Source: an optimization exercise on an open RTL-to-GDS flow (aim: small area, a short achievable clock period and few clock cycles per item). Production flows keep margins and buffers that such runs may drop. At most, simulation tests tie the RTL to the original design; equivalence was not proved. Not every run is shown, and edits may drop behaviour that the tests do not exercise. Only the layout flow was run in runs 2 to 4; the RTL was not checked for function there.

[flow/run.sh]
#!/bin/bash
# synth_recipe.tcl (not shown) runs the flow's synth.tcl, then flattens the netlist and writes it again
# the make line also repeats each setting of config.mk as NAME=value (left out here)
make -C /OpenROAD-flow-scripts/flow DESIGN_CONFIG=/design/flow/config.mk WORK_HOME=/design/flow/orfs CLKGATE_MAP_FILE= SYNTH_SCRIPT=/design/flow/synth_recipe.tcl finish
[flow/config.mk]
export PLATFORM = sky130hd
export DESIGN_NAME = ml_demodulator
export DESIGN_NICKNAME = ml_demodulator
export VERILOG_FILES = /design/flow/design.v
export SDC_FILE = /design/flow/constraint.sdc
export NUM_CORES = 4
export LEC_CHECK = 0
export CAP_MARGIN = 20
export CORE_MARGIN = 2
export CORE_UTILIZATION = 40
export PLACE_DENSITY = 0.6
export SLEW_MARGIN = 20
[flow/constraint.sdc]
create_clock -name core_clock -period 11.0 [get_ports {i_clk}]
set_input_delay 2.2000 -clock core_clock [delete_from_list [all_inputs] [get_ports {i_clk}]]
set_output_delay 2.2000 -clock core_clock [all_outputs]
set_load 0.01 [all_outputs]
[flow/design.v]
module rsmul (
    r_r, 
    r_i, 
    s_r, 
    mul_r, 
    mul_i
);
    input signed [5:0] r_r, r_i;
    input [1:0] s_r;
    output signed [8:0] mul_r, mul_i;
    wire signed [2:0] s;
    assign s = {1'b0, s_r};
    assign mul_r = s * r_r;
    assign mul_i = s * r_i;
endmodule
module ml_demodulator(
    i_clk,
    i_reset,
    i_trig,
    i_y_hat,
    i_r,
    i_rd_rdy,
    o_rd_vld,
    o_llr,
    o_hard_bit
);
input i_clk;
input i_reset;
input i_trig;
input [159:0] i_y_hat;
input [319:0] i_r;
input i_rd_rdy;
output o_rd_vld;
output [7:0] o_llr;
output o_hard_bit;
localparam IDLE = 0;
localparam R44_S = 4'd1;
localparam R33_S = 4'd2;
localparam R34_S = 4'd3;
localparam R22_S = 4'd4;
localparam BUF = 3'd1;
localparam CAL_AB = 3'd2;
localparam OUT = 3'd3;
localparam CAL_CD = 3'd4;
localparam CAL_EF = 3'd5;
localparam CAL_GH = 3'd6;
localparam COMPARE = 3'd7;
integer i, j, k, m, n, p, q;
wire       gclk1, gclk2, gclk3; 
wire [1:0] SQRT   = 2'b1_1;  
wire [39:0] r34, r23, r24, r12, r13, r14;
wire [19:0] r44, r33, r22, r11;
wire [39:0] y4, y3, y2, y1;
reg [9:0] r34_r_r, r24_r_r, r14_r_r, r23_r_r, r13_r_r, r12_r_r, r34_i_r, r24_i_r, r14_i_r, r23_i_r, r13_i_r, r12_i_r;
wire [9:0] r34_r_w, r24_r_w, r14_r_w, r23_r_w, r13_r_w, r12_r_w, r34_i_w, r24_i_w, r14_i_w, r23_i_w, r13_i_w, r12_i_w;
reg [9:0] r44_r_r, r33_r_r, r22_r_r, r11_r_r;
wire [9:0] r44_r_w, r33_r_w, r22_r_w, r11_r_w;
reg [7:0] y1_r_r, y2_r_r, y3_r_r, y4_r_r, y1_i_r, y2_i_r, y3_i_r, y4_i_r;
reg [7:0] y1_r_w, y2_r_w, y3_r_w, y4_r_w, y1_i_w, y2_i_w, y3_i_w, y4_i_w;
wire [8:0] rsmul_o_r, rsmul_o_i;
reg [5:0] rsmul_i_r_r, rsmul_i_r_i;
reg [1:0] rsmul_i_s_r;
reg [3:0] rs_state_r, rs_state_w;
reg [1:0] rs_count_r, rs_count_w;
reg [2:0] state_r, state_w;
reg [1:0] count_r, count_w;
reg [12:0] L_tmp_r[0:3];
reg [12:0] L_tmp_w[0:3];
reg [1:0] j2_path_r[0:3];
reg [1:0] j2_path_w[0:3];
reg [1:0] j1_path_r[0:3];
reg [1:0] j1_path_w[0:3];
reg [9:0] y_tmp_r, y_tmp_i;
reg [9:0] rs1r, rs1i, rs2r, rs2i, rs3r, rs3i, rs4r, rs4i;
reg [9:0] rs_other_r, rs_other_i;
reg signed [11:0] a, b;
reg signed [11:0] c, d;
reg signed [11:0] e[0:3];
reg signed [11:0] f[0:3];
reg signed [11:0] g[0:3];
reg signed [11:0] h[0:3];
reg [11:0] cal_tmp_r, cal_tmp_i;
reg [12:0] L_tmp1;
reg [12:0] L_tmp2;
reg [12:0] L_tmp3[0:3];
reg [12:0] L_tmp4[0:3];
reg [1:0] j3_r, j3_w, j4_r, j4_w, j2_r, j2_w, j1_r, j1_w;
reg [12:0] L_min1_r[0:3];
reg [12:0] L_min1_w[0:3];
reg [12:0] min_r;
reg [12:0] min_w;
reg [12:0] min_tmp[0:6];
reg [1:0] trace_r[0:3];
reg [1:0] trace_w[0:3];
reg [1:0] trace_tmp[0:2];
reg [143:0] output_buf_r, output_buf_w;
reg [7:0] buf_count_r, buf_count_w;
reg [7:0] buf_out_r, buf_out_w;
reg       gclk_detect_w, gclk_detect_r;
assign {r44, r34, r24, r14, r33, r23, r13, r22, r12, r11} = i_r;
assign {y4, y3, y2, y1} = i_y_hat;
assign r34_i_w = (i_trig) ? r34[39:30] : r34_i_r;
assign r34_r_w = (i_trig) ? r34[19:10] : r34_r_r;
assign r24_i_w = (i_trig) ? r24[39:30] : r24_i_r;
assign r24_r_w = (i_trig) ? r24[19:10] : r24_r_r;
assign r14_i_w = (i_trig) ? r14[39:30] : r14_i_r;
assign r14_r_w = (i_trig) ? r14[19:10] : r14_r_r;
assign r23_i_w = (i_trig) ? r23[39:32] : r23_i_r;
assign r23_r_w = (i_trig) ? r23[19:10] : r23_r_r;
assign r13_i_w = (i_trig) ? r13[39:30] : r13_i_r;
assign r13_r_w = (i_trig) ? r13[19:10] : r13_r_r;
assign r12_i_w = (i_trig) ? r12[39:30] : r12_i_r;
assign r12_r_w = (i_trig) ? r12[19:10] : r12_r_r;
assign r44_r_w = (i_trig) ? r44[19:10] : r44_r_r;
assign r33_r_w = (i_trig) ? r33[19:10] : r33_r_r;
assign r22_r_w = (i_trig) ? r22[19:10] : r22_r_r;
assign r11_r_w = (i_trig) ? r11[19:10] : r11_r_r;
assign o_llr = {o_hard_bit, 6'b0, 1'b1};
assign o_hard_bit = output_buf_r[buf_out_r];
assign o_rd_vld = i_rd_rdy & (buf_count_r != buf_out_r);
rsmul rsmul0(.r_r(rsmul_i_r_r), .r_i(rsmul_i_r_i), 
            .s_r(rsmul_i_s_r),  
            .mul_r(rsmul_o_r), .mul_i(rsmul_o_i));
always @(*) begin
    rs_state_w = rs_state_r;
    rs_count_w = rs_count_r;
    y4_i_w = y4_i_r;
    y4_r_w = y4_r_r;
    y3_i_w = y3_i_r;
    y3_r_w = y3_r_r;
    y2_i_w = y2_i_r;
    y2_r_w = y2_r_r;
    y1_i_w = y1_i_r;
    y1_r_w = y1_r_r;
    gclk_detect_w = 0;
    case (rs_state_r)
        IDLE: begin
            rsmul_i_r_i = 0;
            rsmul_i_r_r = 0;
            rsmul_i_s_r = 0;
            if (i_trig) begin
                rs_state_w = R44_S;
                y4_i_w = y4[38:33];
                y4_r_w = y4[18:13];
                y3_i_w = y3[38:33];
                y3_r_w = y3[18:13];
                y2_i_w = y2[38:33];
                y2_r_w = y2[18:13];
                y1_i_w = y1[38:33];
                y1_r_w = y1[18:13];
                gclk_detect_w = 1;
            end
            else rs_state_w = IDLE;
        end
        R44_S: begin
            gclk_detect_w = 1;
            rsmul_i_r_r = y4_r_r;
            rsmul_i_r_i = y4_i_r;
            rsmul_i_s_r = SQRT;
            y4_r_w = rsmul_o_r[7:0];
            y4_i_w = rsmul_o_i[7:0];
            rs_state_w = R33_S;
        end
        R33_S: begin
            gclk_detect_w = 1;
            rsmul_i_r_r = y3_r_r;
            rsmul_i_r_i = y3_i_r;
            rsmul_i_s_r = SQRT;
            y3_r_w = rsmul_o_r[7:0];
            y3_i_w = rsmul_o_i[7:0];
            rs_state_w = R34_S;
        end
        R34_S: begin
            gclk_detect_w = 1;
            rsmul_i_r_r = y2_r_r;
            rsmul_i_r_i = y2_i_r;
            rsmul_i_s_r = SQRT;
            y2_r_w = rsmul_o_r[7:0];
            y2_i_w = rsmul_o_i[7:0];
            rs_state_w = R22_S;
        end
        R22_S: begin
            gclk_detect_w = 1;
            rsmul_i_r_r = y1_r_r;
            rsmul_i_r_i = y1_i_r;
            rsmul_i_s_r = SQRT;
            y1_r_w = rsmul_o_r[7:0];
            y1_i_w = rsmul_o_i[7:0];
            rs_state_w = IDLE;
        end
        default: begin
            rs_state_w = rs_state_r;
            rs_count_w = rs_count_r;
            rsmul_i_r_i = 0;
            rsmul_i_r_r = 0;
            rsmul_i_s_r = 0;
        end
    endcase
end
always @(*) begin
    state_w = state_r;
    count_w = count_r;
    for (j = 0; j < 4; j = j + 1) begin
        L_tmp_w[j] = L_tmp_r[j];
        L_min1_w[j] = L_min1_r[j];
        trace_w[j] = trace_r[j];
        j2_path_w[j] = j2_path_r[j];
        j1_path_w[j] = j1_path_r[j];
    end
    j1_w = j1_r;
    j2_w = j2_r;
    j3_w = j3_r;
    j4_w = j4_r;
    min_w = min_r;
    output_buf_w = output_buf_r;
    buf_count_w = buf_count_r;
    rs4i = 0;
    y_tmp_r = 0;
    y_tmp_i = 0;
    rs_other_r = 0;
    rs_other_i = 0;
    rs4r = 0;
    case (state_r)
        IDLE: begin
            if (i_trig) begin
                state_w = BUF;
                count_w = 0;
            end
            else begin
                state_w = IDLE;
            end
        end
        BUF: begin
            if (count_r < 1) begin
                count_w = count_r + 1;
            end
            else begin
                count_w = 0;
                state_w = CAL_AB;
                j1_w = 0;
                j2_w = 0;
                j3_w = 0;
                j4_w = 0;
            end
        end
        CAL_AB: begin
            state_w = CAL_CD;
            y_tmp_r = {y4_r_r, 2'b0};
            y_tmp_i = {y4_i_r, 2'b0};
            rs4r = (r44_r_r ^ {{10{j4_r[0]}}, 1'b1});
            rs4i = (r44_r_r ^ {{10{j4_r[1]}}, 1'b1});
            rs_other_r = 0;
            rs_other_i = 0;
            a = $signed(y_tmp_r) - $signed(rs4r);
            b = $signed(y_tmp_i) - $signed(rs4i);
            if (a < 0) a = ~a;  
            if (b < 0) b = ~b;  
            L_tmp1 = a + b;
            L_tmp_w[0] = L_tmp1; 
            L_tmp_w[1] = L_tmp1; 
            L_tmp_w[2] = L_tmp1; 
            L_tmp_w[3] = L_tmp1; 
        end
        CAL_CD: begin
            state_w = CAL_EF;
            y_tmp_r = {y3_r_r, 2'b0};
            y_tmp_i = {y3_i_r, 2'b0};
            rs4r = (r34_r_r ^ {11{j4_r[0]}}) + (r34_i_r ^ {11{~j4_r[1]}});
            rs4i = (r34_r_r ^ {11{j4_r[1]}}) + (r34_i_r ^ {11{j4_r[0]}});
            cal_tmp_r = $signed(y_tmp_r) - $signed(rs4r);
            cal_tmp_i = $signed(y_tmp_i) - $signed(rs4i);
            for (m = 0; m < 4; m = m + 1) begin
                rs3r = r33_r_r ^ {11{m[0]}};
                rs3i = r33_r_r ^ {11{m[1]}};
                c = $signed(cal_tmp_r) - $signed(rs3r);
                d = $signed(cal_tmp_i) - $signed(rs3i);
                rs2r = 0;
                rs2i = 0;
                if (c < 0) c = ~c;  
                if (d < 0) d = ~d;  
                L_tmp2 = c + d;
                L_tmp_w[m] = L_tmp_r[m] + L_tmp2; 
            end
        end
        CAL_EF: begin
            j2_w = j2_r + 1;
            y_tmp_r = {y2_r_r, 2'b10};
            y_tmp_i = {y2_i_r, 2'b10};
            rs2r = r22_r_r ^ {11{j2_r[0]}};
            rs2i = r22_r_r ^ {11{j2_r[1]}};
            rs4r = (r24_r_r ^ {11{j4_r[0]}}) + (r24_i_r ^ {11{~j4_r[1]}});
            rs4i = (r24_r_r ^ {11{j4_r[1]}}) + (r24_i_r ^ {11{j4_r[0]}});
            cal_tmp_r = $signed(y_tmp_r) - $signed(rs4r) - $signed(rs2r);
            cal_tmp_i = $signed(y_tmp_i) - $signed(rs4i) - $signed(rs2i);
            for (m = 0; m < 4; m = m + 1) begin  
                rs3r = {r23_r_r ^ {{9{m[0]}}, 2'b0}} + {r23_i_r[7:0] ^ {9{~m[1]}}, 2'b00} ;
                rs3i = {r23_r_r[9:1] ^ {10{m[1]}}, 1'b0} + {r23_i_r[7:1] ^ {8{m[0]}}, 3'b0};
                e[m] = $signed(cal_tmp_r) - $signed(rs3r);
                f[m] = $signed(cal_tmp_i) - $signed(rs3i);
                if (e[m] < 0) e[m] = ~e[m];  
                if (f[m] < 0) f[m] = ~f[m];  
                L_tmp3[m] = e[m] + f[m];
                if (L_tmp3[m] <= L_min1_r[m] || j2_r == 2'b0) begin
                    L_min1_w[m] = L_tmp3[m];
                    j2_path_w[m] = j2_r;
                end
            end
            if (j2_r == 2'b11) begin
                state_w = CAL_GH;
            end
        end
        CAL_GH: begin
            if (count_r == 0 && j1_r == 0) begin
                L_tmp_w[0] = L_tmp_r[0] + L_min1_r[0];
                L_tmp_w[1] = L_tmp_r[1] + L_min1_r[1];
                L_tmp_w[2] = L_tmp_r[2] + L_min1_r[2];
                L_tmp_w[3] = L_tmp_r[3] + L_min1_r[3];
            end
            y_tmp_r = {y1_r_r, 2'b0};
            y_tmp_i = {y1_i_r, 2'b0};
            rs1r = r11_r_r ^ {11{j1_r[0]}};
            rs1i = r11_r_r ^ {11{j1_r[1]}};
            rs4r = (r14_r_r ^ {11{j4_r[0]}}) + (r14_i_r ^ {11{~j4_r[1]}});
            rs4i = (r14_r_r ^ {11{j4_r[1]}}) + (r14_i_r ^ {11{j4_r[0]}});
            cal_tmp_r = $signed(y_tmp_r) - $signed(rs4r) - $signed(rs1r);
            cal_tmp_i = $signed(y_tmp_i) - $signed(rs4i) - $signed(rs1i);
            if (count_r == 0) begin
                count_w = count_r + 1;
                for (m = 0; m < 2; m = m + 1) begin  
                    rs3r = (r13_r_r ^ {11{m[0]}}) + (r13_i_r ^ {11{~m[1]}});
                    rs3i = (r13_r_r ^ {11{m[1]}}) + (r13_i_r ^ {11{m[0]}});
                    rs2r = (r12_r_r ^ {11{j2_path_r[m][0]}}) + (r12_i_r ^ {11{~j2_path_r[m][1]}});
                    rs2i = (r12_r_r ^ {11{j2_path_r[m][1]}}) + (r12_i_r ^ {11{j2_path_r[m][0]}});
                    g[m] = $signed(cal_tmp_r) - $signed(rs2r) - $signed(rs3r);
                    h[m] = $signed(cal_tmp_i) - $signed(rs2i) - $signed(rs3i);
                    if (g[m] < 0) g[m] = ~g[m];  
                    if (h[m] < 0) h[m] = ~h[m];  
                    L_tmp4[m] = g[m] + h[m];
                    if (L_tmp4[m] <= L_min1_r[m] || j1_r == 2'b0) begin
                        L_min1_w[m] = L_tmp4[m];
                        j1_path_w[m] = j1_r;
                    end
                end
            end
            else begin
                count_w = 0;
                j1_w = j1_r + 1;
                for (m = 2; m < 4; m = m + 1) begin  
                    rs3r = (r13_r_r ^ {11{m[0]}}) + (r13_i_r ^ {11{~m[1]}});
                    rs3i = (r13_r_r ^ {11{m[1]}}) + (r13_i_r ^ {11{m[0]}});
                    rs2r = (r12_r_r ^ {11{j2_path_r[m][0]}}) + (r12_i_r ^ {11{~j2_path_r[m][1]}});
                    rs2i = (r12_r_r ^ {11{j2_path_r[m][1]}}) + (r12_i_r ^ {11{j2_path_r[m][0]}});
                    g[m] = $signed(cal_tmp_r) - $signed(rs2r) - $signed(rs3r);
                    h[m] = $signed(cal_tmp_i) - $signed(rs2i) - $signed(rs3i);
                    if (g[m] < 0) g[m] = ~g[m];  
                    if (h[m] < 0) h[m] = ~h[m];  
                    L_tmp4[m] = g[m] + h[m];
                    if (L_tmp4[m] <= L_min1_r[m] || j1_r == 2'b0) begin
                        L_min1_w[m] = L_tmp4[m];
                        j1_path_w[m] = j1_r;
                    end
                end
            end
            if (j1_r == 2'b11 && count_r[0] == 1'b1) begin
                state_w = COMPARE;
            end
        end
        COMPARE: begin
            j4_w = j4_r + 1;
            min_tmp[0] = L_tmp_r[0] + L_min1_r[0];
            min_tmp[1] = L_tmp_r[1] + L_min1_r[1];
            min_tmp[2] = L_tmp_r[2] + L_min1_r[2];
            min_tmp[3] = L_tmp_r[3] + L_min1_r[3];
            if (min_tmp[0] > min_tmp[1]) begin
                min_tmp[4] = min_tmp[1];
                trace_tmp[0] = 1;
            end
            else begin
                min_tmp[4] = min_tmp[0];
                trace_tmp[0] = 0;
            end
            if (min_tmp[2] > min_tmp[3]) begin
                min_tmp[5] = min_tmp[3];
                trace_tmp[1] = 3;
            end
            else begin
                min_tmp[5] = min_tmp[2];
                trace_tmp[1] = 2;
            end
            if (min_tmp[4] > min_tmp[5]) begin
                min_tmp[6] = min_tmp[5];
                trace_tmp[2] = trace_tmp[1];
            end
            else begin
                min_tmp[6] = min_tmp[4];
                trace_tmp[2] = trace_tmp[0];
            end
            if ((min_tmp[6] < min_r) || j4_r == 2'b0) begin
                min_w = min_tmp[6];
                trace_w[0] = j1_path_w[trace_tmp[2]];
                trace_w[1] = j2_path_r[trace_tmp[2]];
                trace_w[2] = trace_tmp[2];
                trace_w[3] = j4_r;
            end
            if (j4_r == 2'b11) begin
                state_w = OUT;
            end
            else begin
                state_w = CAL_AB;
            end
        end
        OUT: begin
            output_buf_w[buf_count_r] = trace_r[0][0];
            output_buf_w[buf_count_r + 1] = trace_r[0][1];
            output_buf_w[buf_count_r + 2] = trace_r[1][0];
            output_buf_w[buf_count_r + 3] = trace_r[1][1];
            output_buf_w[buf_count_r + 4] = trace_r[2][0];
            output_buf_w[buf_count_r + 5] = trace_r[2][1];
            output_buf_w[buf_count_r + 6] = trace_r[3][0];
            output_buf_w[buf_count_r + 7] = trace_r[3][1];
            if (buf_count_r != 8'd136) buf_count_w = buf_count_r + 8;
            else buf_count_w = 0;
            state_w = IDLE;
        end
        default: state_w = IDLE;
    endcase
end
always @(*) begin
    buf_out_w = buf_out_r;
    if (i_rd_rdy) begin
        if (o_rd_vld) begin
            if (buf_out_r == 8'd143) buf_out_w = 8'd0;
            else buf_out_w = buf_out_r + 1;
        end
    end
end
always @(posedge i_clk or posedge i_reset) begin
    if (i_reset) begin
        for (j = 0; j < 4; j = j + 1) begin
            L_tmp_r[j] <= 0;
            L_min1_r[j] <= 13'b1_1111_1111_1111;
            trace_r[j] <= 0;
            j2_path_r[j] <= 0;
            j1_path_r[j] <= 0;
        end
        r34_i_r <= 0;
        r34_r_r <= 0;
        r24_i_r <= 0;
        r24_r_r <= 0;
        r14_i_r <= 0;
        r14_r_r <= 0;
        r23_i_r <= 0;
        r23_r_r <= 0;
        r13_i_r <= 0;
        r13_r_r <= 0;
        r12_i_r <= 0;
        r12_r_r <= 0;
        r44_r_r <= 0;
        r33_r_r <= 0;
        r22_r_r <= 0;
        r11_r_r <= 0;
        y4_i_r <=  0;
        y4_r_r <=  0;
        y3_i_r <=  0;
        y3_r_r <=  0;
        y2_i_r <=  0;
        y2_r_r <=  0;
        y1_i_r <=  0;
        y1_r_r <=  0;
        rs_state_r <= IDLE;
        rs_count_r <= 0;
        state_r <= IDLE;
        count_r <= 0;
        j1_r <= 0;
        j2_r <= 0;
        j3_r <= 0;
        j4_r <= 0;
        min_r <= 0;
        output_buf_r <= 0;
        buf_count_r <= 0;
        buf_out_r <= 0;
        gclk_detect_r <= 0;
    end
    else begin
        for (j = 0; j < 4; j = j + 1) begin
            L_tmp_r[j] <= L_tmp_w[j];
            L_min1_r[j] <= L_min1_w[j];
            trace_r[j] <= trace_w[j];
            j2_path_r[j] <= j2_path_w[j];
            j1_path_r[j] <= j1_path_w[j];
        end
        r34_i_r <= r34_i_w;
        r34_r_r <= r34_r_w;
        r24_i_r <= r24_i_w;
        r24_r_r <= r24_r_w;
        r14_i_r <= r14_i_w;
        r14_r_r <= r14_r_w;
        r23_i_r <= r23_i_w;
        r23_r_r <= r23_r_w;
        r13_i_r <= r13_i_w;
        r13_r_r <= r13_r_w;
        r12_i_r <= r12_i_w;
        r12_r_r <= r12_r_w;
        r44_r_r <= r44_r_w;
        r33_r_r <= r33_r_w;
        r22_r_r <= r22_r_w;
        r11_r_r <= r11_r_w;
        y4_i_r <=  y4_i_w;
        y4_r_r <=  y4_r_w;
        y3_i_r <=  y3_i_w;
        y3_r_r <=  y3_r_w;
        y2_i_r <=  y2_i_w;
        y2_r_r <=  y2_r_w;
        y1_i_r <=  y1_i_w;
        y1_r_r <=  y1_r_w;
        rs_state_r <= rs_state_w;
        rs_count_r <= rs_count_w;
        state_r <= state_w;
        count_r <= count_w;
        j1_r <= j1_w;
        j2_r <= j2_w;
        j3_r <= j3_w;
        j4_r <= j4_w;
        min_r <= min_w;
        output_buf_r <= output_buf_w;
        buf_count_r <= buf_count_w;
        buf_out_r <= buf_out_w;
        gclk_detect_r <= gclk_detect_w;
    end
end
endmodule
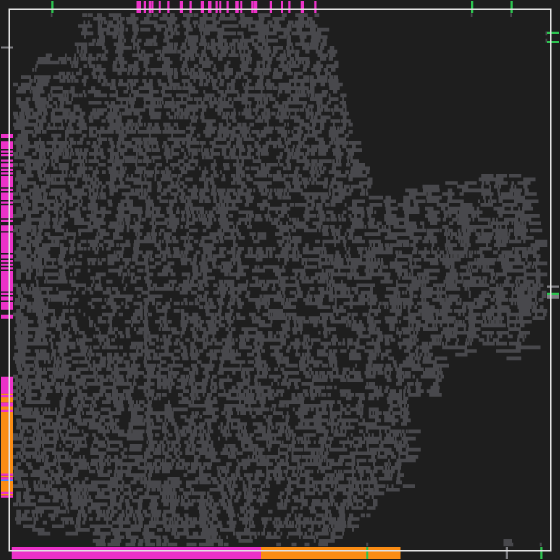
Run 1: I/O pins on the die edge
Pins as bars across the die edge, other pins in grey.
legend:
  orange:
    port: i_y_hat
    pins: 160
    direction: input
    edge: 112 bottom, 48 left
  magenta:
    port: i_r
    pins: 320
    direction: input
    edge: 201 bottom, 89 left, 30 top
  blue:
    port: i_trig
    pins: 1
    direction: input
    edge: left
  green:
    port: o_llr
    pins: 8
    direction: output
    edge: 3 right, 3 top, 2 bottom
all pins by edge: 316 bottom, 139 left, 33 top, 6 right
die height: 402 um
Buffers on Ports: 212
Die Width: 402 um

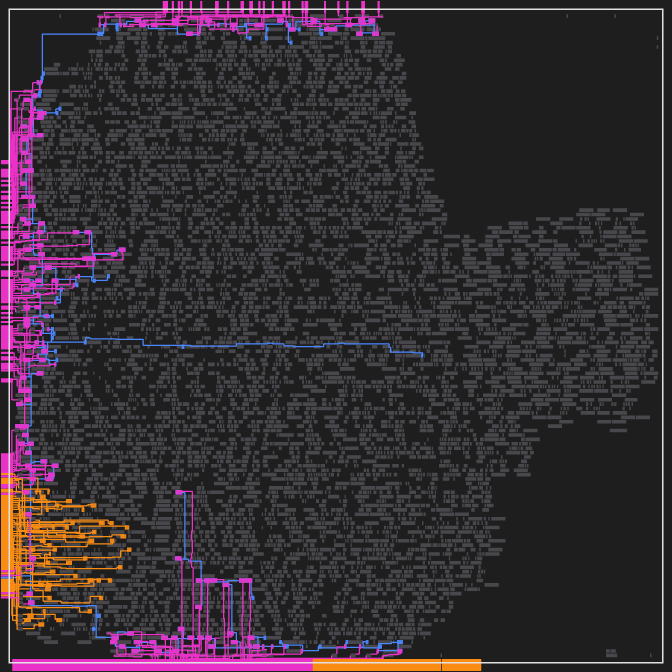
Run 1: wires at chosen ports, followed through buffers
legend:
  blue:
    port: i_trig
    bits: 1
    direction: input
    end_cells: 204
    buffers: 3
    wire: 1960 um
  magenta:
    port: i_r
    bits: 320
    direction: input
    end_cells: 158
    buffers: 158
    wire: 5480 um
  orange:
    port: i_y_hat
    bits: 160
    direction: input
    end_cells: 48
    buffers: 48
    wire: 2250 um

==> metrics.cfg, run 1 <==
[finish]
nNonClkBuffers=333
nClkBuffers=90
drive_gt1_share_pct=8.05
final_area_sq_um=70700
instances_no_fill=9378
final_cell_mix=871 x ha_1, 779 x xnor2_1, 706 x inv_1
regArea_sq_um=13400
largest_register_ffs=144
top_regs=output_buf_r (144), L_min1_r (52), L_tmp_r (52)
multiInputGateArea_sq_um=46400
n_fill_cell=15360

[min_path]
whs_endpoint=output_buf_r[27]$_DFFE_PP0N_
hold_depth=2

[sta]
skew_ns=0.0549
slew_viol_final=0
tightest_slew_ns=1.10
finalHoldViolCount=0
post-route-period-util_pct=95.0

[logic_synthesis]
seq_area_frac_synth_pct=21.2
yosys.area_share.simple_pct=9.24
synth.area.mux_share_pct=6.21
synth_top_area_share_pct=19.0
syn_area_per_cell_sq_um=8.94
async_flop_share_pct=100
synth_top_family_by_area=adder cells
syn_inst=7094
yosysMostFrequentCell=ha_1
synthDistinctLibCells=93
yosysTopAreaCell=dfrtp_1

[grt]
grt_util_met2_pct=38.3
grt_util_all_layers_pct=24.2
use_met1_pct=34.2
antenna_found_initial=1
busiest_layer=met2
met3_usage_pct=2.85

[drt]
wl_met2_mm=88.5
vias=50987
vias_per_cell=5.44
drcViolationCount=0
drt_pre_antenna_iters=8
drt_iter0_drc=3692

[placement]
dpl-instance-area_sq_um=68100
gp_congestion=0.981
place_ws_ns=0.327
place_inst=9250

[floorplan]
tapcell.inserted=2072
core_area_sq_um=158000

[cts]
clk_latency_ns=0.70
clock_sinks=534
ctsHtreeMaxLevel=3
clockBufferDepth=3
cts_setup_buffers=0

[worst_setup_path]
max_stage_delay_ns=0.58
r2r_setup_slack_ns=0.55
cp.depth=44
cp.arrival_ns=11.02
cpMostUsedCell=ha_1
r2r_start=j4_r[1]$_DFFE_PP0P_
crit_buf_inv=4
r2r_end=L_min1_r[2][0]$_DFFE_PP1P_

[run]
drv_cap=0

[outcome]
status=timing/DRC/antenna clean

Testbench counts for the RTL of run 1, summed over its fixed seeds: cycles 68,168, items 960.
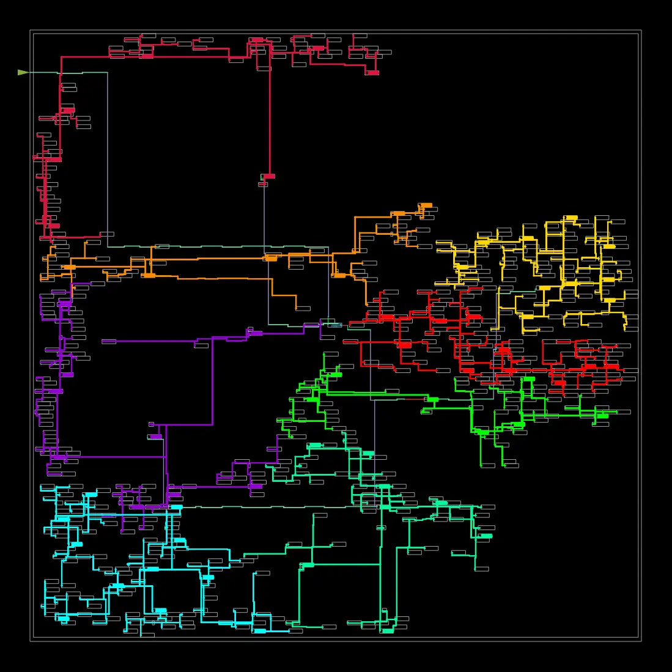
Run 1: the clock tree on the layout
CTS Buf Count: 70
clock root buffer: clkbuf_16

Run 1, routed clock nets over the placement:
Scale bar: 100 um.
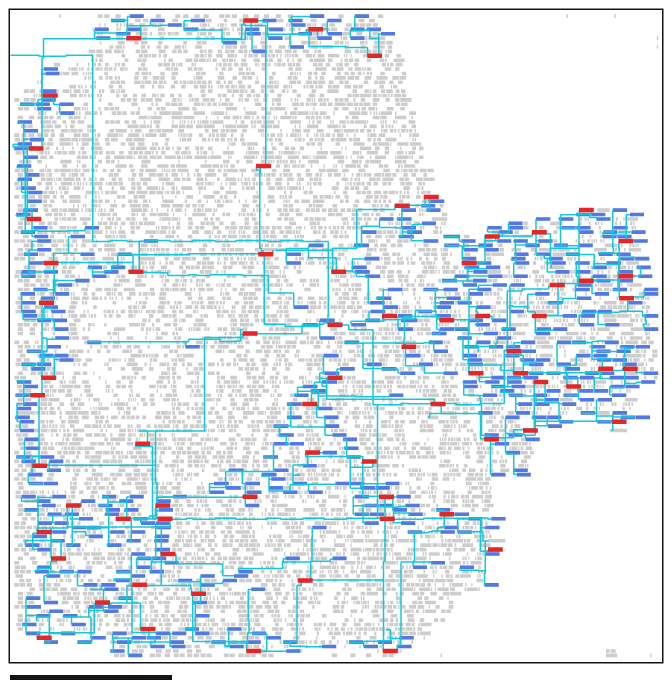

## Run 2: files that changed since run 1, shown whole
==> flow/design.v <==
module rsmul (
    r_r, 
    r_i, 
    s_r, 
    mul_r, 
    mul_i
);
    input signed [5:0] r_r, r_i;
    input [1:0] s_r;
    output signed [8:0] mul_r, mul_i;
    wire signed [2:0] s;
    assign s = {1'b0, s_r};
    assign mul_r = s * r_r;
    assign mul_i = s * r_i;
endmodule
module ml_demodulator(
    i_clk,
    i_reset,
    i_trig,
    i_y_hat,
    i_r,
    i_rd_rdy,
    o_rd_vld,
    o_llr,
    o_hard_bit
);
input i_clk;
input i_reset;
input i_trig;
input [159:0] i_y_hat;
input [319:0] i_r;
input i_rd_rdy;
output o_rd_vld;
output [7:0] o_llr;
output o_hard_bit;
function [11:0] abs1;             
    input [11:0] x;
    abs1 = x[11] ? ~x : x;
endfunction
function [11:0] sx10;             
    input [9:0] x;
    sx10 = {{2{x[9]}}, x};
endfunction
function [9:0] rsx;
    input [9:0] r, i;
    input s, t;
    rsx = (r ^ {10{s}}) + (i ^ {10{t}});
endfunction
function [11:0] wmin;
    input [11:0] x;
    input [9:0]  a;
    reg   [11:0] w;
    begin
        w = abs1(x) + {3'b111, ~(a[8:0] ^ {9{a[9]}})} + {11'd0, ~x[11]};
        wmin = abs1(w);
    end
endfunction
function warg;
    input [11:0] x;
    input [9:0]  a;
    warg = a[9] ? (~x[11] | (&x)) : x[11];
endfunction
wire [39:0] r34, r24, r14, r23, r13, r12;
wire [19:0] r44, r33, r22, r11;
assign {r44, r34, r24, r14, r33, r23, r13, r22, r12, r11} = i_r;
wire [39:0] y4 = i_y_hat[159:120], y3 = i_y_hat[119:80], y2 = i_y_hat[79:40], y1 = i_y_hat[39:0];
reg [5:0] y4r, y4i, y3r, y3i, y2r, y2i, y1r, y1i;
reg [9:0] q44, q33, q22, q11;
reg [9:0] q34r, q34i, q24r, q24i, q14r, q14i, q23r, q13r, q13i, q12r, q12i;
reg [7:0] q23i;
always @(posedge i_clk) begin
    if (i_trig) begin
        y4r <= y4[18:13]; y4i <= y4[38:33];
        y3r <= y3[18:13]; y3i <= y3[38:33];
        y2r <= y2[18:13]; y2i <= y2[38:33];
        y1r <= y1[18:13]; y1i <= y1[38:33];
        q44 <= r44[19:10]; q33 <= r33[19:10]; q22 <= r22[19:10]; q11 <= r11[19:10];
        q34r <= r34[19:10]; q34i <= r34[39:30];
        q24r <= r24[19:10]; q24i <= r24[39:30];
        q14r <= r14[19:10]; q14i <= r14[39:30];
        q23r <= r23[19:10]; q23i <= r23[39:32];
        q13r <= r13[19:10]; q13i <= r13[39:30];
        q12r <= r12[19:10]; q12i <= r12[39:30];
    end
end
function [11:0] y12;
    input [5:0] y;
    reg [7:0] t;
    begin
        t = {{2{y[5]}}, y} + {y[5], y, 1'b0};
        y12 = {{2{t[7]}}, t, 2'b00};
    end
endfunction
reg        run;         
reg [3:0]  idx;         
reg        vB, vC, vD;
reg [3:0]  idxB, idxC, idxD;
always @(posedge i_clk or posedge i_reset) begin
    if (i_reset) begin
        run <= 1'b0; idx <= 4'd0;
        vB <= 1'b0; vC <= 1'b0; vD <= 1'b0;
    end else begin
        if (i_trig) begin
            run <= 1'b1; idx <= 4'd0;
        end else if (run) begin
            idx <= idx + 4'd1;
            if (idx == 4'd15) run <= 1'b0;
        end
        vB <= run; vC <= vB; vD <= vC;
    end
end
wire [1:0] j4 = idx[3:2];
wire [1:0] m  = idx[1:0];
wire [9:0]  rs44r = q44 ^ {{9{j4[0]}}, 1'b1};
wire [9:0]  rs44i = q44 ^ {{9{j4[1]}}, 1'b1};
wire [11:0] a4r = y12(y4r) - sx10(rs44r);
wire [11:0] a4i = y12(y4i) - sx10(rs44i);
wire [9:0]  rs34r = rsx(q34r, q34i, j4[0], ~j4[1]);
wire [9:0]  rs34i = rsx(q34r, q34i, j4[1],  j4[0]);
wire [11:0] x3r = y12(y3r) - sx10(rs34r) - sx10(q33 ^ {10{m[0]}});
wire [11:0] x3i = y12(y3i) - sx10(rs34i) - sx10(q33 ^ {10{m[1]}});
wire [12:0] lA = abs1(a4r) + abs1(a4i) + abs1(x3r) + abs1(x3i);
wire [9:0]  rs24r = rsx(q24r, q24i, j4[0], ~j4[1]);
wire [9:0]  rs24i = rsx(q24r, q24i, j4[1],  j4[0]);
wire [10:0] t23r = {1'b0, q23r} ^ {{9{m[0]}}, 2'b0};
wire [10:0] t23r2 = {q23i ^ {8{~m[1]}}, 2'b00};
wire [10:0] t23i = {q23r[9:1] ^ {9{m[1]}}, 1'b0};
wire [10:0] t23i2 = {q23i[7:1] ^ {7{m[0]}}, 3'b0};
wire [9:0]  rs23r = t23r[9:0] + t23r2[9:0];
wire [9:0]  rs23i = t23i[9:0] + t23i2[9:0];
wire [11:0] x2r = {y12(y2r)} + 12'd2 - sx10(rs24r) - sx10(rs23r);
wire [11:0] x2i = {y12(y2i)} + 12'd2 - sx10(rs24i) - sx10(rs23i);
wire [9:0]  rs14r = rsx(q14r, q14i, j4[0], ~j4[1]);
wire [9:0]  rs14i = rsx(q14r, q14i, j4[1],  j4[0]);
wire [9:0]  rs13r = rsx(q13r, q13i, m[0], ~m[1]);
wire [9:0]  rs13i = rsx(q13r, q13i, m[1],  m[0]);
wire [11:0] x1br = y12(y1r) - sx10(rs14r) - sx10(rs13r);
wire [11:0] x1bi = y12(y1i) - sx10(rs14i) - sx10(rs13i);
reg [11:0] x2rB, x2iB, x1brB, x1biB;
reg [12:0] lB;
always @(posedge i_clk) begin
    x2rB <= x2r; x2iB <= x2i; x1brB <= x1br; x1biB <= x1bi;
    lB <= lA;
    idxB <= idx;
end
wire        p2r = warg(x2rB, q22);
wire        p2i = warg(x2iB, q22);
wire [12:0] lBn = lB + wmin(x2rB, q22) + wmin(x2iB, q22);
wire [9:0]  rs12r = rsx(q12r, q12i, p2r, ~p2i);
wire [9:0]  rs12i = rsx(q12r, q12i, p2i,  p2r);
wire [11:0] x1r = x1brB - sx10(rs12r);
wire [11:0] x1i = x1biB - sx10(rs12i);
reg [11:0] x1rC, x1iC;
reg [12:0] lC;
reg [1:0]  p2C;
always @(posedge i_clk) begin
    x1rC <= x1r; x1iC <= x1i;
    lC <= lBn;
    p2C <= {p2i, p2r};
    idxC <= idxB;
end
wire        p1r = warg(x1rC, q11);
wire        p1i = warg(x1iC, q11);
wire [12:0] tC = lC + wmin(x1rC, q11) + wmin(x1iC, q11);
reg [12:0] tD;
reg [1:0]  p1D, p2D;
always @(posedge i_clk) begin
    tD <= tC;
    p1D <= {p1i, p1r};
    p2D <= p2C;
    idxD <= idxC;
end
reg [12:0] best;
reg [7:0]  res;
reg        have;
reg [2:0]  ptr;
wire take = vD & ((idxD == 4'd0) | (tD < best));
wire rd   = i_rd_rdy & have;
always @(posedge i_clk) begin
    if (take) begin
        best <= tD;
        res  <= {idxD, p2D, p1D};
    end
end
always @(posedge i_clk or posedge i_reset) begin
    if (i_reset) begin
        have <= 1'b0;
        ptr  <= 3'd0;
    end else begin
        if (vD & (idxD == 4'd15)) begin
            have <= 1'b1;
            ptr  <= 3'd0;
        end else if (rd) begin
            ptr <= ptr + 3'd1;
            if (ptr == 3'd7) have <= 1'b0;
        end
    end
end
assign o_rd_vld   = rd;
assign o_hard_bit = res[ptr];
assign o_llr      = {o_hard_bit, 6'b000000, 1'b1};
endmodule
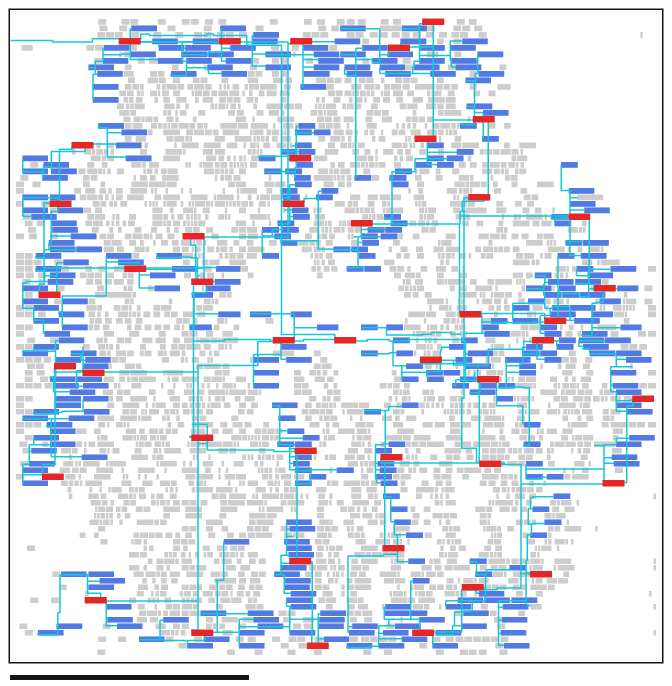
Run 2: routed clock nets over the placement
Scale bar: 100 um.
legend:
  red:
    item: clock-net drivers
    count: 43
  blue:
    item: flip-flops
    count: 368
  cyan:
    item: clock wires
    length: 5560 um
flops lie: spread over the die
clk_skew: 0.0167 ns

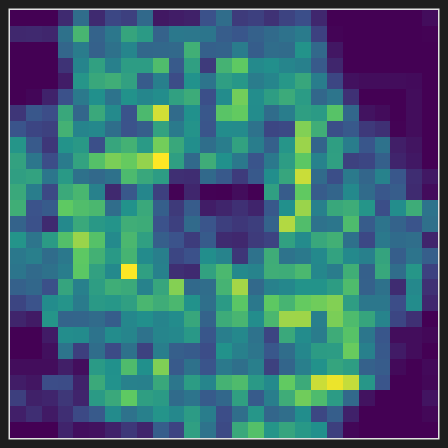
Run 2: wiring heat map
27 x 27 tiles, from dark purple (low) to yellow (high), scaled to the fullest tile. Values are wire area over tile area, all layers added.
mean over tiles: 0.14
tiles over half the peak: 29%
densest ninth of the die: left middle
emptiest ninth of the die: top right

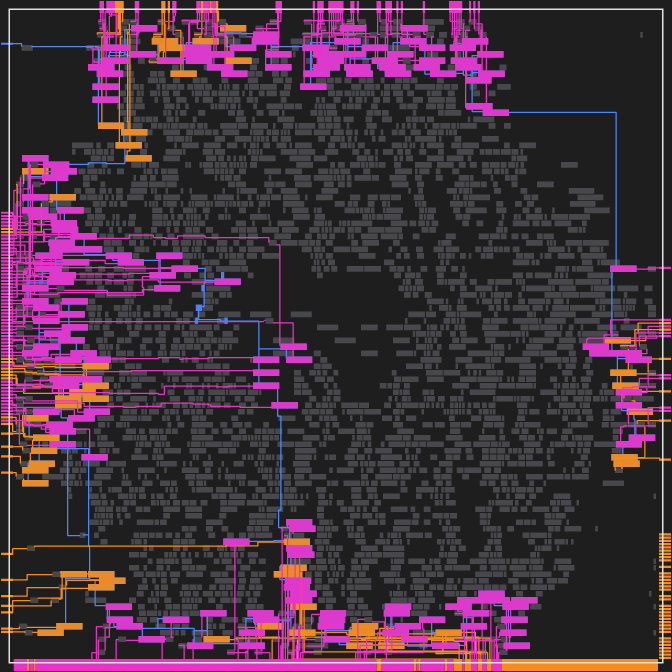
Run 2: wires at chosen ports, followed through buffers
legend:
  blue:
    port: i_trig
    bits: 1
    direction: input
    end_cells: 211
    buffers: 3
    wire: 2150 um
  orange:
    port: i_y_hat
    bits: 160
    direction: input
    end_cells: 48
    buffers: 48
    wire: 2140 um
  magenta:
    port: i_r
    bits: 320
    direction: input
    end_cells: 158
    buffers: 158
    wire: 5170 um

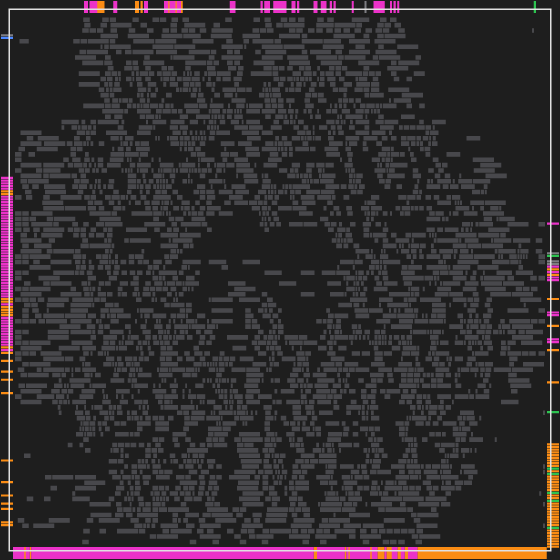
Run 2: I/O pins on the die edge
Pins as bars across the die edge, other pins in grey.
legend:
  green:
    port: o_llr
    pins: 8
    direction: output
    edge: 7 right, 1 top
  magenta:
    port: i_r
    pins: 320
    direction: input
    edge: 204 bottom, 56 left, 51 top, 9 right
  blue:
    port: i_trig
    pins: 1
    direction: input
    edge: left
  orange:
    port: i_y_hat
    pins: 160
    direction: input
    edge: 89 bottom, 40 right, 21 left, 10 top

==> run 2 against run 1 <==
Against the previous run:
- still clean on timing, DRC and antenna
- count of clock-buffer cells in the layout decreased by 24
- sequential share of layout area increased by 9.9 points
- register-to-register slack improved by 2.4 ns
- design area decreased by 53%
- maximum frequency increased by 30%
- die area decreased by 54%
- via count decreased by 62%
- utilization increased by 2.2 points
- critical path type unchanged
- largest cell class unchanged
==> metrics.cfg, run 2 <==
[floorplan]
die_h_um=273  ; -32%
die_w_um=273  ; -32%
tapcell.inserted=950  ; -54%
die_area_sq_um=74500
io-pin-count=494

[finish]
final_area_sq_um=33600  ; -53%
seqAreaFraction_pct=28.9
n_fill_cell=6563  ; -57%
nClkBuffers=66  ; -27%
antenna_cells=2
multiInputGateArea_sq_um=17900  ; -61%
nNonClkBuffers=224  ; -33%
final_cell_mix=356 x ha_1, 329 x xnor2_1, 289 x xor2_1
drive_gt1_share_pct=3.70  ; -4.4 points
instances_no_fill=3927  ; -58%
regArea_sq_um=9710  ; -28%

[worst_setup_path]
r2r_end=lB[11]$_DFF_P_
r2r_setup_slack_ns=2.97  ; +2.41 ns
crit_buf_inv=5  ; +1
r2r_start=idx[3]$_DFFE_PP0P_
max_stage_delay_ns=0.83  ; +0.25 ns
cp.arrival_ns=8.52  ; -2.50 ns
cp.depth=31  ; -30%
cpMostUsedCell=fa_1

[grt]
grt_util_met2_pct=29.3  ; -9.1 points
antenna_found_initial=2  ; +1
use_met1_pct=23.5  ; -11 points
met3_usage_pct=2.49  ; -0.36 points
busiest_layer=met2
grt_util_all_layers_pct=17.6  ; -6.7 points

[drt]
vias_per_cell=4.96  ; -8.8%
drt_iter0_drc=834  ; -77%
vias=19477  ; -62%
drt_pre_antenna_iters=5  ; -3
wl_met2_mm=30.4  ; -66%

[outcome]
status=timing/DRC/antenna clean

[cts]
clk_latency_ns=0.58  ; -0.12 ns
cts_made_buffers=43  ; -39%
clockBufferDepth=3  ; unchanged
root_buffer=clkbuf_16
ctsHtreeMaxLevel=2  ; -1
cts_setup_buffers=0  ; unchanged

[logic_synthesis]
synthDistinctLibCells=75  ; -19%
async_flop_share_pct=3.26  ; -97 points
synth.area.mux_share_pct=0.584  ; -5.6 points
syn_area_per_cell_sq_um=10.6  ; +19%
yosys.area_share.simple_pct=7.23  ; -2.0 points
seq_area_frac_synth_pct=33.5  ; +12 points
syn_inst=2727  ; -62%
yosysMostFrequentCell=ha_1
synth_top_area_share_pct=23.6  ; +4.6 points
yosysTopAreaCell=edfxtp_1

[sta]
hold-worst-slack_ns=0.326
slew_viol_final=0  ; unchanged
finalHoldViolCount=0  ; unchanged
tightest_slew_ns=1.06  ; -0.0352 ns

[placement]
place_inst=3847  ; -58%
place_ws_ns=2.92  ; +2.59 ns
port_buffers=212  ; unchanged
dpl-instance-area_sq_um=32100  ; -53%
gp_congestion=0.876  ; -11%

[min_path]
whs_endpoint=idxC[1]$_DFF_P_
hold_depth=0  ; -2

[run]
drv_cap=0  ; unchanged

Run 2, congestion heat map:
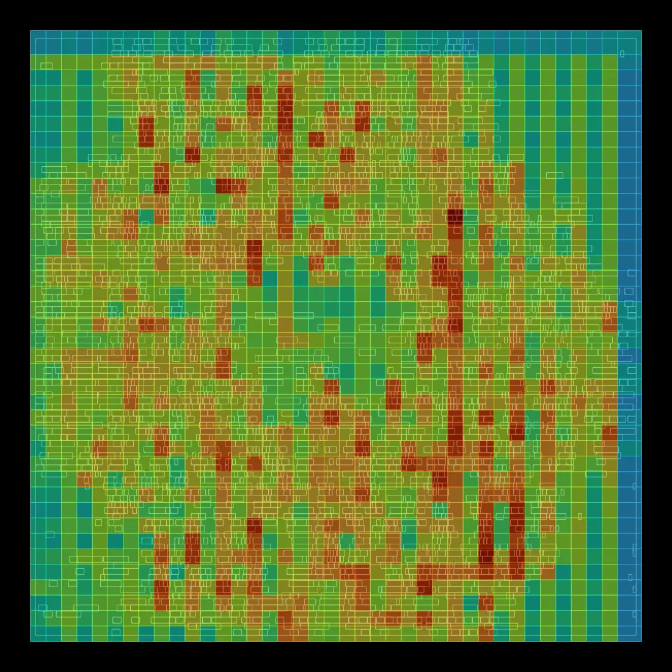

==> inputs of run 3 (changes only) <==
--- a/flow/design.v
+++ b/flow/design.v
@@ -119,7 +119,7 @@
 wire [9:0]  rs34i = rsx(q34r, q34i, j4[1],  j4[0]);
 wire [11:0] x3r = y12(y3r) - sx10(rs34r) - sx10(q33 ^ {10{m[0]}});
 wire [11:0] x3i = y12(y3i) - sx10(rs34i) - sx10(q33 ^ {10{m[1]}});
-wire [12:0] lA = abs1(a4r) + abs1(a4i) + abs1(x3r) + abs1(x3i);
+wire [12:0] l4 = abs1(a4r) + abs1(a4i);
 wire [9:0]  rs24r = rsx(q24r, q24i, j4[0], ~j4[1]);
 wire [9:0]  rs24i = rsx(q24r, q24i, j4[1],  j4[0]);
 wire [10:0] t23r = {1'b0, q23r} ^ {{9{m[0]}}, 2'b0};
@@ -136,16 +136,17 @@
 wire [9:0]  rs13i = rsx(q13r, q13i, m[1],  m[0]);
 wire [11:0] x1br = y12(y1r) - sx10(rs14r) - sx10(rs13r);
 wire [11:0] x1bi = y12(y1i) - sx10(rs14i) - sx10(rs13i);
-reg [11:0] x2rB, x2iB, x1brB, x1biB;
+reg [11:0] x2rB, x2iB, x1brB, x1biB, x3rB, x3iB;
 reg [12:0] lB;
 always @(posedge i_clk) begin
     x2rB <= x2r; x2iB <= x2i; x1brB <= x1br; x1biB <= x1bi;
-    lB <= lA;
+    x3rB <= x3r; x3iB <= x3i;
+    lB <= l4;
     idxB <= idx;
 end
 wire        p2r = warg(x2rB, q22);
 wire        p2i = warg(x2iB, q22);
-wire [12:0] lBn = lB + wmin(x2rB, q22) + wmin(x2iB, q22);
+wire [12:0] lBn = lB + abs1(x3rB) + abs1(x3iB) + wmin(x2rB, q22) + wmin(x2iB, q22);
 wire [9:0]  rs12r = rsx(q12r, q12i, p2r, ~p2i);
 wire [9:0]  rs12i = rsx(q12r, q12i, p2i,  p2r);
 wire [11:0] x1r = x1brB - sx10(rs12r);
@@ -175,7 +176,8 @@
 reg        have;
 reg [2:0]  ptr;
 wire take = vD & ((idxD == 4'd0) | (tD < best));
-wire rd   = i_rd_rdy & have;
+wire last = vD & (idxD == 4'd15);
+wire rd   = i_rd_rdy & (have | last);
 always @(posedge i_clk) begin
     if (take) begin
         best <= tD;
@@ -187,9 +189,9 @@
         have <= 1'b0;
         ptr  <= 3'd0;
     end else begin
-        if (vD & (idxD == 4'd15)) begin
+        if (last) begin
             have <= 1'b1;
-            ptr  <= 3'd0;
+            ptr  <= {2'b00, i_rd_rdy};
         end else if (rd) begin
             ptr <= ptr + 3'd1;
             if (ptr == 3'd7) have <= 1'b0;
@@ -197,6 +199,6 @@
     end
 end
 assign o_rd_vld   = rd;
-assign o_hard_bit = res[ptr];
+assign o_hard_bit = last ? (take ? p1D[0] : res[0]) : res[ptr];
 assign o_llr      = {o_hard_bit, 6'b000000, 1'b1};
 endmodule
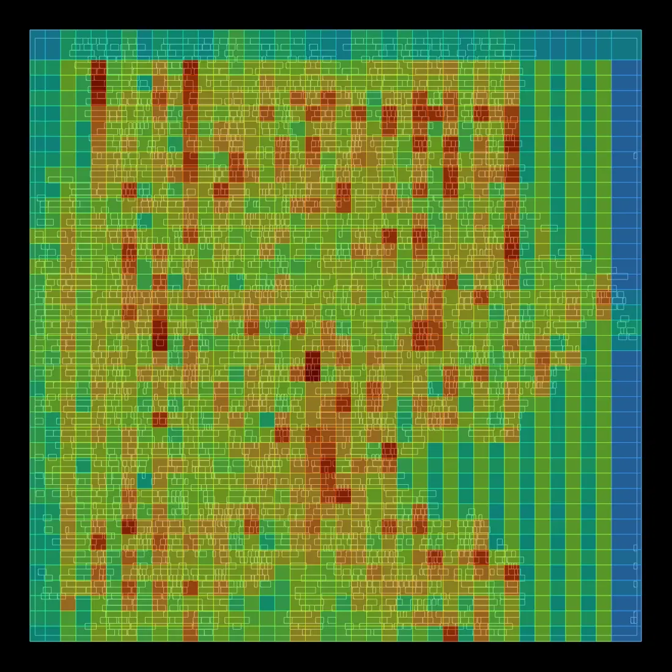
Run 3: congestion heat map
M3 GR Usage: 2.02%
GRT met1 Usage: 22.7%

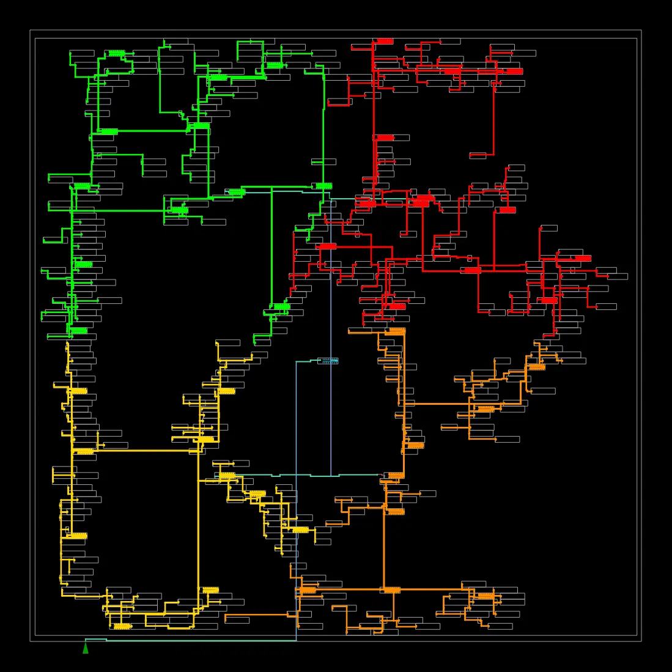
Run 3: the clock tree on the layout
seq_cells: 390
CTS Sinks: 390

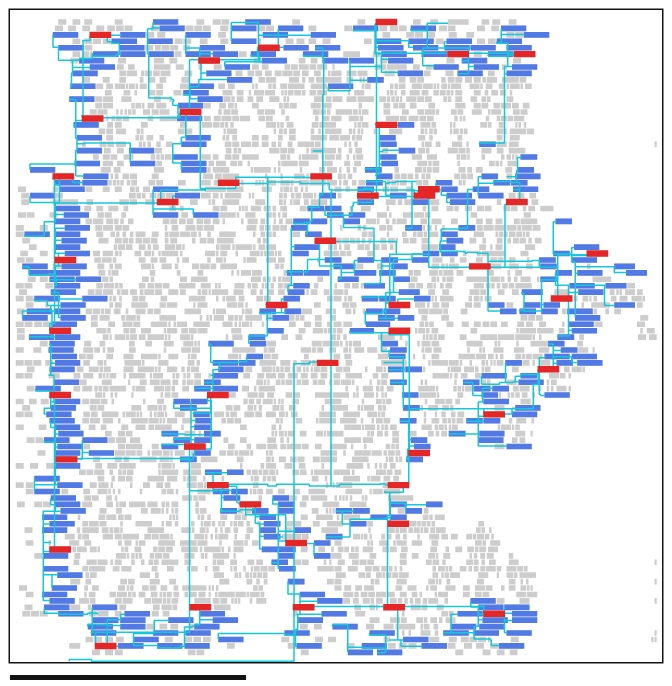
Run 3: routed clock nets over the placement
Scale bar: 100 um.
legend:
  red:
    item: clock-net drivers
    count: 45
  cyan:
    item: clock wires
    length: 5280 um
  blue:
    item: flip-flops
    count: 390
flops lie: spread over the die

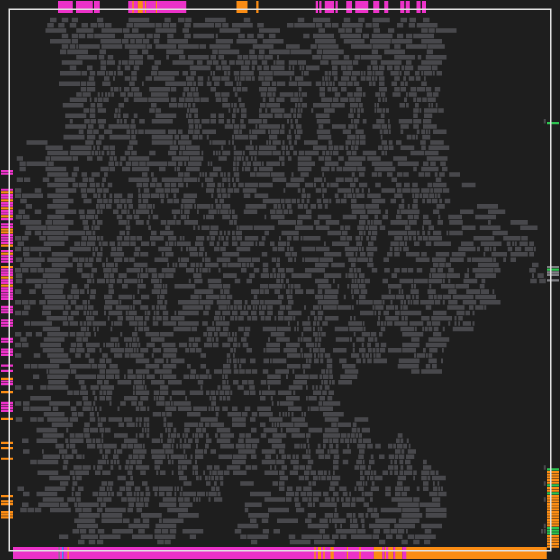
Run 3: I/O pins on the die edge
Pins as bars across the die edge, other pins in grey.
legend:
  magenta:
    port: i_r
    pins: 320
    direction: input
    edge: 194 bottom, 77 top, 49 left
  green:
    port: o_llr
    pins: 8
    direction: output
    edge: right
  blue:
    port: i_trig
    pins: 1
    direction: input
    edge: bottom
  orange:
    port: i_y_hat
    pins: 160
    direction: input
    edge: 100 bottom, 24 right, 23 left, 13 top
all pins by edge: 296 bottom, 90 top, 72 left, 36 right

==> run 3 against run 2 <==
Against the previous run:
- critical path depth decreased by 9
- routed wire length shrank 2.6%
- highest routed layer unchanged
- via count grew 1.3%
- critical endpoint is now lC[11]$_DFF_P_
- register-to-register slack gained 1.9 ns
- synthesized area increased by 2.1%
- critical path type unchanged
- count of clock-buffer cells in the layout fell by 4
- design area increased by 2.2%
- still clean
==> metrics.cfg, run 3 <==
[finish]
inverters=335
nNonClkBuffers=222  ; -0.89%
final_cell_mix=352 x ha_1, 335 x inv_1, 309 x xor2_1
regArea_sq_um=10100  ; +4.5%
nClkBuffers=62  ; -6.1%
antenna_cells=0  ; -2
final_area_sq_um=34300  ; +2.2%
buffer_area_share_pct=6.42
n_fill_cell=6738  ; +2.7%
multiInputGateArea_sq_um=17900  ; +0.24%
clkCellAreaFrac_pct=4.53
instances_no_fill=4009  ; +2.1%
drive_gt1_share_pct=4.07  ; +0.37 points
seqAreaFraction_pct=29.6  ; +0.66 points

[worst_setup_path]
crit_buf_inv=2  ; -3
cp.arrival_ns=6.62  ; -1.90 ns
start_kind=flip-flop
cp.depth=22  ; -29%
r2r_end=lC[11]$_DFF_P_
startpoint=q22[9]$_DFFE_PP_
r2r_setup_slack_ns=4.88  ; +1.91 ns
slowest_stage=edfxtp_1
r2r_start=q22[9]$_DFFE_PP_
max_stage_delay_ns=0.87  ; +0.04 ns

[drt]
drt_pre_antenna_iters=16  ; +11
vias_per_cell=4.92  ; -0.82%
highest_layer=met4
vias=19721  ; +1.3%
drcViolationCount=0
ant_nets=0
drt_iter0_drc=778  ; -6.7%
wl_mm=63.7
wl_met2_mm=30.3  ; -0.44%

[grt]
antenna_found_initial=0  ; -2
busiest_layer=met2
grt_util_all_layers_pct=16.7  ; -0.86 points
grt_pass1_wl_mm=102
grt_util_met2_pct=28.4  ; -0.89 points

[outcome]
status=timing/DRC/antenna clean

[logic_synthesis]
async_flop_share_pct=3.08  ; -0.18 points
ys_seq_elements=390
synth_compound_area_share_pct=11.1
synth_top_area_share_pct=23.1  ; -0.49 points
syn_area_per_cell_sq_um=10.6  ; -0.21%
synth.area.mux_share_pct=0.843  ; +0.26 points
syn_inst=2791  ; +2.3%
synth-main-ff-cell=edfxtp_1
yosysTopAreaCell=edfxtp_1
yosys.area_share.adder_pct=23.4
yosysMostFrequentCell=ha_1
synthDistinctLibCells=77  ; +2.7%
yosys.area_share.simple_pct=6.84  ; -0.38 points
seq_area_frac_synth_pct=34.3  ; +0.79 points

[cts]
clockBufferDepth=3  ; unchanged
cts_made_buffers=45  ; +4.7%
cts_tree=yes
root_buffer=clkbuf_16
cts_setup_buffers=0  ; unchanged
clk_latency_ns=0.59  ; about the same
ctsHtreeMaxLevel=2  ; unchanged
clk_pin_slew_ns=0.06

[sta]
tightest_slew_ns=0.906  ; -0.158 ns
finalHoldViolCount=0  ; unchanged
finalWorstSetupSlack_ns=4.88
skew_ns=0.0245  ; +0.00774 ns
fmax_mhz=163
setup_tns_ns=0
hold-worst-slack_ns=0.326  ; +0.000690 ns
slew_viol_final=0  ; unchanged
finalCriticalPeriod_ns=6.12
slew_headroom_pct=39.2

[floorplan]
die_w_um=276  ; +1.0%
die_h_um=276  ; +1.0%
tapcell.inserted=959  ; +0.95%
fp-row-count=99
io-pin-count=494  ; unchanged
die_area_sq_um=76000  ; +2.1%
start_util_pct=40.4

[min_path]
whs_endpoint=idxD[2]$_DFF_P_
hold_depth=0  ; unchanged

[placement]
place_ws_ns=4.88  ; +1.96 ns
gp_congestion=0.879  ; +0.33%
place_inst=3925  ; +2.0%
dpl-instance-area_sq_um=32700  ; +2.1%
port_buffers=212  ; unchanged

[run]
drv_cap=0  ; unchanged

Run 3, wires at chosen ports, followed through buffers:
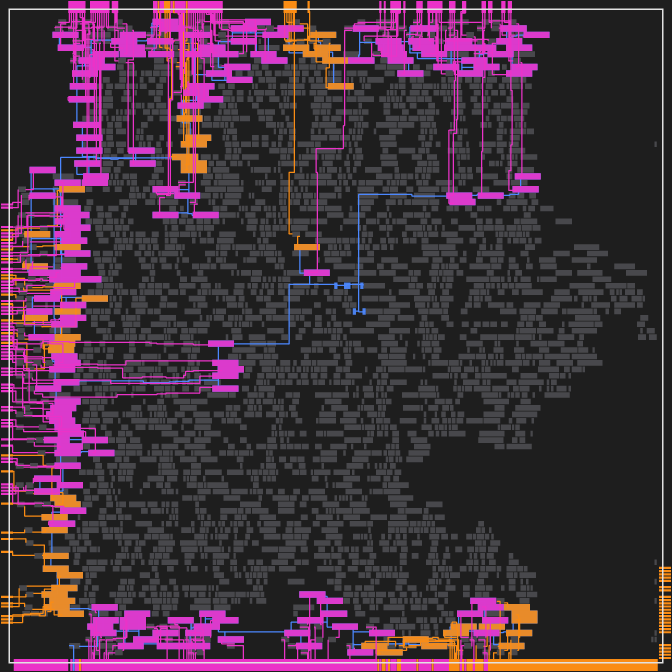

==> inputs of run 4 (changes only) <==
--- a/flow/config.mk
+++ b/flow/config.mk
@@ -9,4 +9,5 @@
 export CORE_MARGIN = 2
 export CORE_UTILIZATION = 40
 export PLACE_DENSITY = 0.6
+export SETUP_SLACK_MARGIN = 5
 export SLEW_MARGIN = 20
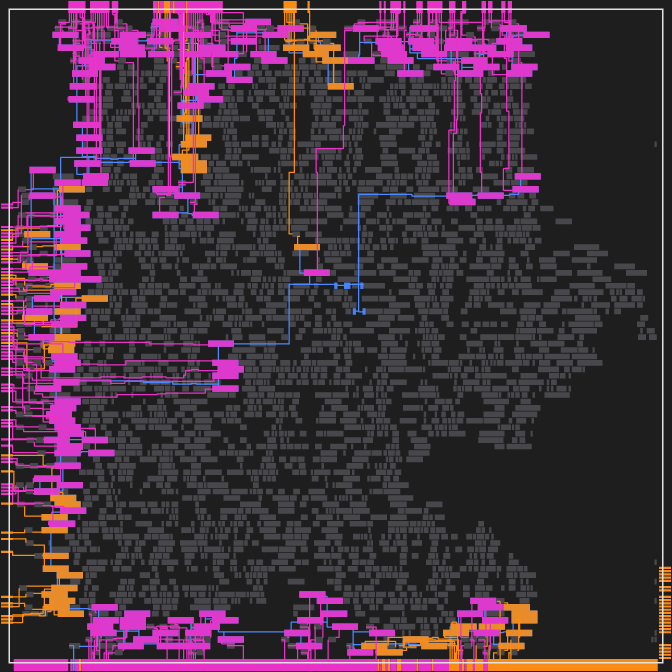
Run 4: wires at chosen ports, followed through buffers
legend:
  orange:
    port: i_y_hat
    bits: 160
    direction: input
    end_cells: 48
    buffers: 48
    wire: 1530 um
  magenta:
    port: i_r
    bits: 320
    direction: input
    end_cells: 158
    buffers: 158
    wire: 5340 um
  blue:
    port: i_trig
    bits: 1
    direction: input
    end_cells: 211
    buffers: 3
    wire: 2140 um
I/O pin count: 494

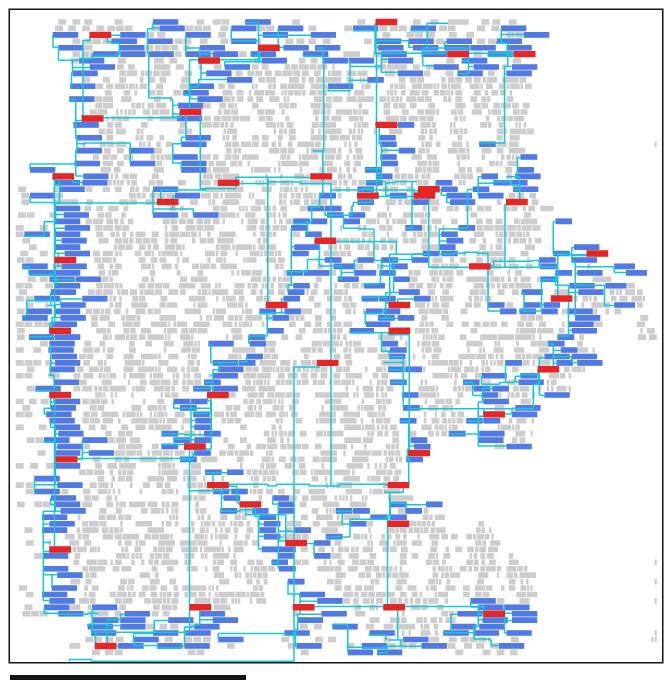
Run 4: routed clock nets over the placement
Scale bar: 100 um.
legend:
  cyan:
    item: clock wires
    length: 5290 um
  blue:
    item: flip-flops
    count: 390
  red:
    item: clock-net drivers
    count: 45
flops lie: spread over the die
routed clock nets: 46

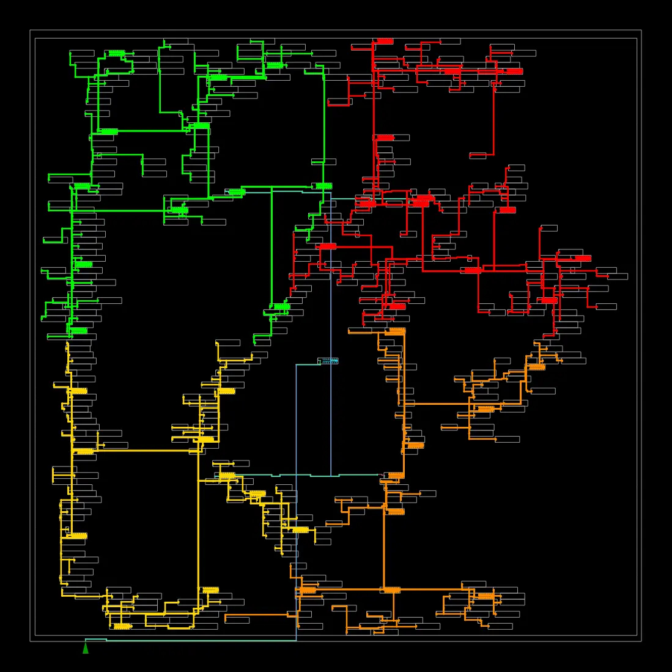
Run 4: the clock tree on the layout
CTS Buf Count: 45
depth of the CTS H-tree: 2

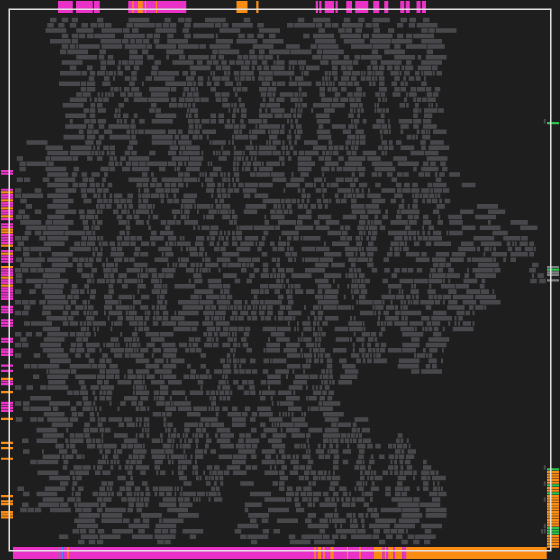
Run 4: I/O pins on the die edge
Pins as bars across the die edge, other pins in grey.
legend:
  orange:
    port: i_y_hat
    pins: 160
    direction: input
    edge: 100 bottom, 24 right, 23 left, 13 top
  green:
    port: o_llr
    pins: 8
    direction: output
    edge: right
  blue:
    port: i_trig
    pins: 1
    direction: input
    edge: bottom
  magenta:
    port: i_r
    pins: 320
    direction: input
    edge: 194 bottom, 77 top, 49 left
all pins by edge: 296 bottom, 90 top, 72 left, 36 right

==> run 4 against run 3 <==
Against the previous run:
- critical path type is now in2out
- utilization increased by 0.10 points
- maximum frequency increased by 7.6%
- die area unchanged
- routed wire length increased by 0.10%
- hold slack unchanged
- global-route usage about the same
==> metrics.cfg, run 4 <==
[run]
drv_cap=0  ; unchanged

[logic_synthesis]
synth_area_leaders=edfxtp_1 23%, ha_1 15%, dfxtp_1 10%, xor2_1 9.2%, xnor2_1 8.9%
synthDistinctLibCells=77  ; unchanged
synth_xor_area_share_pct=18.4
yosysMostFrequentCell=ha_1
synth_compound_area_share_pct=11.1  ; unchanged
yosys.area_share.adder_pct=23.4  ; unchanged
synth-main-ff-cell=edfxtp_1
yosys_warnings=1
synthTopCellsByCount=352 x ha_1, 335 x inv_1, 309 x xor2_1
async_flop_share_pct=3.08  ; unchanged
syn_inst=2791  ; unchanged
ys_seq_elements=390  ; unchanged
synth_top_family_by_area=adder cells
seq_area_frac_synth_pct=34.3  ; unchanged
netlist_area_sq_um=29500
synth_top_area_share_pct=23.1  ; unchanged
yosys.area_share.simple_pct=6.84  ; unchanged
synth_edf_count=227
yosysTopAreaCell=edfxtp_1
syn_area_per_cell_sq_um=10.6  ; unchanged
synth.area.mux_share_pct=0.843  ; unchanged

[worst_setup_path]
path_cells=clkdlybuf4s50_1 > o21a_1 > clkdlybuf4s50_1
crit_path_max_fanout=4
required_ns=8.80
max_stage_delay_ns=0.58  ; -0.29 ns
endpoint_kind=output port
worstSetupPathType=in2out
r2r_cells=20
crit_family=buffers and inverters
start_kind=primary input
r2r_end=lC[11]$_DFF_P_
startpoint=i_rd_rdy
slowest_stage=clkdlybuf4s50_1
cp.arrival_ns=3.49  ; -3.13 ns
cp.depth=3  ; -86%
r2r_start=q22[9]$_DFFE_PP_
cpMostUsedCell=clkdlybuf4s50_1
crit_buf_inv=2  ; unchanged
cp-endpoint=o_rd_vld
r2r_setup_slack_ns=5.37  ; +0.49 ns

[cts]
cts_resized=0
cts_tree=yes
cts_setup_buffers=5  ; +5
clk_pin_slew_ns=0.06  ; about the same
clockBufferDepth=3  ; unchanged
root_buffer=clkbuf_16
clock_sinks=390  ; unchanged
clk_latency_ns=0.59  ; about the same
cts_hold_buf=0

[finish]
n_fill_cell=6737  ; -0.015%
antenna_cells=0  ; unchanged
multi_input_gates=2019
multi_input_area_share_pct=52.3
final_nets=3980
nClkBuffers=62  ; unchanged
nFlopsAndLatches=390  ; unchanged
regArea_sq_um=10200  ; about the same
syn_to_final_growth_pct=16.4
inverters=335  ; unchanged
buffer_area_share_pct=6.54  ; +0.12 points
seqAreaFraction_pct=29.5  ; -0.060 points
top_regs=best (13), lC (13), tD (13)
multiInputGateArea_sq_um=18000  ; +0.15%
final_util_pct=47.0
instances_no_fill=4015  ; +0.15%
final_area_sq_um=34400  ; +0.22%
layout.area.top_class=multi-input gates
drive_gt1_share_pct=4.38  ; +0.32 points
clkCellAreaFrac_pct=4.52  ; -0.0097 points
final_cell_mix=352 x ha_1, 335 x inv_1, 309 x xor2_1
nNonClkBuffers=228  ; +2.7%
layout_commonest_cell=ha_1

[drt]
vias=19796  ; +0.38%
drt_iter0_drc=846  ; +8.7%
wl_met1_mm=30.0
vias_per_cell=4.93  ; +0.23%
wl_met3_mm=1.97
wl_mm=63.7  ; +0.10%
drcViolationCount=0  ; unchanged
wl_met2_mm=30.3  ; +0.18%
highest_layer=met4
drt_pre_antenna_iters=16  ; unchanged
wire_per_inst_um=15.9
ant_nets=0  ; unchanged

[sta]
rsz0062_at_grt=no
fmax_mhz=176  ; +7.6%
post-route-period-util_pct=51.7
setup_tns_ns=0  ; unchanged
finalHoldViolCount=0  ; unchanged
slew_viol_final=0  ; unchanged
finalCriticalPeriod_ns=5.69  ; -0.433 ns
tightest_slew_ns=0.879  ; -0.0263 ns
slew_headroom_pct=41.0  ; +1.8 points
finalWorstSetupSlack_ns=5.31  ; +0.433 ns
hold-worst-slack_ns=0.326  ; unchanged
skew_ns=0.0243  ; -0.000130 ns
setup_viol=0

[floorplan]
die_area_sq_um=76000  ; unchanged
tapcell.inserted=959  ; unchanged
fp-row-count=99  ; unchanged
core_area_sq_um=73100
die_w_um=276  ; unchanged
die_h_um=276  ; unchanged
start_util_pct=40.4  ; unchanged

[grt]
grt_pass1_wl_mm=102  ; about the same
grt_max_degree=96
met3_usage_pct=2.02  ; unchanged
use_met1_pct=22.7  ; about the same
grt_util_all_layers_pct=16.7  ; +0.022 points
antenna_found_initial=0  ; unchanged
grt-ovfl-total=0
busiest_layer=met2
grt_pass1_vias=20124
grt_util_met2_pct=28.4  ; about the same

[min_path]
hold_start=idxC[2]$_DFF_P_
hold_depth=0  ; unchanged
whs_endpoint=idxD[2]$_DFF_P_
hold_path.class=reg2reg

[outcome]
status=timing/DRC/antenna clean

[placement]
dpl-instance-area_sq_um=32700  ; unchanged
port_buffers=212  ; unchanged
place_hpwl_mm=52.1
place_inst=3925  ; unchanged
gp_congestion=0.879  ; unchanged
place_ws_ns=4.88  ; unchanged

Run 4, congestion heat map:
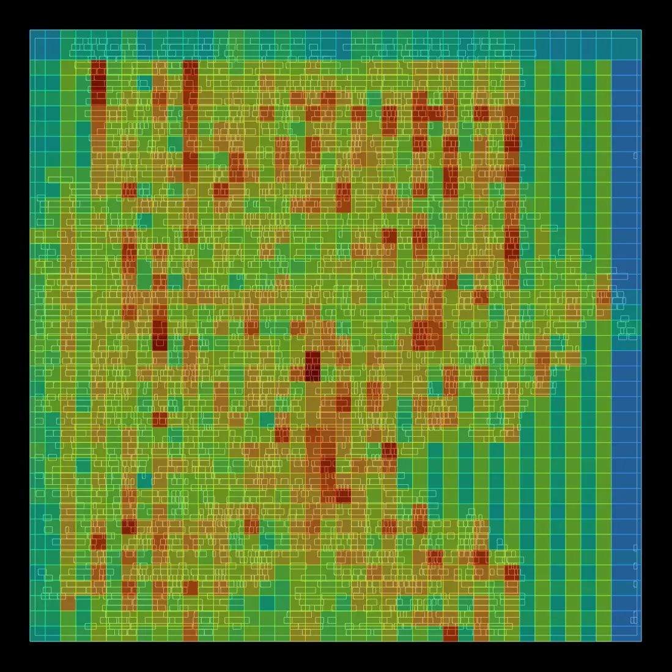

==> inputs of run 5 (changes only) <==
--- a/flow/design.v
+++ b/flow/design.v
@@ -51,7 +51,7 @@
     input [9:0]  a;
     reg   [11:0] w;
     begin
-        w = abs1(x) + {3'b111, ~(a[8:0] ^ {9{a[9]}})} + {11'd0, ~x[11]};
+        w = abs1(x) + {3'b111, a[8:0]} + {11'd0, ~x[11]};
         wmin = abs1(w);
     end
 endfunction
@@ -74,7 +74,8 @@
         y3r <= y3[18:13]; y3i <= y3[38:33];
         y2r <= y2[18:13]; y2i <= y2[38:33];
         y1r <= y1[18:13]; y1i <= y1[38:33];
-        q44 <= r44[19:10]; q33 <= r33[19:10]; q22 <= r22[19:10]; q11 <= r11[19:10];
+        q44 <= r44[19:10]; q33 <= r33[19:10]; q22 <= {r22[19], ~(r22[18:10] ^ {9{r22[19]}})};
+        q11 <= {r11[19], ~(r11[18:10] ^ {9{r11[19]}})};
         q34r <= r34[19:10]; q34i <= r34[39:30];
         q24r <= r24[19:10]; q24i <= r24[39:30];
         q14r <= r14[19:10]; q14i <= r14[39:30];
==> flow/flow/run.sh (new file) <==
#!/bin/bash
# Standard layout (standard.sh), with the port buffers made of plain
# buffer cells (buf_1) instead of the delay-buffer cells buffer_ports picks
# by default. Every input and output port still gets its own buffer.
set -o pipefail
export BUFFER_PORTS_ARGS="-buffer_cell sky130_fd_sc_hd__buf_1"
bash standard.sh > standard_flow.log 2>&1
==> flow/standard.sh (new file) <==
#!/bin/bash
# synth_recipe.tcl (not shown) runs the flow's synth.tcl, then flattens the netlist and writes it again
# the make line also repeats each setting of config.mk as NAME=value (left out here)
make -C /OpenROAD-flow-scripts/flow DESIGN_CONFIG=/design/flow/config.mk WORK_HOME=/design/flow/orfs CLKGATE_MAP_FILE= SYNTH_SCRIPT=/design/flow/synth_recipe.tcl "${@:-finish}"
removed: flow/run.sh
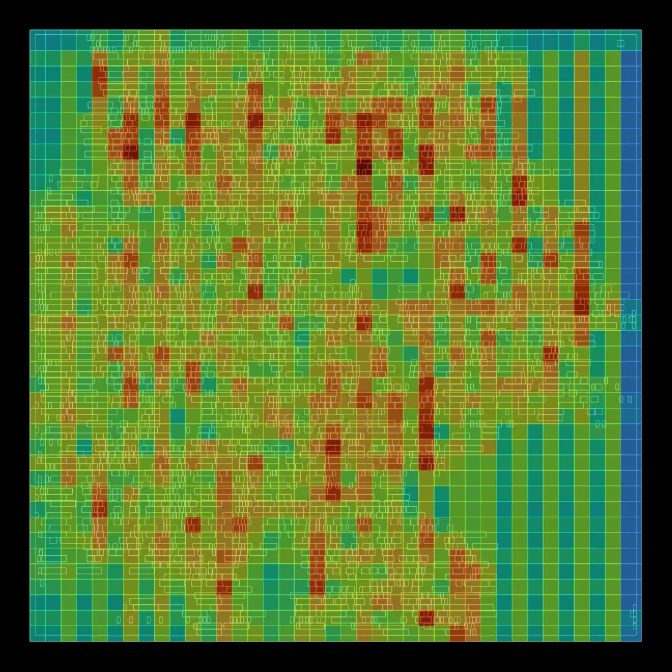
Run 5: congestion heat map
GRT met1 Usage: 23.0%
fin util: 45.1%

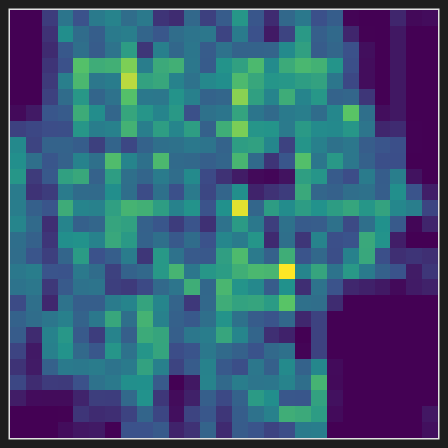
Run 5: wiring heat map
27 x 27 tiles, from dark purple (low) to yellow (high), scaled to the fullest tile. Values are wire area over tile area, all layers added.
tiles over half the peak: 18%
nearly empty tiles: 15%
fullest tile: 0.43
Total GRT Usage: 16.6%
WL final: 60.8 mm
Avg WL per Cell: 15.7 um
via count: 18269

==> run 5 against run 4 <==
Against the previous run:
- still clean on timing, DRC and antenna
- count of clock-buffer cells in the layout fell by 6
- routed wire length fell by 4.6%
- setup slack improved by 0.026 ns
- design area fell by 6.6%
- maximum frequency rose by 0.46%
- cell count fell by 3.8%
- synthesized area fell by 3.2%
- clock skew rose by 0.0036 ns
- synthesized cell count fell by 5.3%
==> metrics.cfg, run 5 <==
[outcome]
status=timing/DRC/antenna clean

[logic_synthesis]
synth_top_family_by_area=adder cells
synth_xor_area_share_pct=19.4  ; +1.0 points
syn_area_per_cell_sq_um=10.8  ; +2.2%
netlist_area_sq_um=28600  ; -3.2%
async_flop_share_pct=3.08  ; unchanged
synth_top_area_share_pct=23.8  ; +0.76 points
syn_inst=2643  ; -5.3%

[sta]
fmax_mhz=177  ; +0.46%
skew_ns=0.0280  ; +0.00363 ns
hold-worst-slack_ns=0.326  ; -0.000439 ns
setup_tns_ns=0  ; unchanged
finalHoldViolCount=0  ; unchanged
tightest_slew_ns=1.00  ; +0.125 ns
finalWorstSetupSlack_ns=5.34  ; +0.0261 ns
post-route-period-util_pct=51.5  ; -0.24 points

[drt]
highest_layer=met4
drcViolationCount=0  ; unchanged
wl_met3_mm=2.05  ; +4.1%
wl_met1_mm=29.5  ; -1.9%
vias_per_cell=4.73  ; -4.1%
ant_nets=0  ; unchanged

[cts]
clk_pin_slew_ns=0.06  ; about the same
root_buffer=clkbuf_16
cts_setup_buffers=0  ; -5

[worst_setup_path]
crit_buf_inv=2  ; unchanged
startpoint=x2rB[11]$_DFF_P_
cp-endpoint=lC[11]$_DFF_P_
worstSetupPathType=reg2reg
crit_family=adder cells
endpoint_kind=flip-flop
required_ns=11.52  ; +2.72 ns
r2r_end=lC[11]$_DFF_P_

[placement]
gp_congestion=0.849  ; -3.4%
place_hpwl_mm=50.3  ; -3.6%
place_ws_ns=4.97  ; +0.0953 ns
place_inst=3772  ; -3.9%

[finish]
regArea_sq_um=10200  ; about the same
multi_input_area_share_pct=53.2  ; +0.96 points
syn_to_final_growth_pct=12.3
multiInputGateArea_sq_um=17100  ; -4.9%
layout.area.top_class=multi-input gates
nFlopsAndLatches=390  ; unchanged
n_fill_cell=6752  ; +0.22%
clkCellAreaFrac_pct=4.90  ; +0.38 points
final_nets=3838  ; -3.6%
nClkBuffers=56  ; -9.7%
seqAreaFraction_pct=31.6  ; +2.1 points
final_area_sq_um=32100  ; -6.6%
instances_no_fill=3863  ; -3.8%

[floorplan]
die_area_sq_um=73600  ; -3.2%
tapcell.inserted=950  ; -0.94%

[grt]
busiest_layer=met2

[min_path]
hold_path.class=reg2reg
hold_depth=0  ; unchanged

Testbench counts for the RTL of run 5, summed over its fixed seeds: cycles 24,968, items 960.
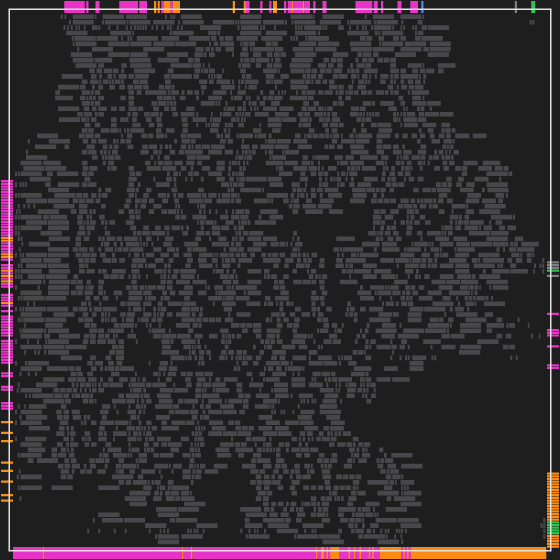
Run 5: I/O pins on the die edge
Pins as bars across the die edge, other pins in grey.
legend:
  orange:
    port: i_y_hat
    pins: 160
    direction: input
    edge: 105 bottom, 23 right, 16 left, 16 top
  green:
    port: o_llr
    pins: 8
    direction: output
    edge: 6 right, 2 top
  blue:
    port: i_trig
    pins: 1
    direction: input
    edge: top
  magenta:
    port: i_r
    pins: 320
    direction: input
    edge: 186 bottom, 66 top, 61 left, 7 right
all pins by edge: 291 bottom, 86 top, 77 left, 40 right
Die Width: 271 um
die height: 271 um

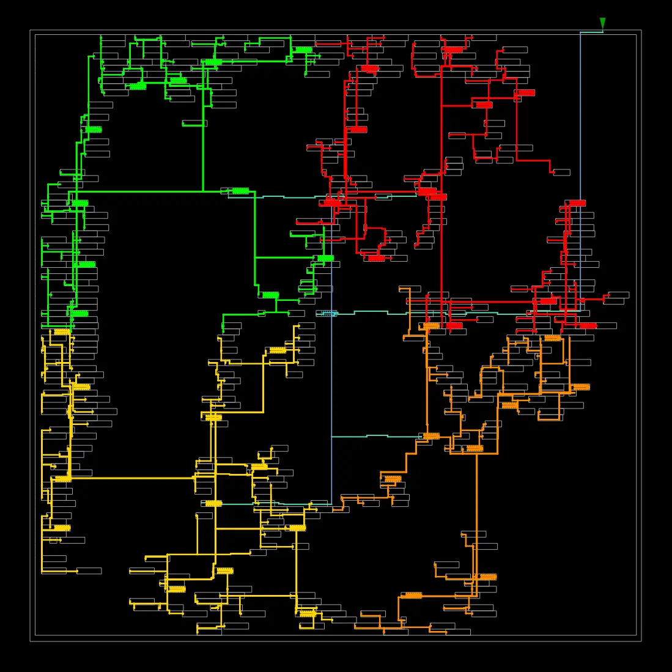
Run 5: the clock tree on the layout
CTS Buf Count: 46

Run 5, routed clock nets over the placement:
Scale bar: 100 um.
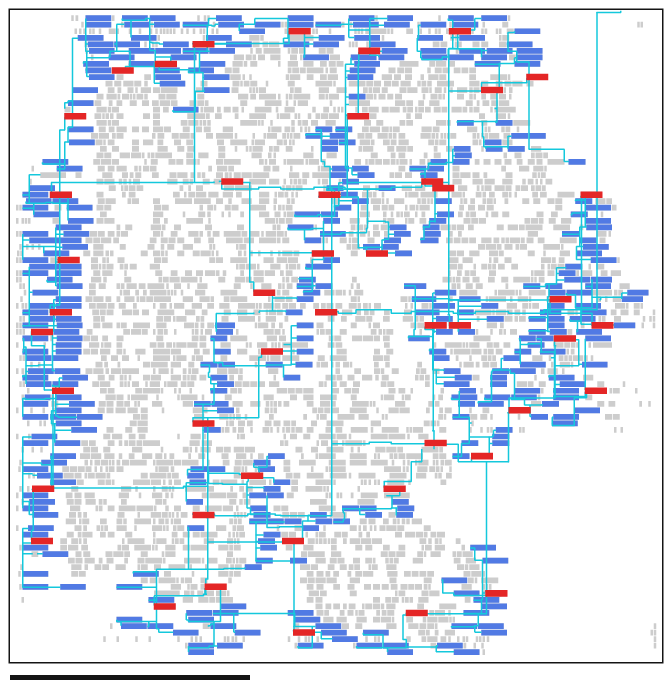

==> inputs of run 6 (changes only) <==
==> flow/flow/run.sh (replaced) <==
#!/bin/bash
# Standard layout (standard.sh), with the port buffers made of plain
# buffer cells (buf_2) instead of the delay-buffer cells buffer_ports picks
# by default. Every input and output port still gets its own buffer.
set -o pipefail
export BUFFER_PORTS_ARGS="-buffer_cell sky130_fd_sc_hd__buf_2"
bash standard.sh > standard_flow.log 2>&1
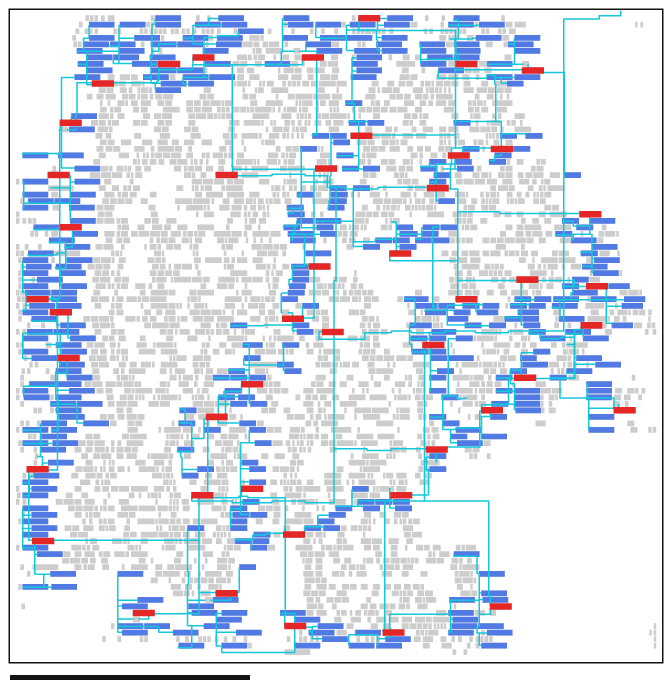
Run 6: routed clock nets over the placement
Scale bar: 100 um.
legend:
  blue:
    item: flip-flops
    count: 390
  cyan:
    item: clock wires
    length: 5410 um
  red:
    item: clock-net drivers
    count: 46
flops lie: spread over the die

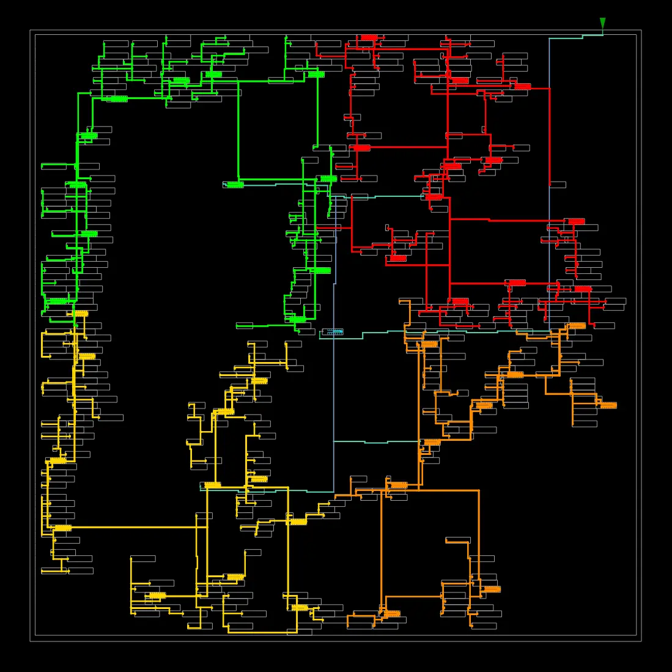
Run 6: the clock tree on the layout

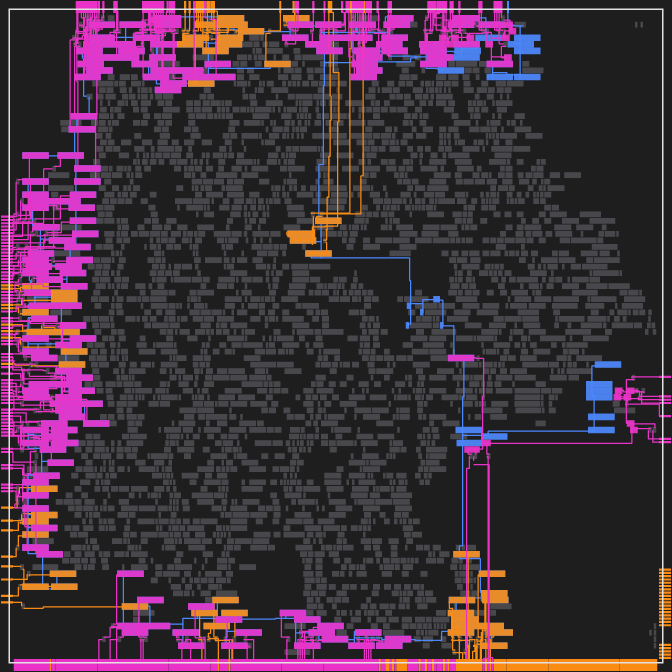
Run 6: wires at chosen ports, followed through buffers
legend:
  magenta:
    port: i_r
    bits: 320
    direction: input
    end_cells: 158
    buffers: 158
    wire: 4160 um
  blue:
    port: i_trig
    bits: 1
    direction: input
    end_cells: 211
    buffers: 3
    wire: 2020 um
  orange:
    port: i_y_hat
    bits: 160
    direction: input
    end_cells: 48
    buffers: 48
    wire: 1600 um

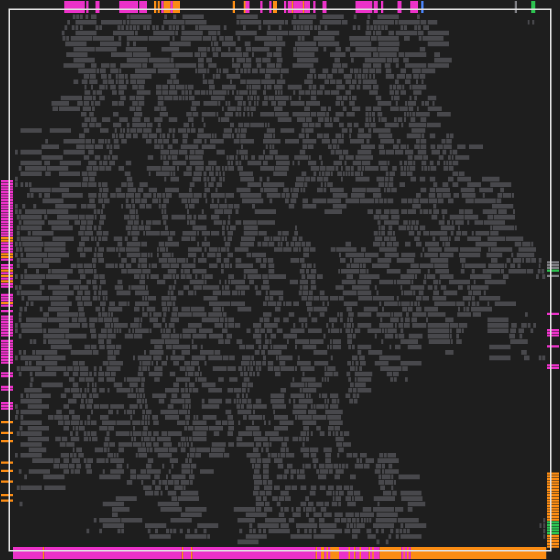
Run 6: I/O pins on the die edge
Pins as bars across the die edge, other pins in grey.
legend:
  magenta:
    port: i_r
    pins: 320
    direction: input
    edge: 186 bottom, 66 top, 61 left, 7 right
  blue:
    port: i_trig
    pins: 1
    direction: input
    edge: top
  green:
    port: o_llr
    pins: 8
    direction: output
    edge: 6 right, 2 top
  orange:
    port: i_y_hat
    pins: 160
    direction: input
    edge: 105 bottom, 23 right, 16 left, 16 top

==> run 6 against run 5 <==
Against the previous run:
- still clean
- via count up 0.65%
- sequential share of layout area decreased by 0.22 points
- utilization rose by 0.31 points
- count of clock-buffer cells in the layout is 2 higher
- maximum frequency increased by 1.4%
- routed wire length shrank 0.31%
- cell count is essentially flat
- first-iteration DRC count rose by 0.88%
- non-clock buffer count fell by 1
- die area did not move
- highest routed layer unchanged
==> metrics.cfg, run 6 <==
[logic_synthesis]
async_flop_share_pct=3.08  ; unchanged
synth_top_family_by_area=adder cells
synth_edf_count=227
syn_area_per_cell_sq_um=10.8  ; unchanged
synth_xor_area_share_pct=19.4  ; unchanged
syn_inst=2643  ; unchanged
yosys.area_share.simple_pct=4.38
netlist_area_sq_um=28600  ; unchanged
synth_top_area_share_pct=23.8  ; unchanged

[grt]
grt_max_degree=81
grt-ovfl-total=0
busiest_layer=met2
use_met1_pct=22.4  ; -0.55 points
grt_util_all_layers_pct=16.4  ; -0.20 points

[worst_setup_path]
required_ns=11.51  ; about the same
endpoint_kind=flip-flop
start_kind=flip-flop
startpoint=q22[4]$_DFFE_PP_
r2r_end=lC[11]$_DFF_P_
cp-endpoint=lC[11]$_DFF_P_
crit_buf_inv=2  ; unchanged
cp.depth=23
crit_family=adder cells
worstSetupPathType=reg2reg

[placement]
place_ws_ns=5.11  ; +0.137 ns
place_inst=3771  ; -0.027%
port_buffers=212
gp_congestion=0.864  ; +1.8%
place_hpwl_mm=50.0  ; -0.42%

[finish]
multi_input_gates=1898
multiInputGateArea_sq_um=17100  ; unchanged
final_area_sq_um=32300  ; +0.69%
multi_input_area_share_pct=52.9  ; -0.36 points
n_fill_cell=6658  ; -1.4%
layout_commonest_cell=ha_1
final_nets=3837  ; -0.026%
clkCellAreaFrac_pct=4.74  ; -0.16 points
syn_to_final_growth_pct=13.1
instances_no_fill=3862  ; -0.026%
top_regs=best (13), lC (13), tD (13)
layout.area.top_class=multi-input gates
seqAreaFraction_pct=31.4  ; -0.22 points
nFlopsAndLatches=390  ; unchanged
buffer_area_share_pct=3.68
final_util_pct=45.4  ; +0.31 points
regArea_sq_um=10200  ; unchanged
nClkBuffers=58  ; +3.6%
nNonClkBuffers=228

[sta]
post-route-period-util_pct=50.8  ; -0.70 points
hold-worst-slack_ns=0.325  ; -0.000804 ns
finalHoldViolCount=0  ; unchanged
rsz0062_at_grt=yes
finalCriticalPeriod_ns=5.59
finalWorstSetupSlack_ns=5.41  ; +0.0770 ns
setup_tns_ns=0  ; unchanged
tightest_slew_ns=1.03  ; +0.0206 ns
skew_ns=0.0169  ; -0.0111 ns
fmax_mhz=179  ; +1.4%

[cts]
clk_pin_slew_ns=0.06  ; about the same
cts_setup_buffers=0  ; unchanged
clock_sinks=390
cts_made_buffers=46  ; unchanged
root_buffer=clkbuf_16

[drt]
drt_iter0_drc=684
wire_per_inst_um=15.7  ; -0.28%
ant_nets=0  ; unchanged
drcViolationCount=0  ; unchanged
vias_per_cell=4.76  ; +0.67%
wl_met1_mm=29.4  ; -0.19%
wl_met3_mm=1.98  ; -3.2%
highest_layer=met4
vias=18387  ; +0.65%
wl_mm=60.6  ; -0.31%

[floorplan]
fp-row-count=98
die_w_um=271  ; unchanged
die_area_sq_um=73600  ; unchanged
die_h_um=271  ; unchanged
tapcell.inserted=950  ; unchanged

[min_path]
whs_endpoint=p2D[1]$_DFF_P_
hold_path.class=reg2reg
hold_depth=0  ; unchanged

[outcome]
status=timing/DRC/antenna clean

Run 6, wiring heat map:
27 x 27 tiles, from dark purple (low) to yellow (high), scaled to the fullest tile. Values are wire area over tile area, all layers added.
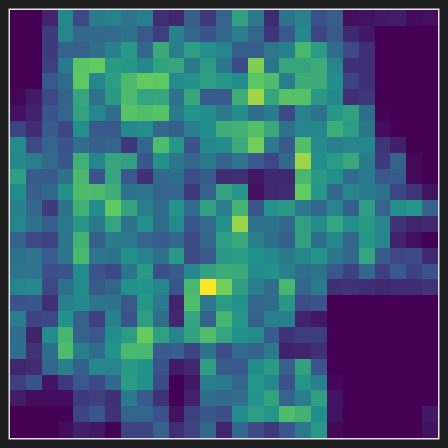

==> inputs of run 7 (changes only) <==
==> flow/flow/run.sh (replaced) <==
#!/bin/bash
# Standard layout (standard.sh), with
#  - the port buffers made of plain buffer cells (buf_2) instead of the
#    delay-buffer cells buffer_ports picks by default (every input and
#    output port still gets its own buffer);
#  - timing repair asked to over-fix setup by 6.3 ns (the constraints and
#    the clock period are unchanged).
set -o pipefail
export BUFFER_PORTS_ARGS="-buffer_cell sky130_fd_sc_hd__buf_2"
export SETUP_SLACK_MARGIN=6.3
bash standard.sh > standard_flow.log 2>&1
--- a/flow/config.mk
+++ b/flow/config.mk
@@ -9,5 +9,4 @@
 export CORE_MARGIN = 2
 export CORE_UTILIZATION = 40
 export PLACE_DENSITY = 0.6
-export SETUP_SLACK_MARGIN = 5
 export SLEW_MARGIN = 20
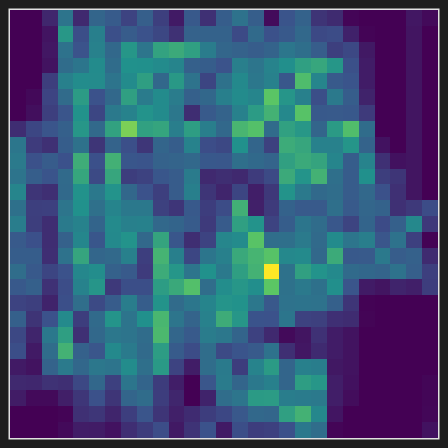
Run 7: wiring heat map
27 x 27 tiles, from dark purple (low) to yellow (high), scaled to the fullest tile. Values are wire area over tile area, all layers added.
fullest tile: 0.49
nearly empty tiles: 14%
emptiest ninth of the die: bottom right
tiles over half the peak: 13%
mean over tiles: 0.14
Avg WL per Cell: 16.3 um
Total GRT Usage: 17.2%
via count: 19047
WL final: 64.7 mm

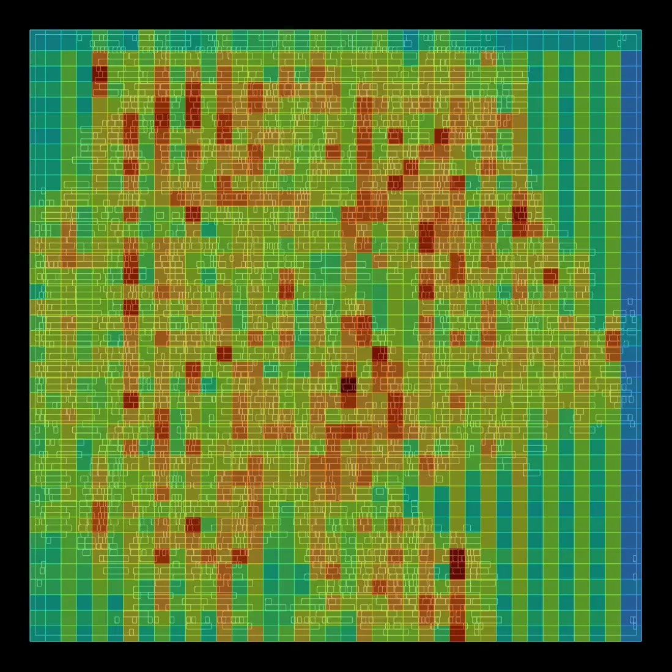
Run 7: congestion heat map
GRT met1 Usage: 24.1%
fin util: 47.9%

==> run 7 against run 6 <==
Against the previous run:
- first-iteration DRC count is 14% higher
- global-route usage is 0.83 points higher
- utilization is 2.5 points higher
- cell count is 2.6% higher
- synthesized cell count stayed put
- via count is 3.6% higher
- routed wire length is 6.7% higher
- sequential share of layout area is 1.6 points lower
- maximum frequency is 14% higher
- non-clock buffer count is 98 higher
==> metrics.cfg, run 7 <==
[outcome]
status=timing/DRC/antenna clean

[cts]
cts_setup_buffers=50  ; +50
clk_pin_slew_ns=0.06  ; about the same
clk_latency_ns=0.59
cts_tree=yes
clock_sinks=390  ; unchanged
cts_resized=78
cts_made_buffers=46  ; unchanged
root_buffer=clkbuf_16
clockBufferDepth=3
ctsHtreeMaxLevel=2
cts_hold_buf=0

[sta]
setup_viol=0
hold-worst-slack_ns=0.324  ; -0.000869 ns
fmax_mhz=203  ; +14%
finalCriticalPeriod_ns=4.92  ; -0.670 ns
setup_tns_ns=0  ; unchanged
post-route-period-util_pct=44.7  ; -6.1 points
finalHoldViolCount=0  ; unchanged
finalWorstSetupSlack_ns=6.08  ; +0.670 ns
slew_viol_final=0
tightest_slew_ns=1.02  ; -0.00358 ns
skew_ns=0.0266  ; +0.00974 ns
rsz0062_at_grt=yes
slew_headroom_pct=31.9

[placement]
place_ws_ns=5.40  ; +0.290 ns
gp_congestion=0.864  ; about the same
place_inst=3772  ; +0.027%
port_buffers=212  ; unchanged
place_hpwl_mm=50.4  ; +0.75%
dpl-instance-area_sq_um=30800

[grt]
busiest_layer=met2
antenna_found_initial=6
met3_usage_pct=2.49
grt_max_degree=79  ; -2.5%
grt_pass1_vias=19460
grt_pass1_wl_mm=101
grt-ovfl-total=0  ; unchanged
grt_util_met2_pct=27.5

[logic_synthesis]
seq_area_frac_synth_pct=35.5
netlist_area_sq_um=28600  ; unchanged
synthDistinctLibCells=61
synth_area_leaders=edfxtp_1 24%, ha_1 15%, dfxtp_1 11%, xnor2_1 10%, xor2_1 9.3%
yosys.area_share.simple_pct=4.38  ; unchanged
synthTopCellsByCount=354 x ha_1, 330 x xnor2_1, 310 x inv_1
synth.area.mux_share_pct=0.674
synth_compound_area_share_pct=10.9
synth_top_family_by_area=adder cells
yosys.area_share.adder_pct=24.2
yosys_warnings=1
syn_area_per_cell_sq_um=10.8  ; unchanged
synth_edf_count=227  ; unchanged
yosysTopAreaCell=edfxtp_1
synth-main-ff-cell=edfxtp_1
ys_seq_elements=390
async_flop_share_pct=3.08  ; unchanged
synth_top_area_share_pct=23.8  ; unchanged
yosysMostFrequentCell=ha_1
synth_xor_area_share_pct=19.4  ; unchanged
syn_inst=2643  ; unchanged

[drt]
vias_per_cell=4.81  ; +0.95%
wl_met1_mm=31.2  ; +6.2%
ant_nets=0  ; unchanged
highest_layer=met4
wl_met2_mm=29.2
drt_iter0_drc=778  ; +14%
drt_pre_antenna_iters=5
drcViolationCount=0  ; unchanged
wl_met3_mm=2.31  ; +16%

[floorplan]
die_area_sq_um=73600  ; unchanged
tapcell.inserted=950  ; unchanged
die_h_um=271  ; unchanged
start_util_pct=40.2
fp-row-count=98  ; unchanged
die_w_um=271  ; unchanged
core_area_sq_um=71100
io-pin-count=494

[finish]
seqAreaFraction_pct=29.8  ; -1.6 points
layout_commonest_cell=ha_1
syn_to_final_growth_pct=19.3
antenna_cells=3
layout.area.top_class=multi-input gates
clkCellAreaFrac_pct=4.52  ; -0.22 points
multiInputGateArea_sq_um=17900  ; +4.7%
final_cell_mix=330 x ha_1, 310 x xnor2_1, 303 x inv_1
drive_gt1_share_pct=19.3
nFlopsAndLatches=390  ; unchanged
multi_input_area_share_pct=52.5  ; -0.38 points
final_nets=3936  ; +2.6%
buffer_area_share_pct=6.25  ; +2.6 points
inverters=310
n_fill_cell=6573  ; -1.3%
instances_no_fill=3963  ; +2.6%
nClkBuffers=53  ; -8.6%
multi_input_gates=1899  ; +0.053%
top_regs=best (13), lC (13), tD (13)
nNonClkBuffers=326  ; +43%
regArea_sq_um=10200  ; +0.16%
final_area_sq_um=34100  ; +5.5%

[worst_setup_path]
cp.depth=25  ; +8.7%
max_stage_delay_ns=0.50
crit_buf_inv=3  ; +1
start_kind=flip-flop
endpoint_kind=flip-flop
r2r_setup_slack_ns=6.08
cp.arrival_ns=5.43
r2r_start=x2rB[11]$_DFF_P_
r2r_cells=25
worstSetupPathType=reg2reg
slowest_stage=fa_1
cp-endpoint=lC[11]$_DFF_P_
r2r_end=lC[11]$_DFF_P_
crit_path_max_fanout=5
startpoint=x2rB[11]$_DFF_P_
crit_family=adder cells
required_ns=11.51  ; about the same

[min_path]
hold_path.class=reg2reg
hold_start=idxC[3]$_DFF_P_
hold_depth=0  ; unchanged
whs_endpoint=idxD[3]$_DFF_P_

[run]
drv_cap=0

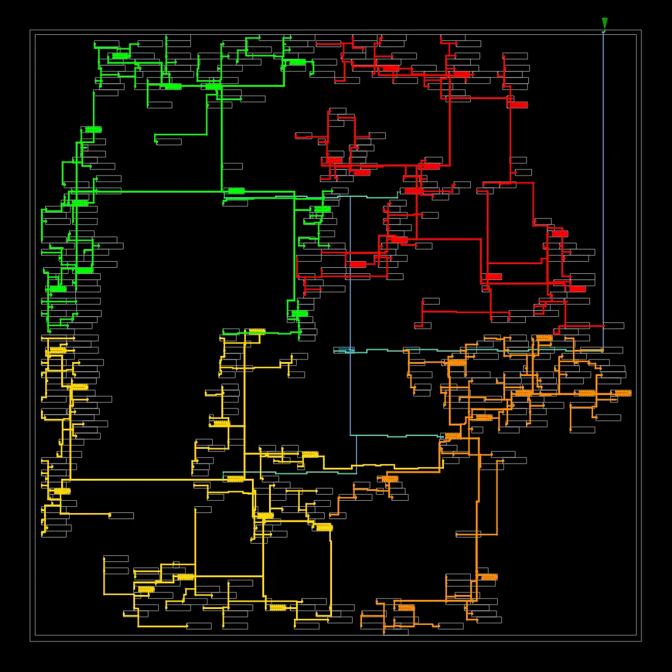
Run 7: the clock tree on the layout

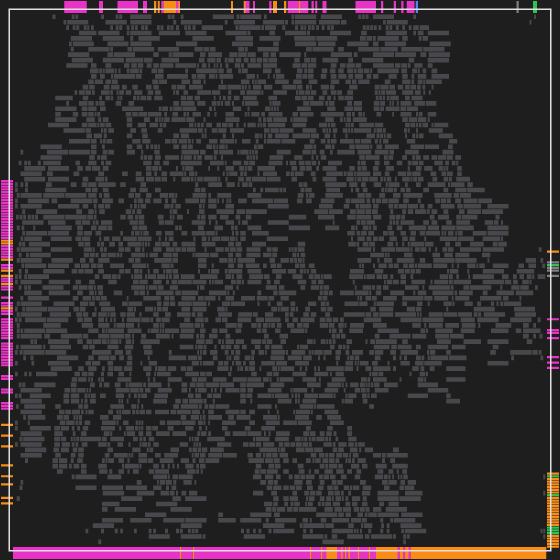
Run 7: I/O pins on the die edge
Pins as bars across the die edge, other pins in grey.
legend:
  blue:
    port: i_trig
    pins: 1
    direction: input
    edge: top
  green:
    port: o_llr
    pins: 8
    direction: output
    edge: 6 right, 2 top
  orange:
    port: i_y_hat
    pins: 160
    direction: input
    edge: 105 bottom, 24 right, 16 top, 15 left
  magenta:
    port: i_r
    pins: 320
    direction: input
    edge: 186 bottom, 65 top, 62 left, 7 right
all pins by edge: 291 bottom, 85 top, 77 left, 41 right

Run 7, wires at chosen ports, followed through buffers:
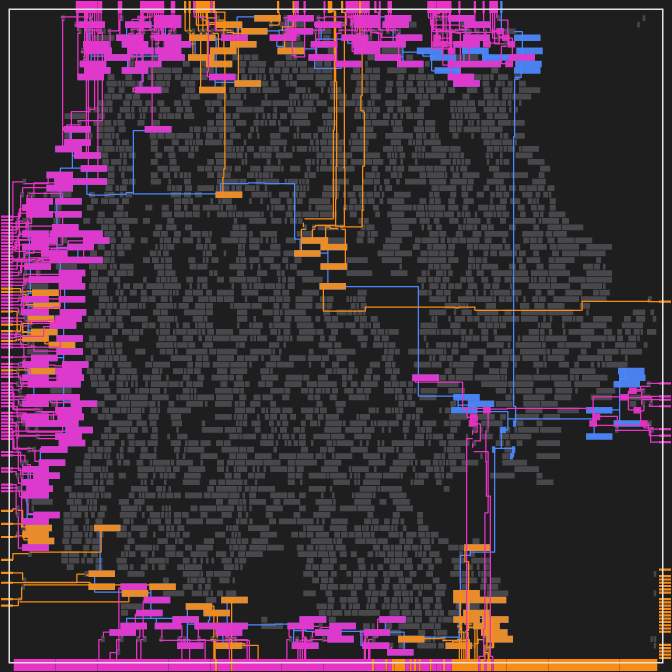

==> inputs of run 8 (changes only) <==
--- a/flow/config.mk
+++ b/flow/config.mk
@@ -5,6 +5,7 @@
 export SDC_FILE = /design/flow/constraint.sdc
 export NUM_CORES = 4
 export LEC_CHECK = 0
+export ABC_AREA = 1
 export CAP_MARGIN = 20
 export CORE_MARGIN = 2
 export CORE_UTILIZATION = 40
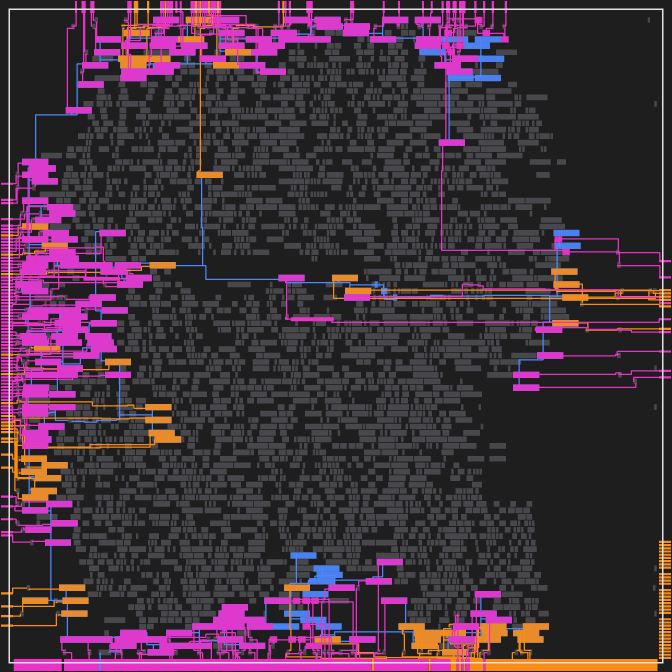
Run 8: wires at chosen ports, followed through buffers
legend:
  magenta:
    port: i_r
    bits: 320
    direction: input
    end_cells: 158
    buffers: 158
    wire: 4350 um
  blue:
    port: i_trig
    bits: 1
    direction: input
    end_cells: 209
    buffers: 3
    wire: 2080 um
  orange:
    port: i_y_hat
    bits: 160
    direction: input
    end_cells: 48
    buffers: 48
    wire: 1890 um

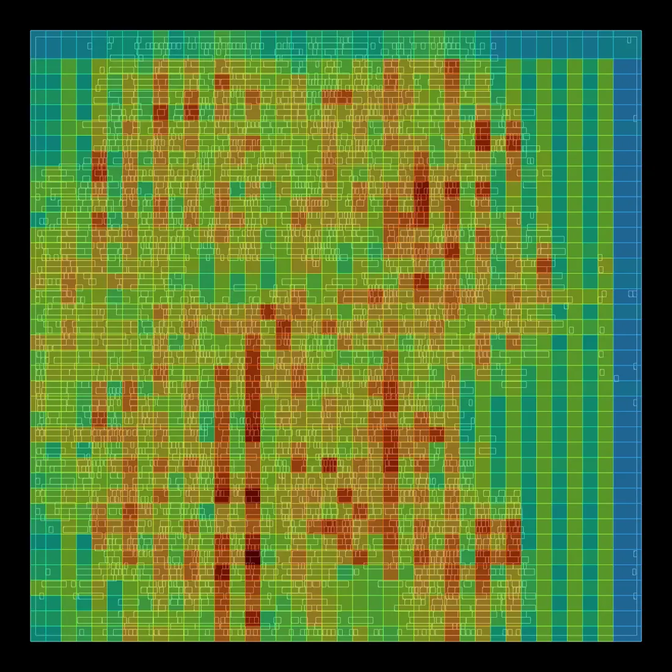
Run 8: congestion heat map
Total GRT Usage: 16.8%
fin util: 47.0%
M3 GR Usage: 3.18%

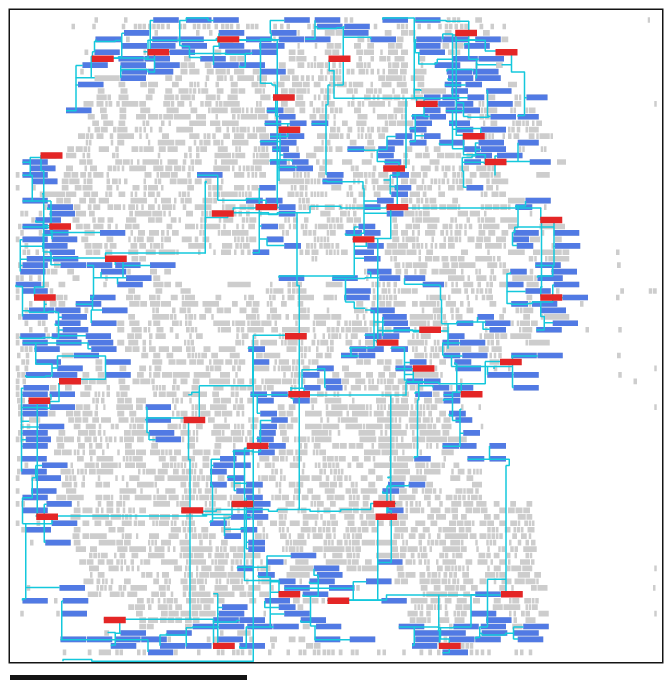
Run 8: routed clock nets over the placement
Scale bar: 100 um.
legend:
  cyan:
    item: clock wires
    length: 5490 um
  blue:
    item: flip-flops
    count: 390
  red:
    item: clock-net drivers
    count: 44
flops lie: spread over the die
Clock Latency Late Sink: 0.59 ns

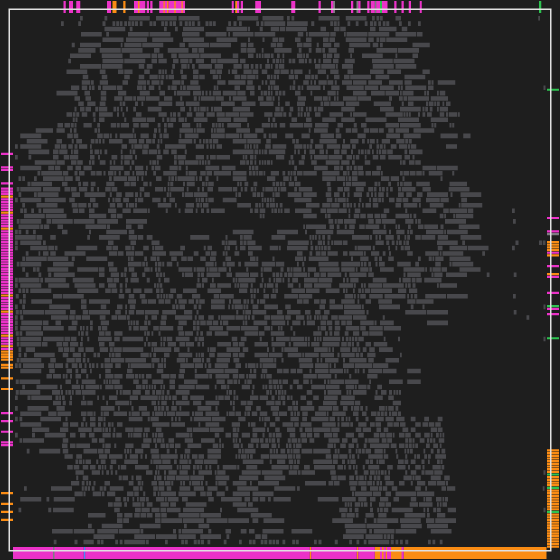
Run 8: I/O pins on the die edge
Pins as bars across the die edge, other pins in grey.
legend:
  orange:
    port: i_y_hat
    pins: 160
    direction: input
    edge: 92 bottom, 40 right, 19 left, 9 top
  magenta:
    port: i_r
    pins: 320
    direction: input
    edge: 201 bottom, 63 left, 48 top, 8 right
  green:
    port: o_llr
    pins: 8
    direction: output
    edge: 6 right, 2 top
  blue:
    port: i_trig
    pins: 1
    direction: input
    edge: bottom
all pins by edge: 295 bottom, 82 left, 62 top, 55 right

==> run 8 against run 7 <==
Against the previous run:
- still clean
- first-iteration DRC count rose by 0.26%
- synthesized area rose by 2.7%
- critical path type is now in2out
- highest routed layer is now met5
==> metrics.cfg, run 8 <==
[finish]
final_area_sq_um=34200  ; +0.46%
instances_no_fill=4257  ; +7.4%
regArea_sq_um=10200  ; about the same
multiInputGateArea_sq_um=17900  ; about the same
buffer_area_share_pct=5.03  ; -1.2 points
top_regs=best (13), lC (13), tD (13)
layout_commonest_cell=inv_1
seqAreaFraction_pct=29.7  ; -0.14 points
final_nets=4226  ; +7.4%
nClkBuffers=49  ; -7.5%
nFlopsAndLatches=390  ; unchanged
layout.area.top_class=multi-input gates
nNonClkBuffers=277  ; -15%
antenna_cells=0  ; -3
n_fill_cell=6908  ; +5.1%
inverters=458  ; +48%
multi_input_gates=2092  ; +10%
syn_to_final_growth_pct=16.7
clkCellAreaFrac_pct=4.57  ; +0.049 points

[placement]
place_ws_ns=5.82  ; +0.424 ns
gp_congestion=0.849  ; -1.8%
place_inst=4120  ; +9.2%

[sta]
tightest_slew_ns=0.931  ; -0.0909 ns
setup_viol=0  ; unchanged
hold-worst-slack_ns=0.326  ; +0.00148 ns
slew_headroom_pct=38.0  ; +6.1 points
setup_tns_ns=0  ; unchanged
slew_viol_final=0  ; unchanged
finalCriticalPeriod_ns=4.75  ; -0.167 ns
finalHoldViolCount=0  ; unchanged
post-route-period-util_pct=43.2  ; -1.5 points

[drt]
wl_met2_mm=29.1  ; -0.26%
ant_nets=0  ; unchanged
drcViolationCount=0  ; unchanged
wl_mm=64.4  ; -0.38%
vias_per_cell=4.62  ; -3.9%
wl_met3_mm=2.69  ; +17%
highest_layer=met5
wl_met1_mm=31.2  ; about the same
drt_pre_antenna_iters=5  ; unchanged
vias=19665  ; +3.2%

[logic_synthesis]
synth_area_leaders=edfxtp_1 23%, ha_1 15%, xor2_1 12%, dfxtp_1 10%, fa_1 8.5%
yosys.area_share.simple_pct=7.69  ; +3.3 points
synth.area.mux_share_pct=0  ; -0.67 points
yosysMostFrequentCell=inv_1
yosysTopAreaCell=edfxtp_1
syn_inst=2983  ; +13%
seq_area_frac_synth_pct=34.6  ; -0.92 points
netlist_area_sq_um=29300  ; +2.7%
synthTopCellsByCount=457 x inv_1, 415 x xor2_1, 354 x ha_1
yosys.area_share.adder_pct=23.6  ; -0.63 points
yosys_warnings=1  ; unchanged
synthDistinctLibCells=48  ; -21%
synth_top_family_by_area=adder cells

[run]
drv_cap=0  ; unchanged

[worst_setup_path]
cp.depth=4  ; -84%
cp-endpoint=o_rd_vld
r2r_end=lC[11]$_DFF_P_
crit_family=buffers and inverters
r2r_start=x2rB[11]$_DFF_P_
r2r_cells=26  ; +4.0%
start_kind=primary input
crit_buf_inv=3  ; unchanged
crit_path_max_fanout=2  ; -3
max_stage_delay_ns=0.12  ; -0.38 ns

[cts]
cts_hold_buf=0  ; unchanged
cts_resized=46  ; -41%
clk_pin_slew_ns=0.06  ; about the same
clockBufferDepth=3  ; unchanged
cts_made_buffers=44  ; -4.3%
ctsHtreeMaxLevel=2  ; unchanged
cts_setup_buffers=14  ; -72%
root_buffer=clkbuf_16

[floorplan]
core_area_sq_um=72800  ; +2.4%
die_area_sq_um=75500  ; +2.6%
io-pin-count=494  ; unchanged

[min_path]
hold_path.class=reg2reg
hold_start=idxC[3]$_DFF_P_
whs_endpoint=idxD[3]$_DFF_P_

[outcome]
status=timing/DRC/antenna clean

[grt]
grt_pass1_wl_mm=99.8  ; -0.75%
grt_max_degree=76  ; -3.8%
busiest_layer=met2
use_met1_pct=23.2  ; -0.89 points

Run 8, the clock tree on the layout:
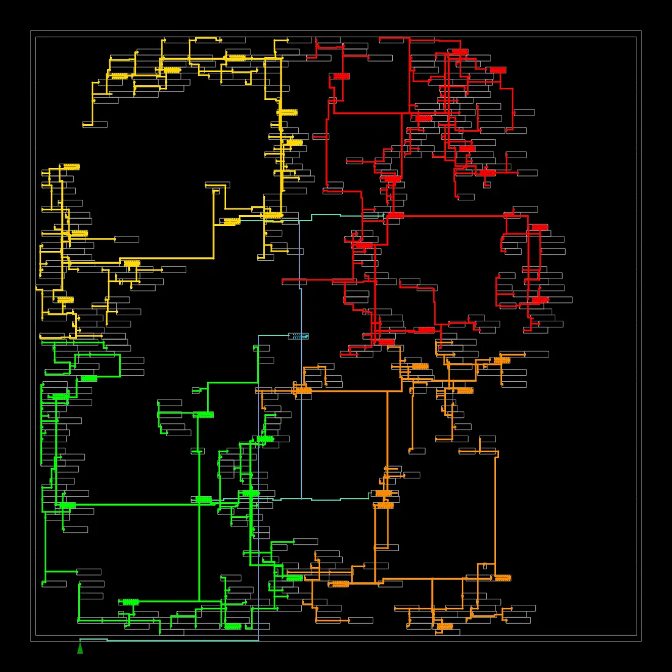

==> inputs of run 9 (changes only) <==
==> flow/flow/run.sh (replaced) <==
#!/bin/bash
# Standard layout (standard.sh), with
#  - the port buffers made of plain buffer cells (buf_2) instead of the
#    delay-buffer cells buffer_ports picks by default (every input and
#    output port still gets its own buffer);
#  - timing repair asked to over-fix setup by 5 ns (the constraints and
#    the clock period are unchanged).
set -o pipefail
export BUFFER_PORTS_ARGS="-buffer_cell sky130_fd_sc_hd__buf_2"
export SETUP_SLACK_MARGIN=5
bash standard.sh > standard_flow.log 2>&1
--- a/flow/config.mk
+++ b/flow/config.mk
@@ -5,9 +5,11 @@
 export SDC_FILE = /design/flow/constraint.sdc
 export NUM_CORES = 4
 export LEC_CHECK = 0
-export ABC_AREA = 1
 export CAP_MARGIN = 20
 export CORE_MARGIN = 2
 export CORE_UTILIZATION = 40
+export CTS_BUF_LIST = sky130_fd_sc_hd__clkbuf_8
+export CTS_CLUSTER_SIZE = 30
 export PLACE_DENSITY = 0.6
+export SETUP_SLACK_MARGIN = 5
 export SLEW_MARGIN = 20
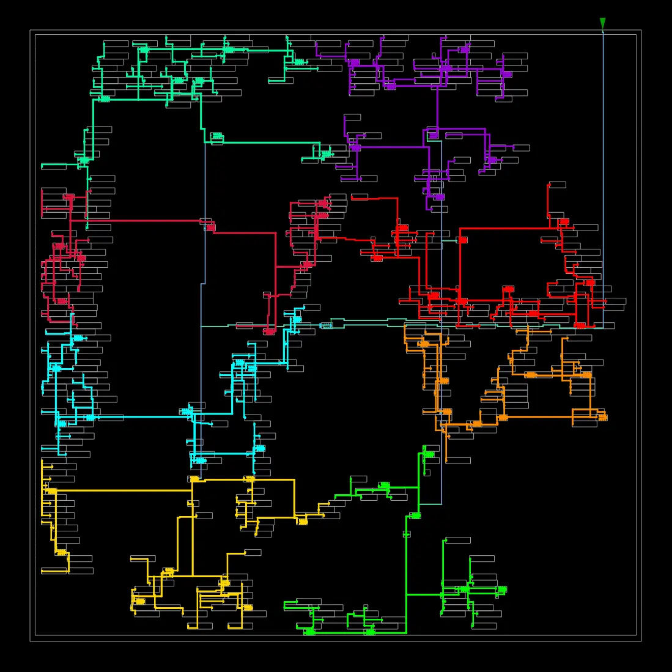
Run 9: the clock tree on the layout
depth of the CTS H-tree: 3
CTS Buf Count: 72
clock root buffer: clkbuf_8

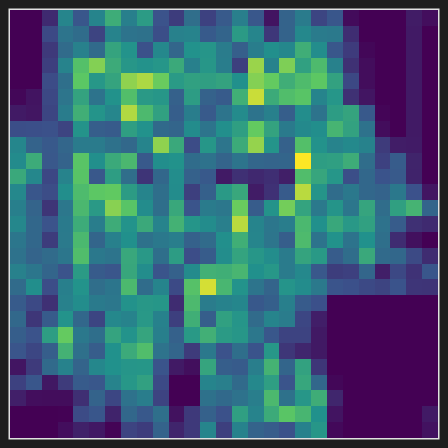
Run 9: wiring heat map
27 x 27 tiles, from dark purple (low) to yellow (high), scaled to the fullest tile. Values are wire area over tile area, all layers added.
nearly empty tiles: 15%
tiles over half the peak: 25%
fullest tile: 0.38
emptiest ninth of the die: bottom right

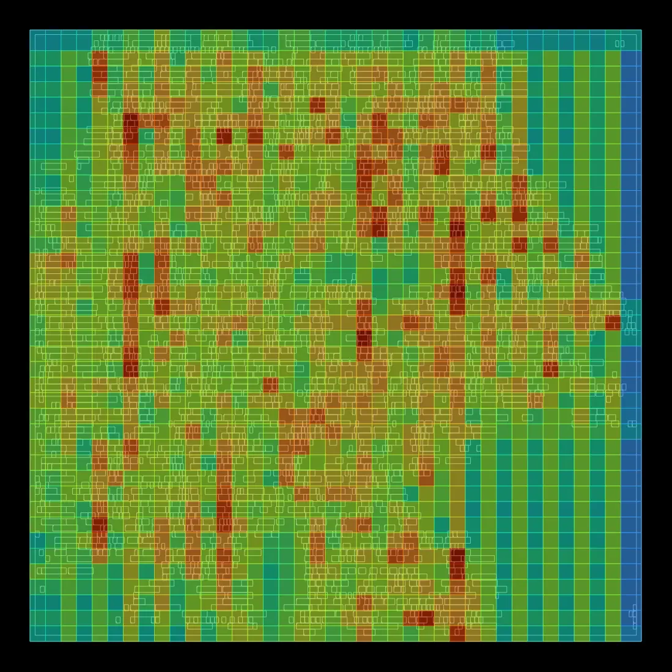
Run 9: congestion heat map
Avg WL per Cell: 15.6 um
Total GRT Usage: 16.5%
GRT busiest layer: met2
M3 GR Usage: 2.81%
grt met2 use: 26.9%

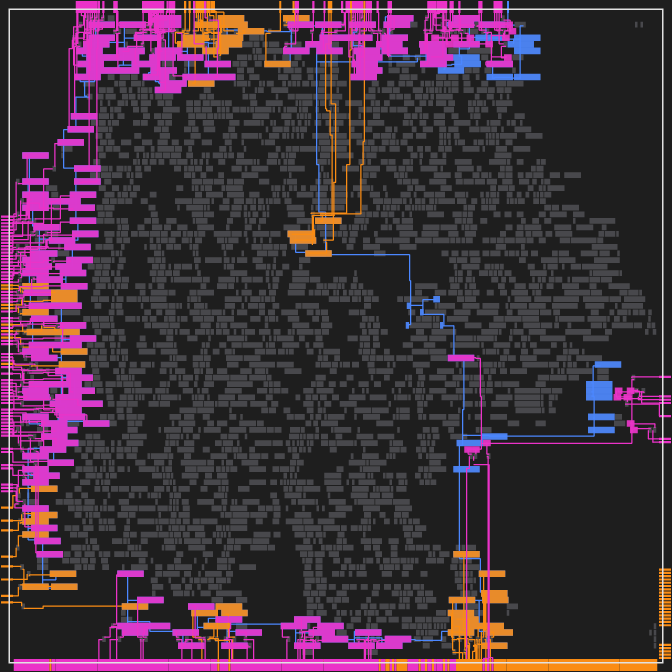
Run 9: wires at chosen ports, followed through buffers
legend:
  magenta:
    port: i_r
    bits: 320
    direction: input
    end_cells: 158
    buffers: 158
    wire: 4110 um
  blue:
    port: i_trig
    bits: 1
    direction: input
    end_cells: 211
    buffers: 3
    wire: 1980 um
  orange:
    port: i_y_hat
    bits: 160
    direction: input
    end_cells: 48
    buffers: 48
    wire: 1620 um

==> run 9 against run 8 <==
Against the previous run:
- still clean on timing, DRC and antenna
- largest cell class unchanged
- cell count down 8.1%
- critical path type is now reg2reg
- design area down 5.5%
- setup slack worse by 0.84 ns
==> metrics.cfg, run 9 <==
[worst_setup_path]
endpoint_kind=flip-flop
path_cells=xor2_1 > ha_1 > a21o_1 > a21oi_1 > nor2_1 > a31oi_1 > o31a_1 > nor2b_1 > nand2_4 > xnor2_1 > fa_1 > inv_1 > fa_1 > inv_1 > ha_1 > fa_1 > a21oi_1 > nor2_1 > nor2_1 > o21bai_1 > a21oi_1 > o21bai_1 > or4_1 > nand4_1
startpoint=x2rB[11]$_DFF_P_
crit_family=adder cells
cp.depth=24  ; +20
slowest_stage=fa_1
max_stage_delay_ns=0.54  ; +0.42 ns
worstSetupPathType=reg2reg
start_kind=flip-flop
crit_path_max_fanout=13  ; +11
cp-endpoint=lC[11]$_DFF_P_
r2r_setup_slack_ns=5.41
r2r_end=lC[11]$_DFF_P_
r2r_cells=24  ; -7.7%
crit_buf_inv=2  ; -1
required_ns=11.56
cp.arrival_ns=6.15
r2r_start=x2rB[11]$_DFF_P_

[floorplan]
io-pin-count=494  ; unchanged
die_w_um=271
die_area_sq_um=73600  ; -2.6%
tapcell.inserted=950
start_util_pct=40.2
core_area_sq_um=71100  ; -2.4%
die_h_um=271
fp-row-count=98

[finish]
final_cell_mix=354 x ha_1, 330 x xnor2_1, 323 x inv_1
antenna_cells=4  ; +4
layout.area.top_class=multi-input gates
nClkBuffers=83  ; +69%
buffer_area_share_pct=3.68  ; -1.4 points
multi_input_gates=1898  ; -9.3%
multi_input_area_share_pct=52.8
layout_commonest_cell=ha_1
syn_to_final_growth_pct=13.2
nNonClkBuffers=228  ; -18%
final_area_sq_um=32400  ; -5.5%
drive_gt1_share_pct=12.6
final_util_pct=45.5  ; -1.5 points
inverters=310  ; -32%
multiInputGateArea_sq_um=17100  ; -4.4%
regArea_sq_um=10200  ; -0.15%
n_fill_cell=6688  ; -3.2%
nFlopsAndLatches=390  ; unchanged
seqAreaFraction_pct=31.4  ; +1.7 points
instances_no_fill=3911  ; -8.1%
final_nets=3863  ; -8.6%
top_regs=best (13), lC (13), tD (13)
clkCellAreaFrac_pct=4.88  ; +0.31 points

[logic_synthesis]
syn_area_per_cell_sq_um=10.8
synth_edf_count=227
synth_top_area_share_pct=23.8
synth_top_family_by_area=adder cells
synth.area.mux_share_pct=0.674  ; +0.67 points
yosys.area_share.adder_pct=24.2  ; +0.63 points
synthTopCellsByCount=354 x ha_1, 330 x xnor2_1, 310 x inv_1
seq_area_frac_synth_pct=35.5  ; +0.92 points
synth_area_leaders=edfxtp_1 24%, ha_1 15%, dfxtp_1 11%, xnor2_1 10%, xor2_1 9.3%
synth-main-ff-cell=edfxtp_1
yosys_warnings=1  ; unchanged
yosysTopAreaCell=edfxtp_1
synth_xor_area_share_pct=19.4
yosys.area_share.simple_pct=4.38  ; -3.3 points
yosysMostFrequentCell=ha_1
ys_seq_elements=390
netlist_area_sq_um=28600  ; -2.6%
synthDistinctLibCells=61  ; +27%
syn_inst=2643  ; -11%
async_flop_share_pct=3.08
synth_compound_area_share_pct=10.9

[drt]
wl_met1_mm=29.3  ; -6.1%
drt_pre_antenna_iters=5  ; unchanged
ant_nets=0  ; unchanged
vias=18535  ; -5.7%
wl_met2_mm=27.9  ; -4.1%
wl_mm=60.8  ; -5.6%
drt_iter0_drc=629
highest_layer=met4
wl_met3_mm=2.27  ; -15%
vias_per_cell=4.74  ; +2.6%
drcViolationCount=0  ; unchanged

[run]
drv_cap=0  ; unchanged

[cts]
cts_tree=yes
clk_pin_slew_ns=0.06  ; about the same
cts_setup_buffers=0  ; -14
clock_sinks=390
clockBufferDepth=3  ; unchanged
cts_hold_buf=0  ; unchanged
clk_latency_ns=0.65  ; +0.06 ns
cts_resized=0  ; -100%

[sta]
post-route-period-util_pct=50.8  ; +7.7 points
fmax_mhz=179
slew_viol_final=0  ; unchanged
setup_tns_ns=0  ; unchanged
skew_ns=0.0336
finalHoldViolCount=0  ; unchanged
slew_headroom_pct=32.5  ; -5.4 points
rsz0062_at_grt=yes
setup_viol=0  ; unchanged
tightest_slew_ns=1.01  ; +0.0770 ns
finalWorstSetupSlack_ns=5.41
hold-worst-slack_ns=0.320  ; -0.00538 ns
finalCriticalPeriod_ns=5.59  ; +0.844 ns

[min_path]
hold_path.class=reg2reg
hold_start=p2C[0]$_DFF_P_
whs_endpoint=p2D[0]$_DFF_P_
hold_depth=0

[placement]
place_hpwl_mm=50.0
gp_congestion=0.864  ; +1.8%
place_inst=3771  ; -8.5%
dpl-instance-area_sq_um=30700
port_buffers=212
place_ws_ns=5.11  ; -0.714 ns

[grt]
antenna_found_initial=4
grt-ovfl-total=0
grt_pass1_vias=19057
use_met1_pct=22.3  ; -0.83 points
grt_max_degree=81  ; +6.6%
grt_pass1_wl_mm=96.9  ; -2.9%

[outcome]
status=timing/DRC/antenna clean

## static timing again, ports no longer ideal
In the flow no input, the clock included, has a driving cell. The finished layouts below were timed again as built, in two steps.
Step 1: set_driving_cell puts a clkbuf_16 on i_clk and a buf_2 on each other input, an assumption about the parent block.
Step 2 adds t to the input delays and takes it off the output delays; t is the mean of the earliest and latest rising clock arrival at the registers after step 1. Input paths then give back, and output paths get back, about the clock's delay inside the block.
Three values: no drivers, after step 1, after step 2; two values: the first two.
run | t, ns | slack for setup (ns) | hold WS [ns] | latest minus earliest clock arrival (ns)
run 1 | 0.750 | 0.554 / 0.554 / 0.554 | 0.476 / 0.476 / 0.476 | 0.054 / 0.055
run 2 | 0.636 | 2.968 / 2.968 / 2.968 | 0.326 / 0.326 / 0.326 | 0.020 / 0.020
run 3 | 0.629 | 4.878 / 4.878 / 4.878 | 0.326 / 0.326 / 0.326 | 0.030 / 0.031
run 4 | 0.629 | 5.311 / 5.283 / 5.283 | 0.326 / 0.326 / 0.326 | 0.030 / 0.031
run 5 | 0.649 | 5.337 / 5.337 / 5.337 | 0.326 / 0.326 / 0.326 | 0.030 / 0.030
run 6 | 0.640 | 5.414 / 5.414 / 5.414 | 0.325 / 0.325 / 0.325 | 0.021 / 0.020
run 7 | 0.641 | 6.084 / 6.084 / 6.084 | 0.324 / 0.324 / 0.324 | 0.028 / 0.027
run 8 | 0.635 | 6.251 / 6.190 / 6.190 | 0.326 / 0.326 / 0.326 | 0.025 / 0.025
run 9 | 0.696 | 5.407 / 5.407 / 5.407 | 0.320 / 0.320 / 0.320 | 0.036 / 0.037
After both steps setup and hold are still met in every run listed. The setup slack of run 8, which loses most, moves by -0.061 ns with the drivers and by -0.061 ns with both steps.
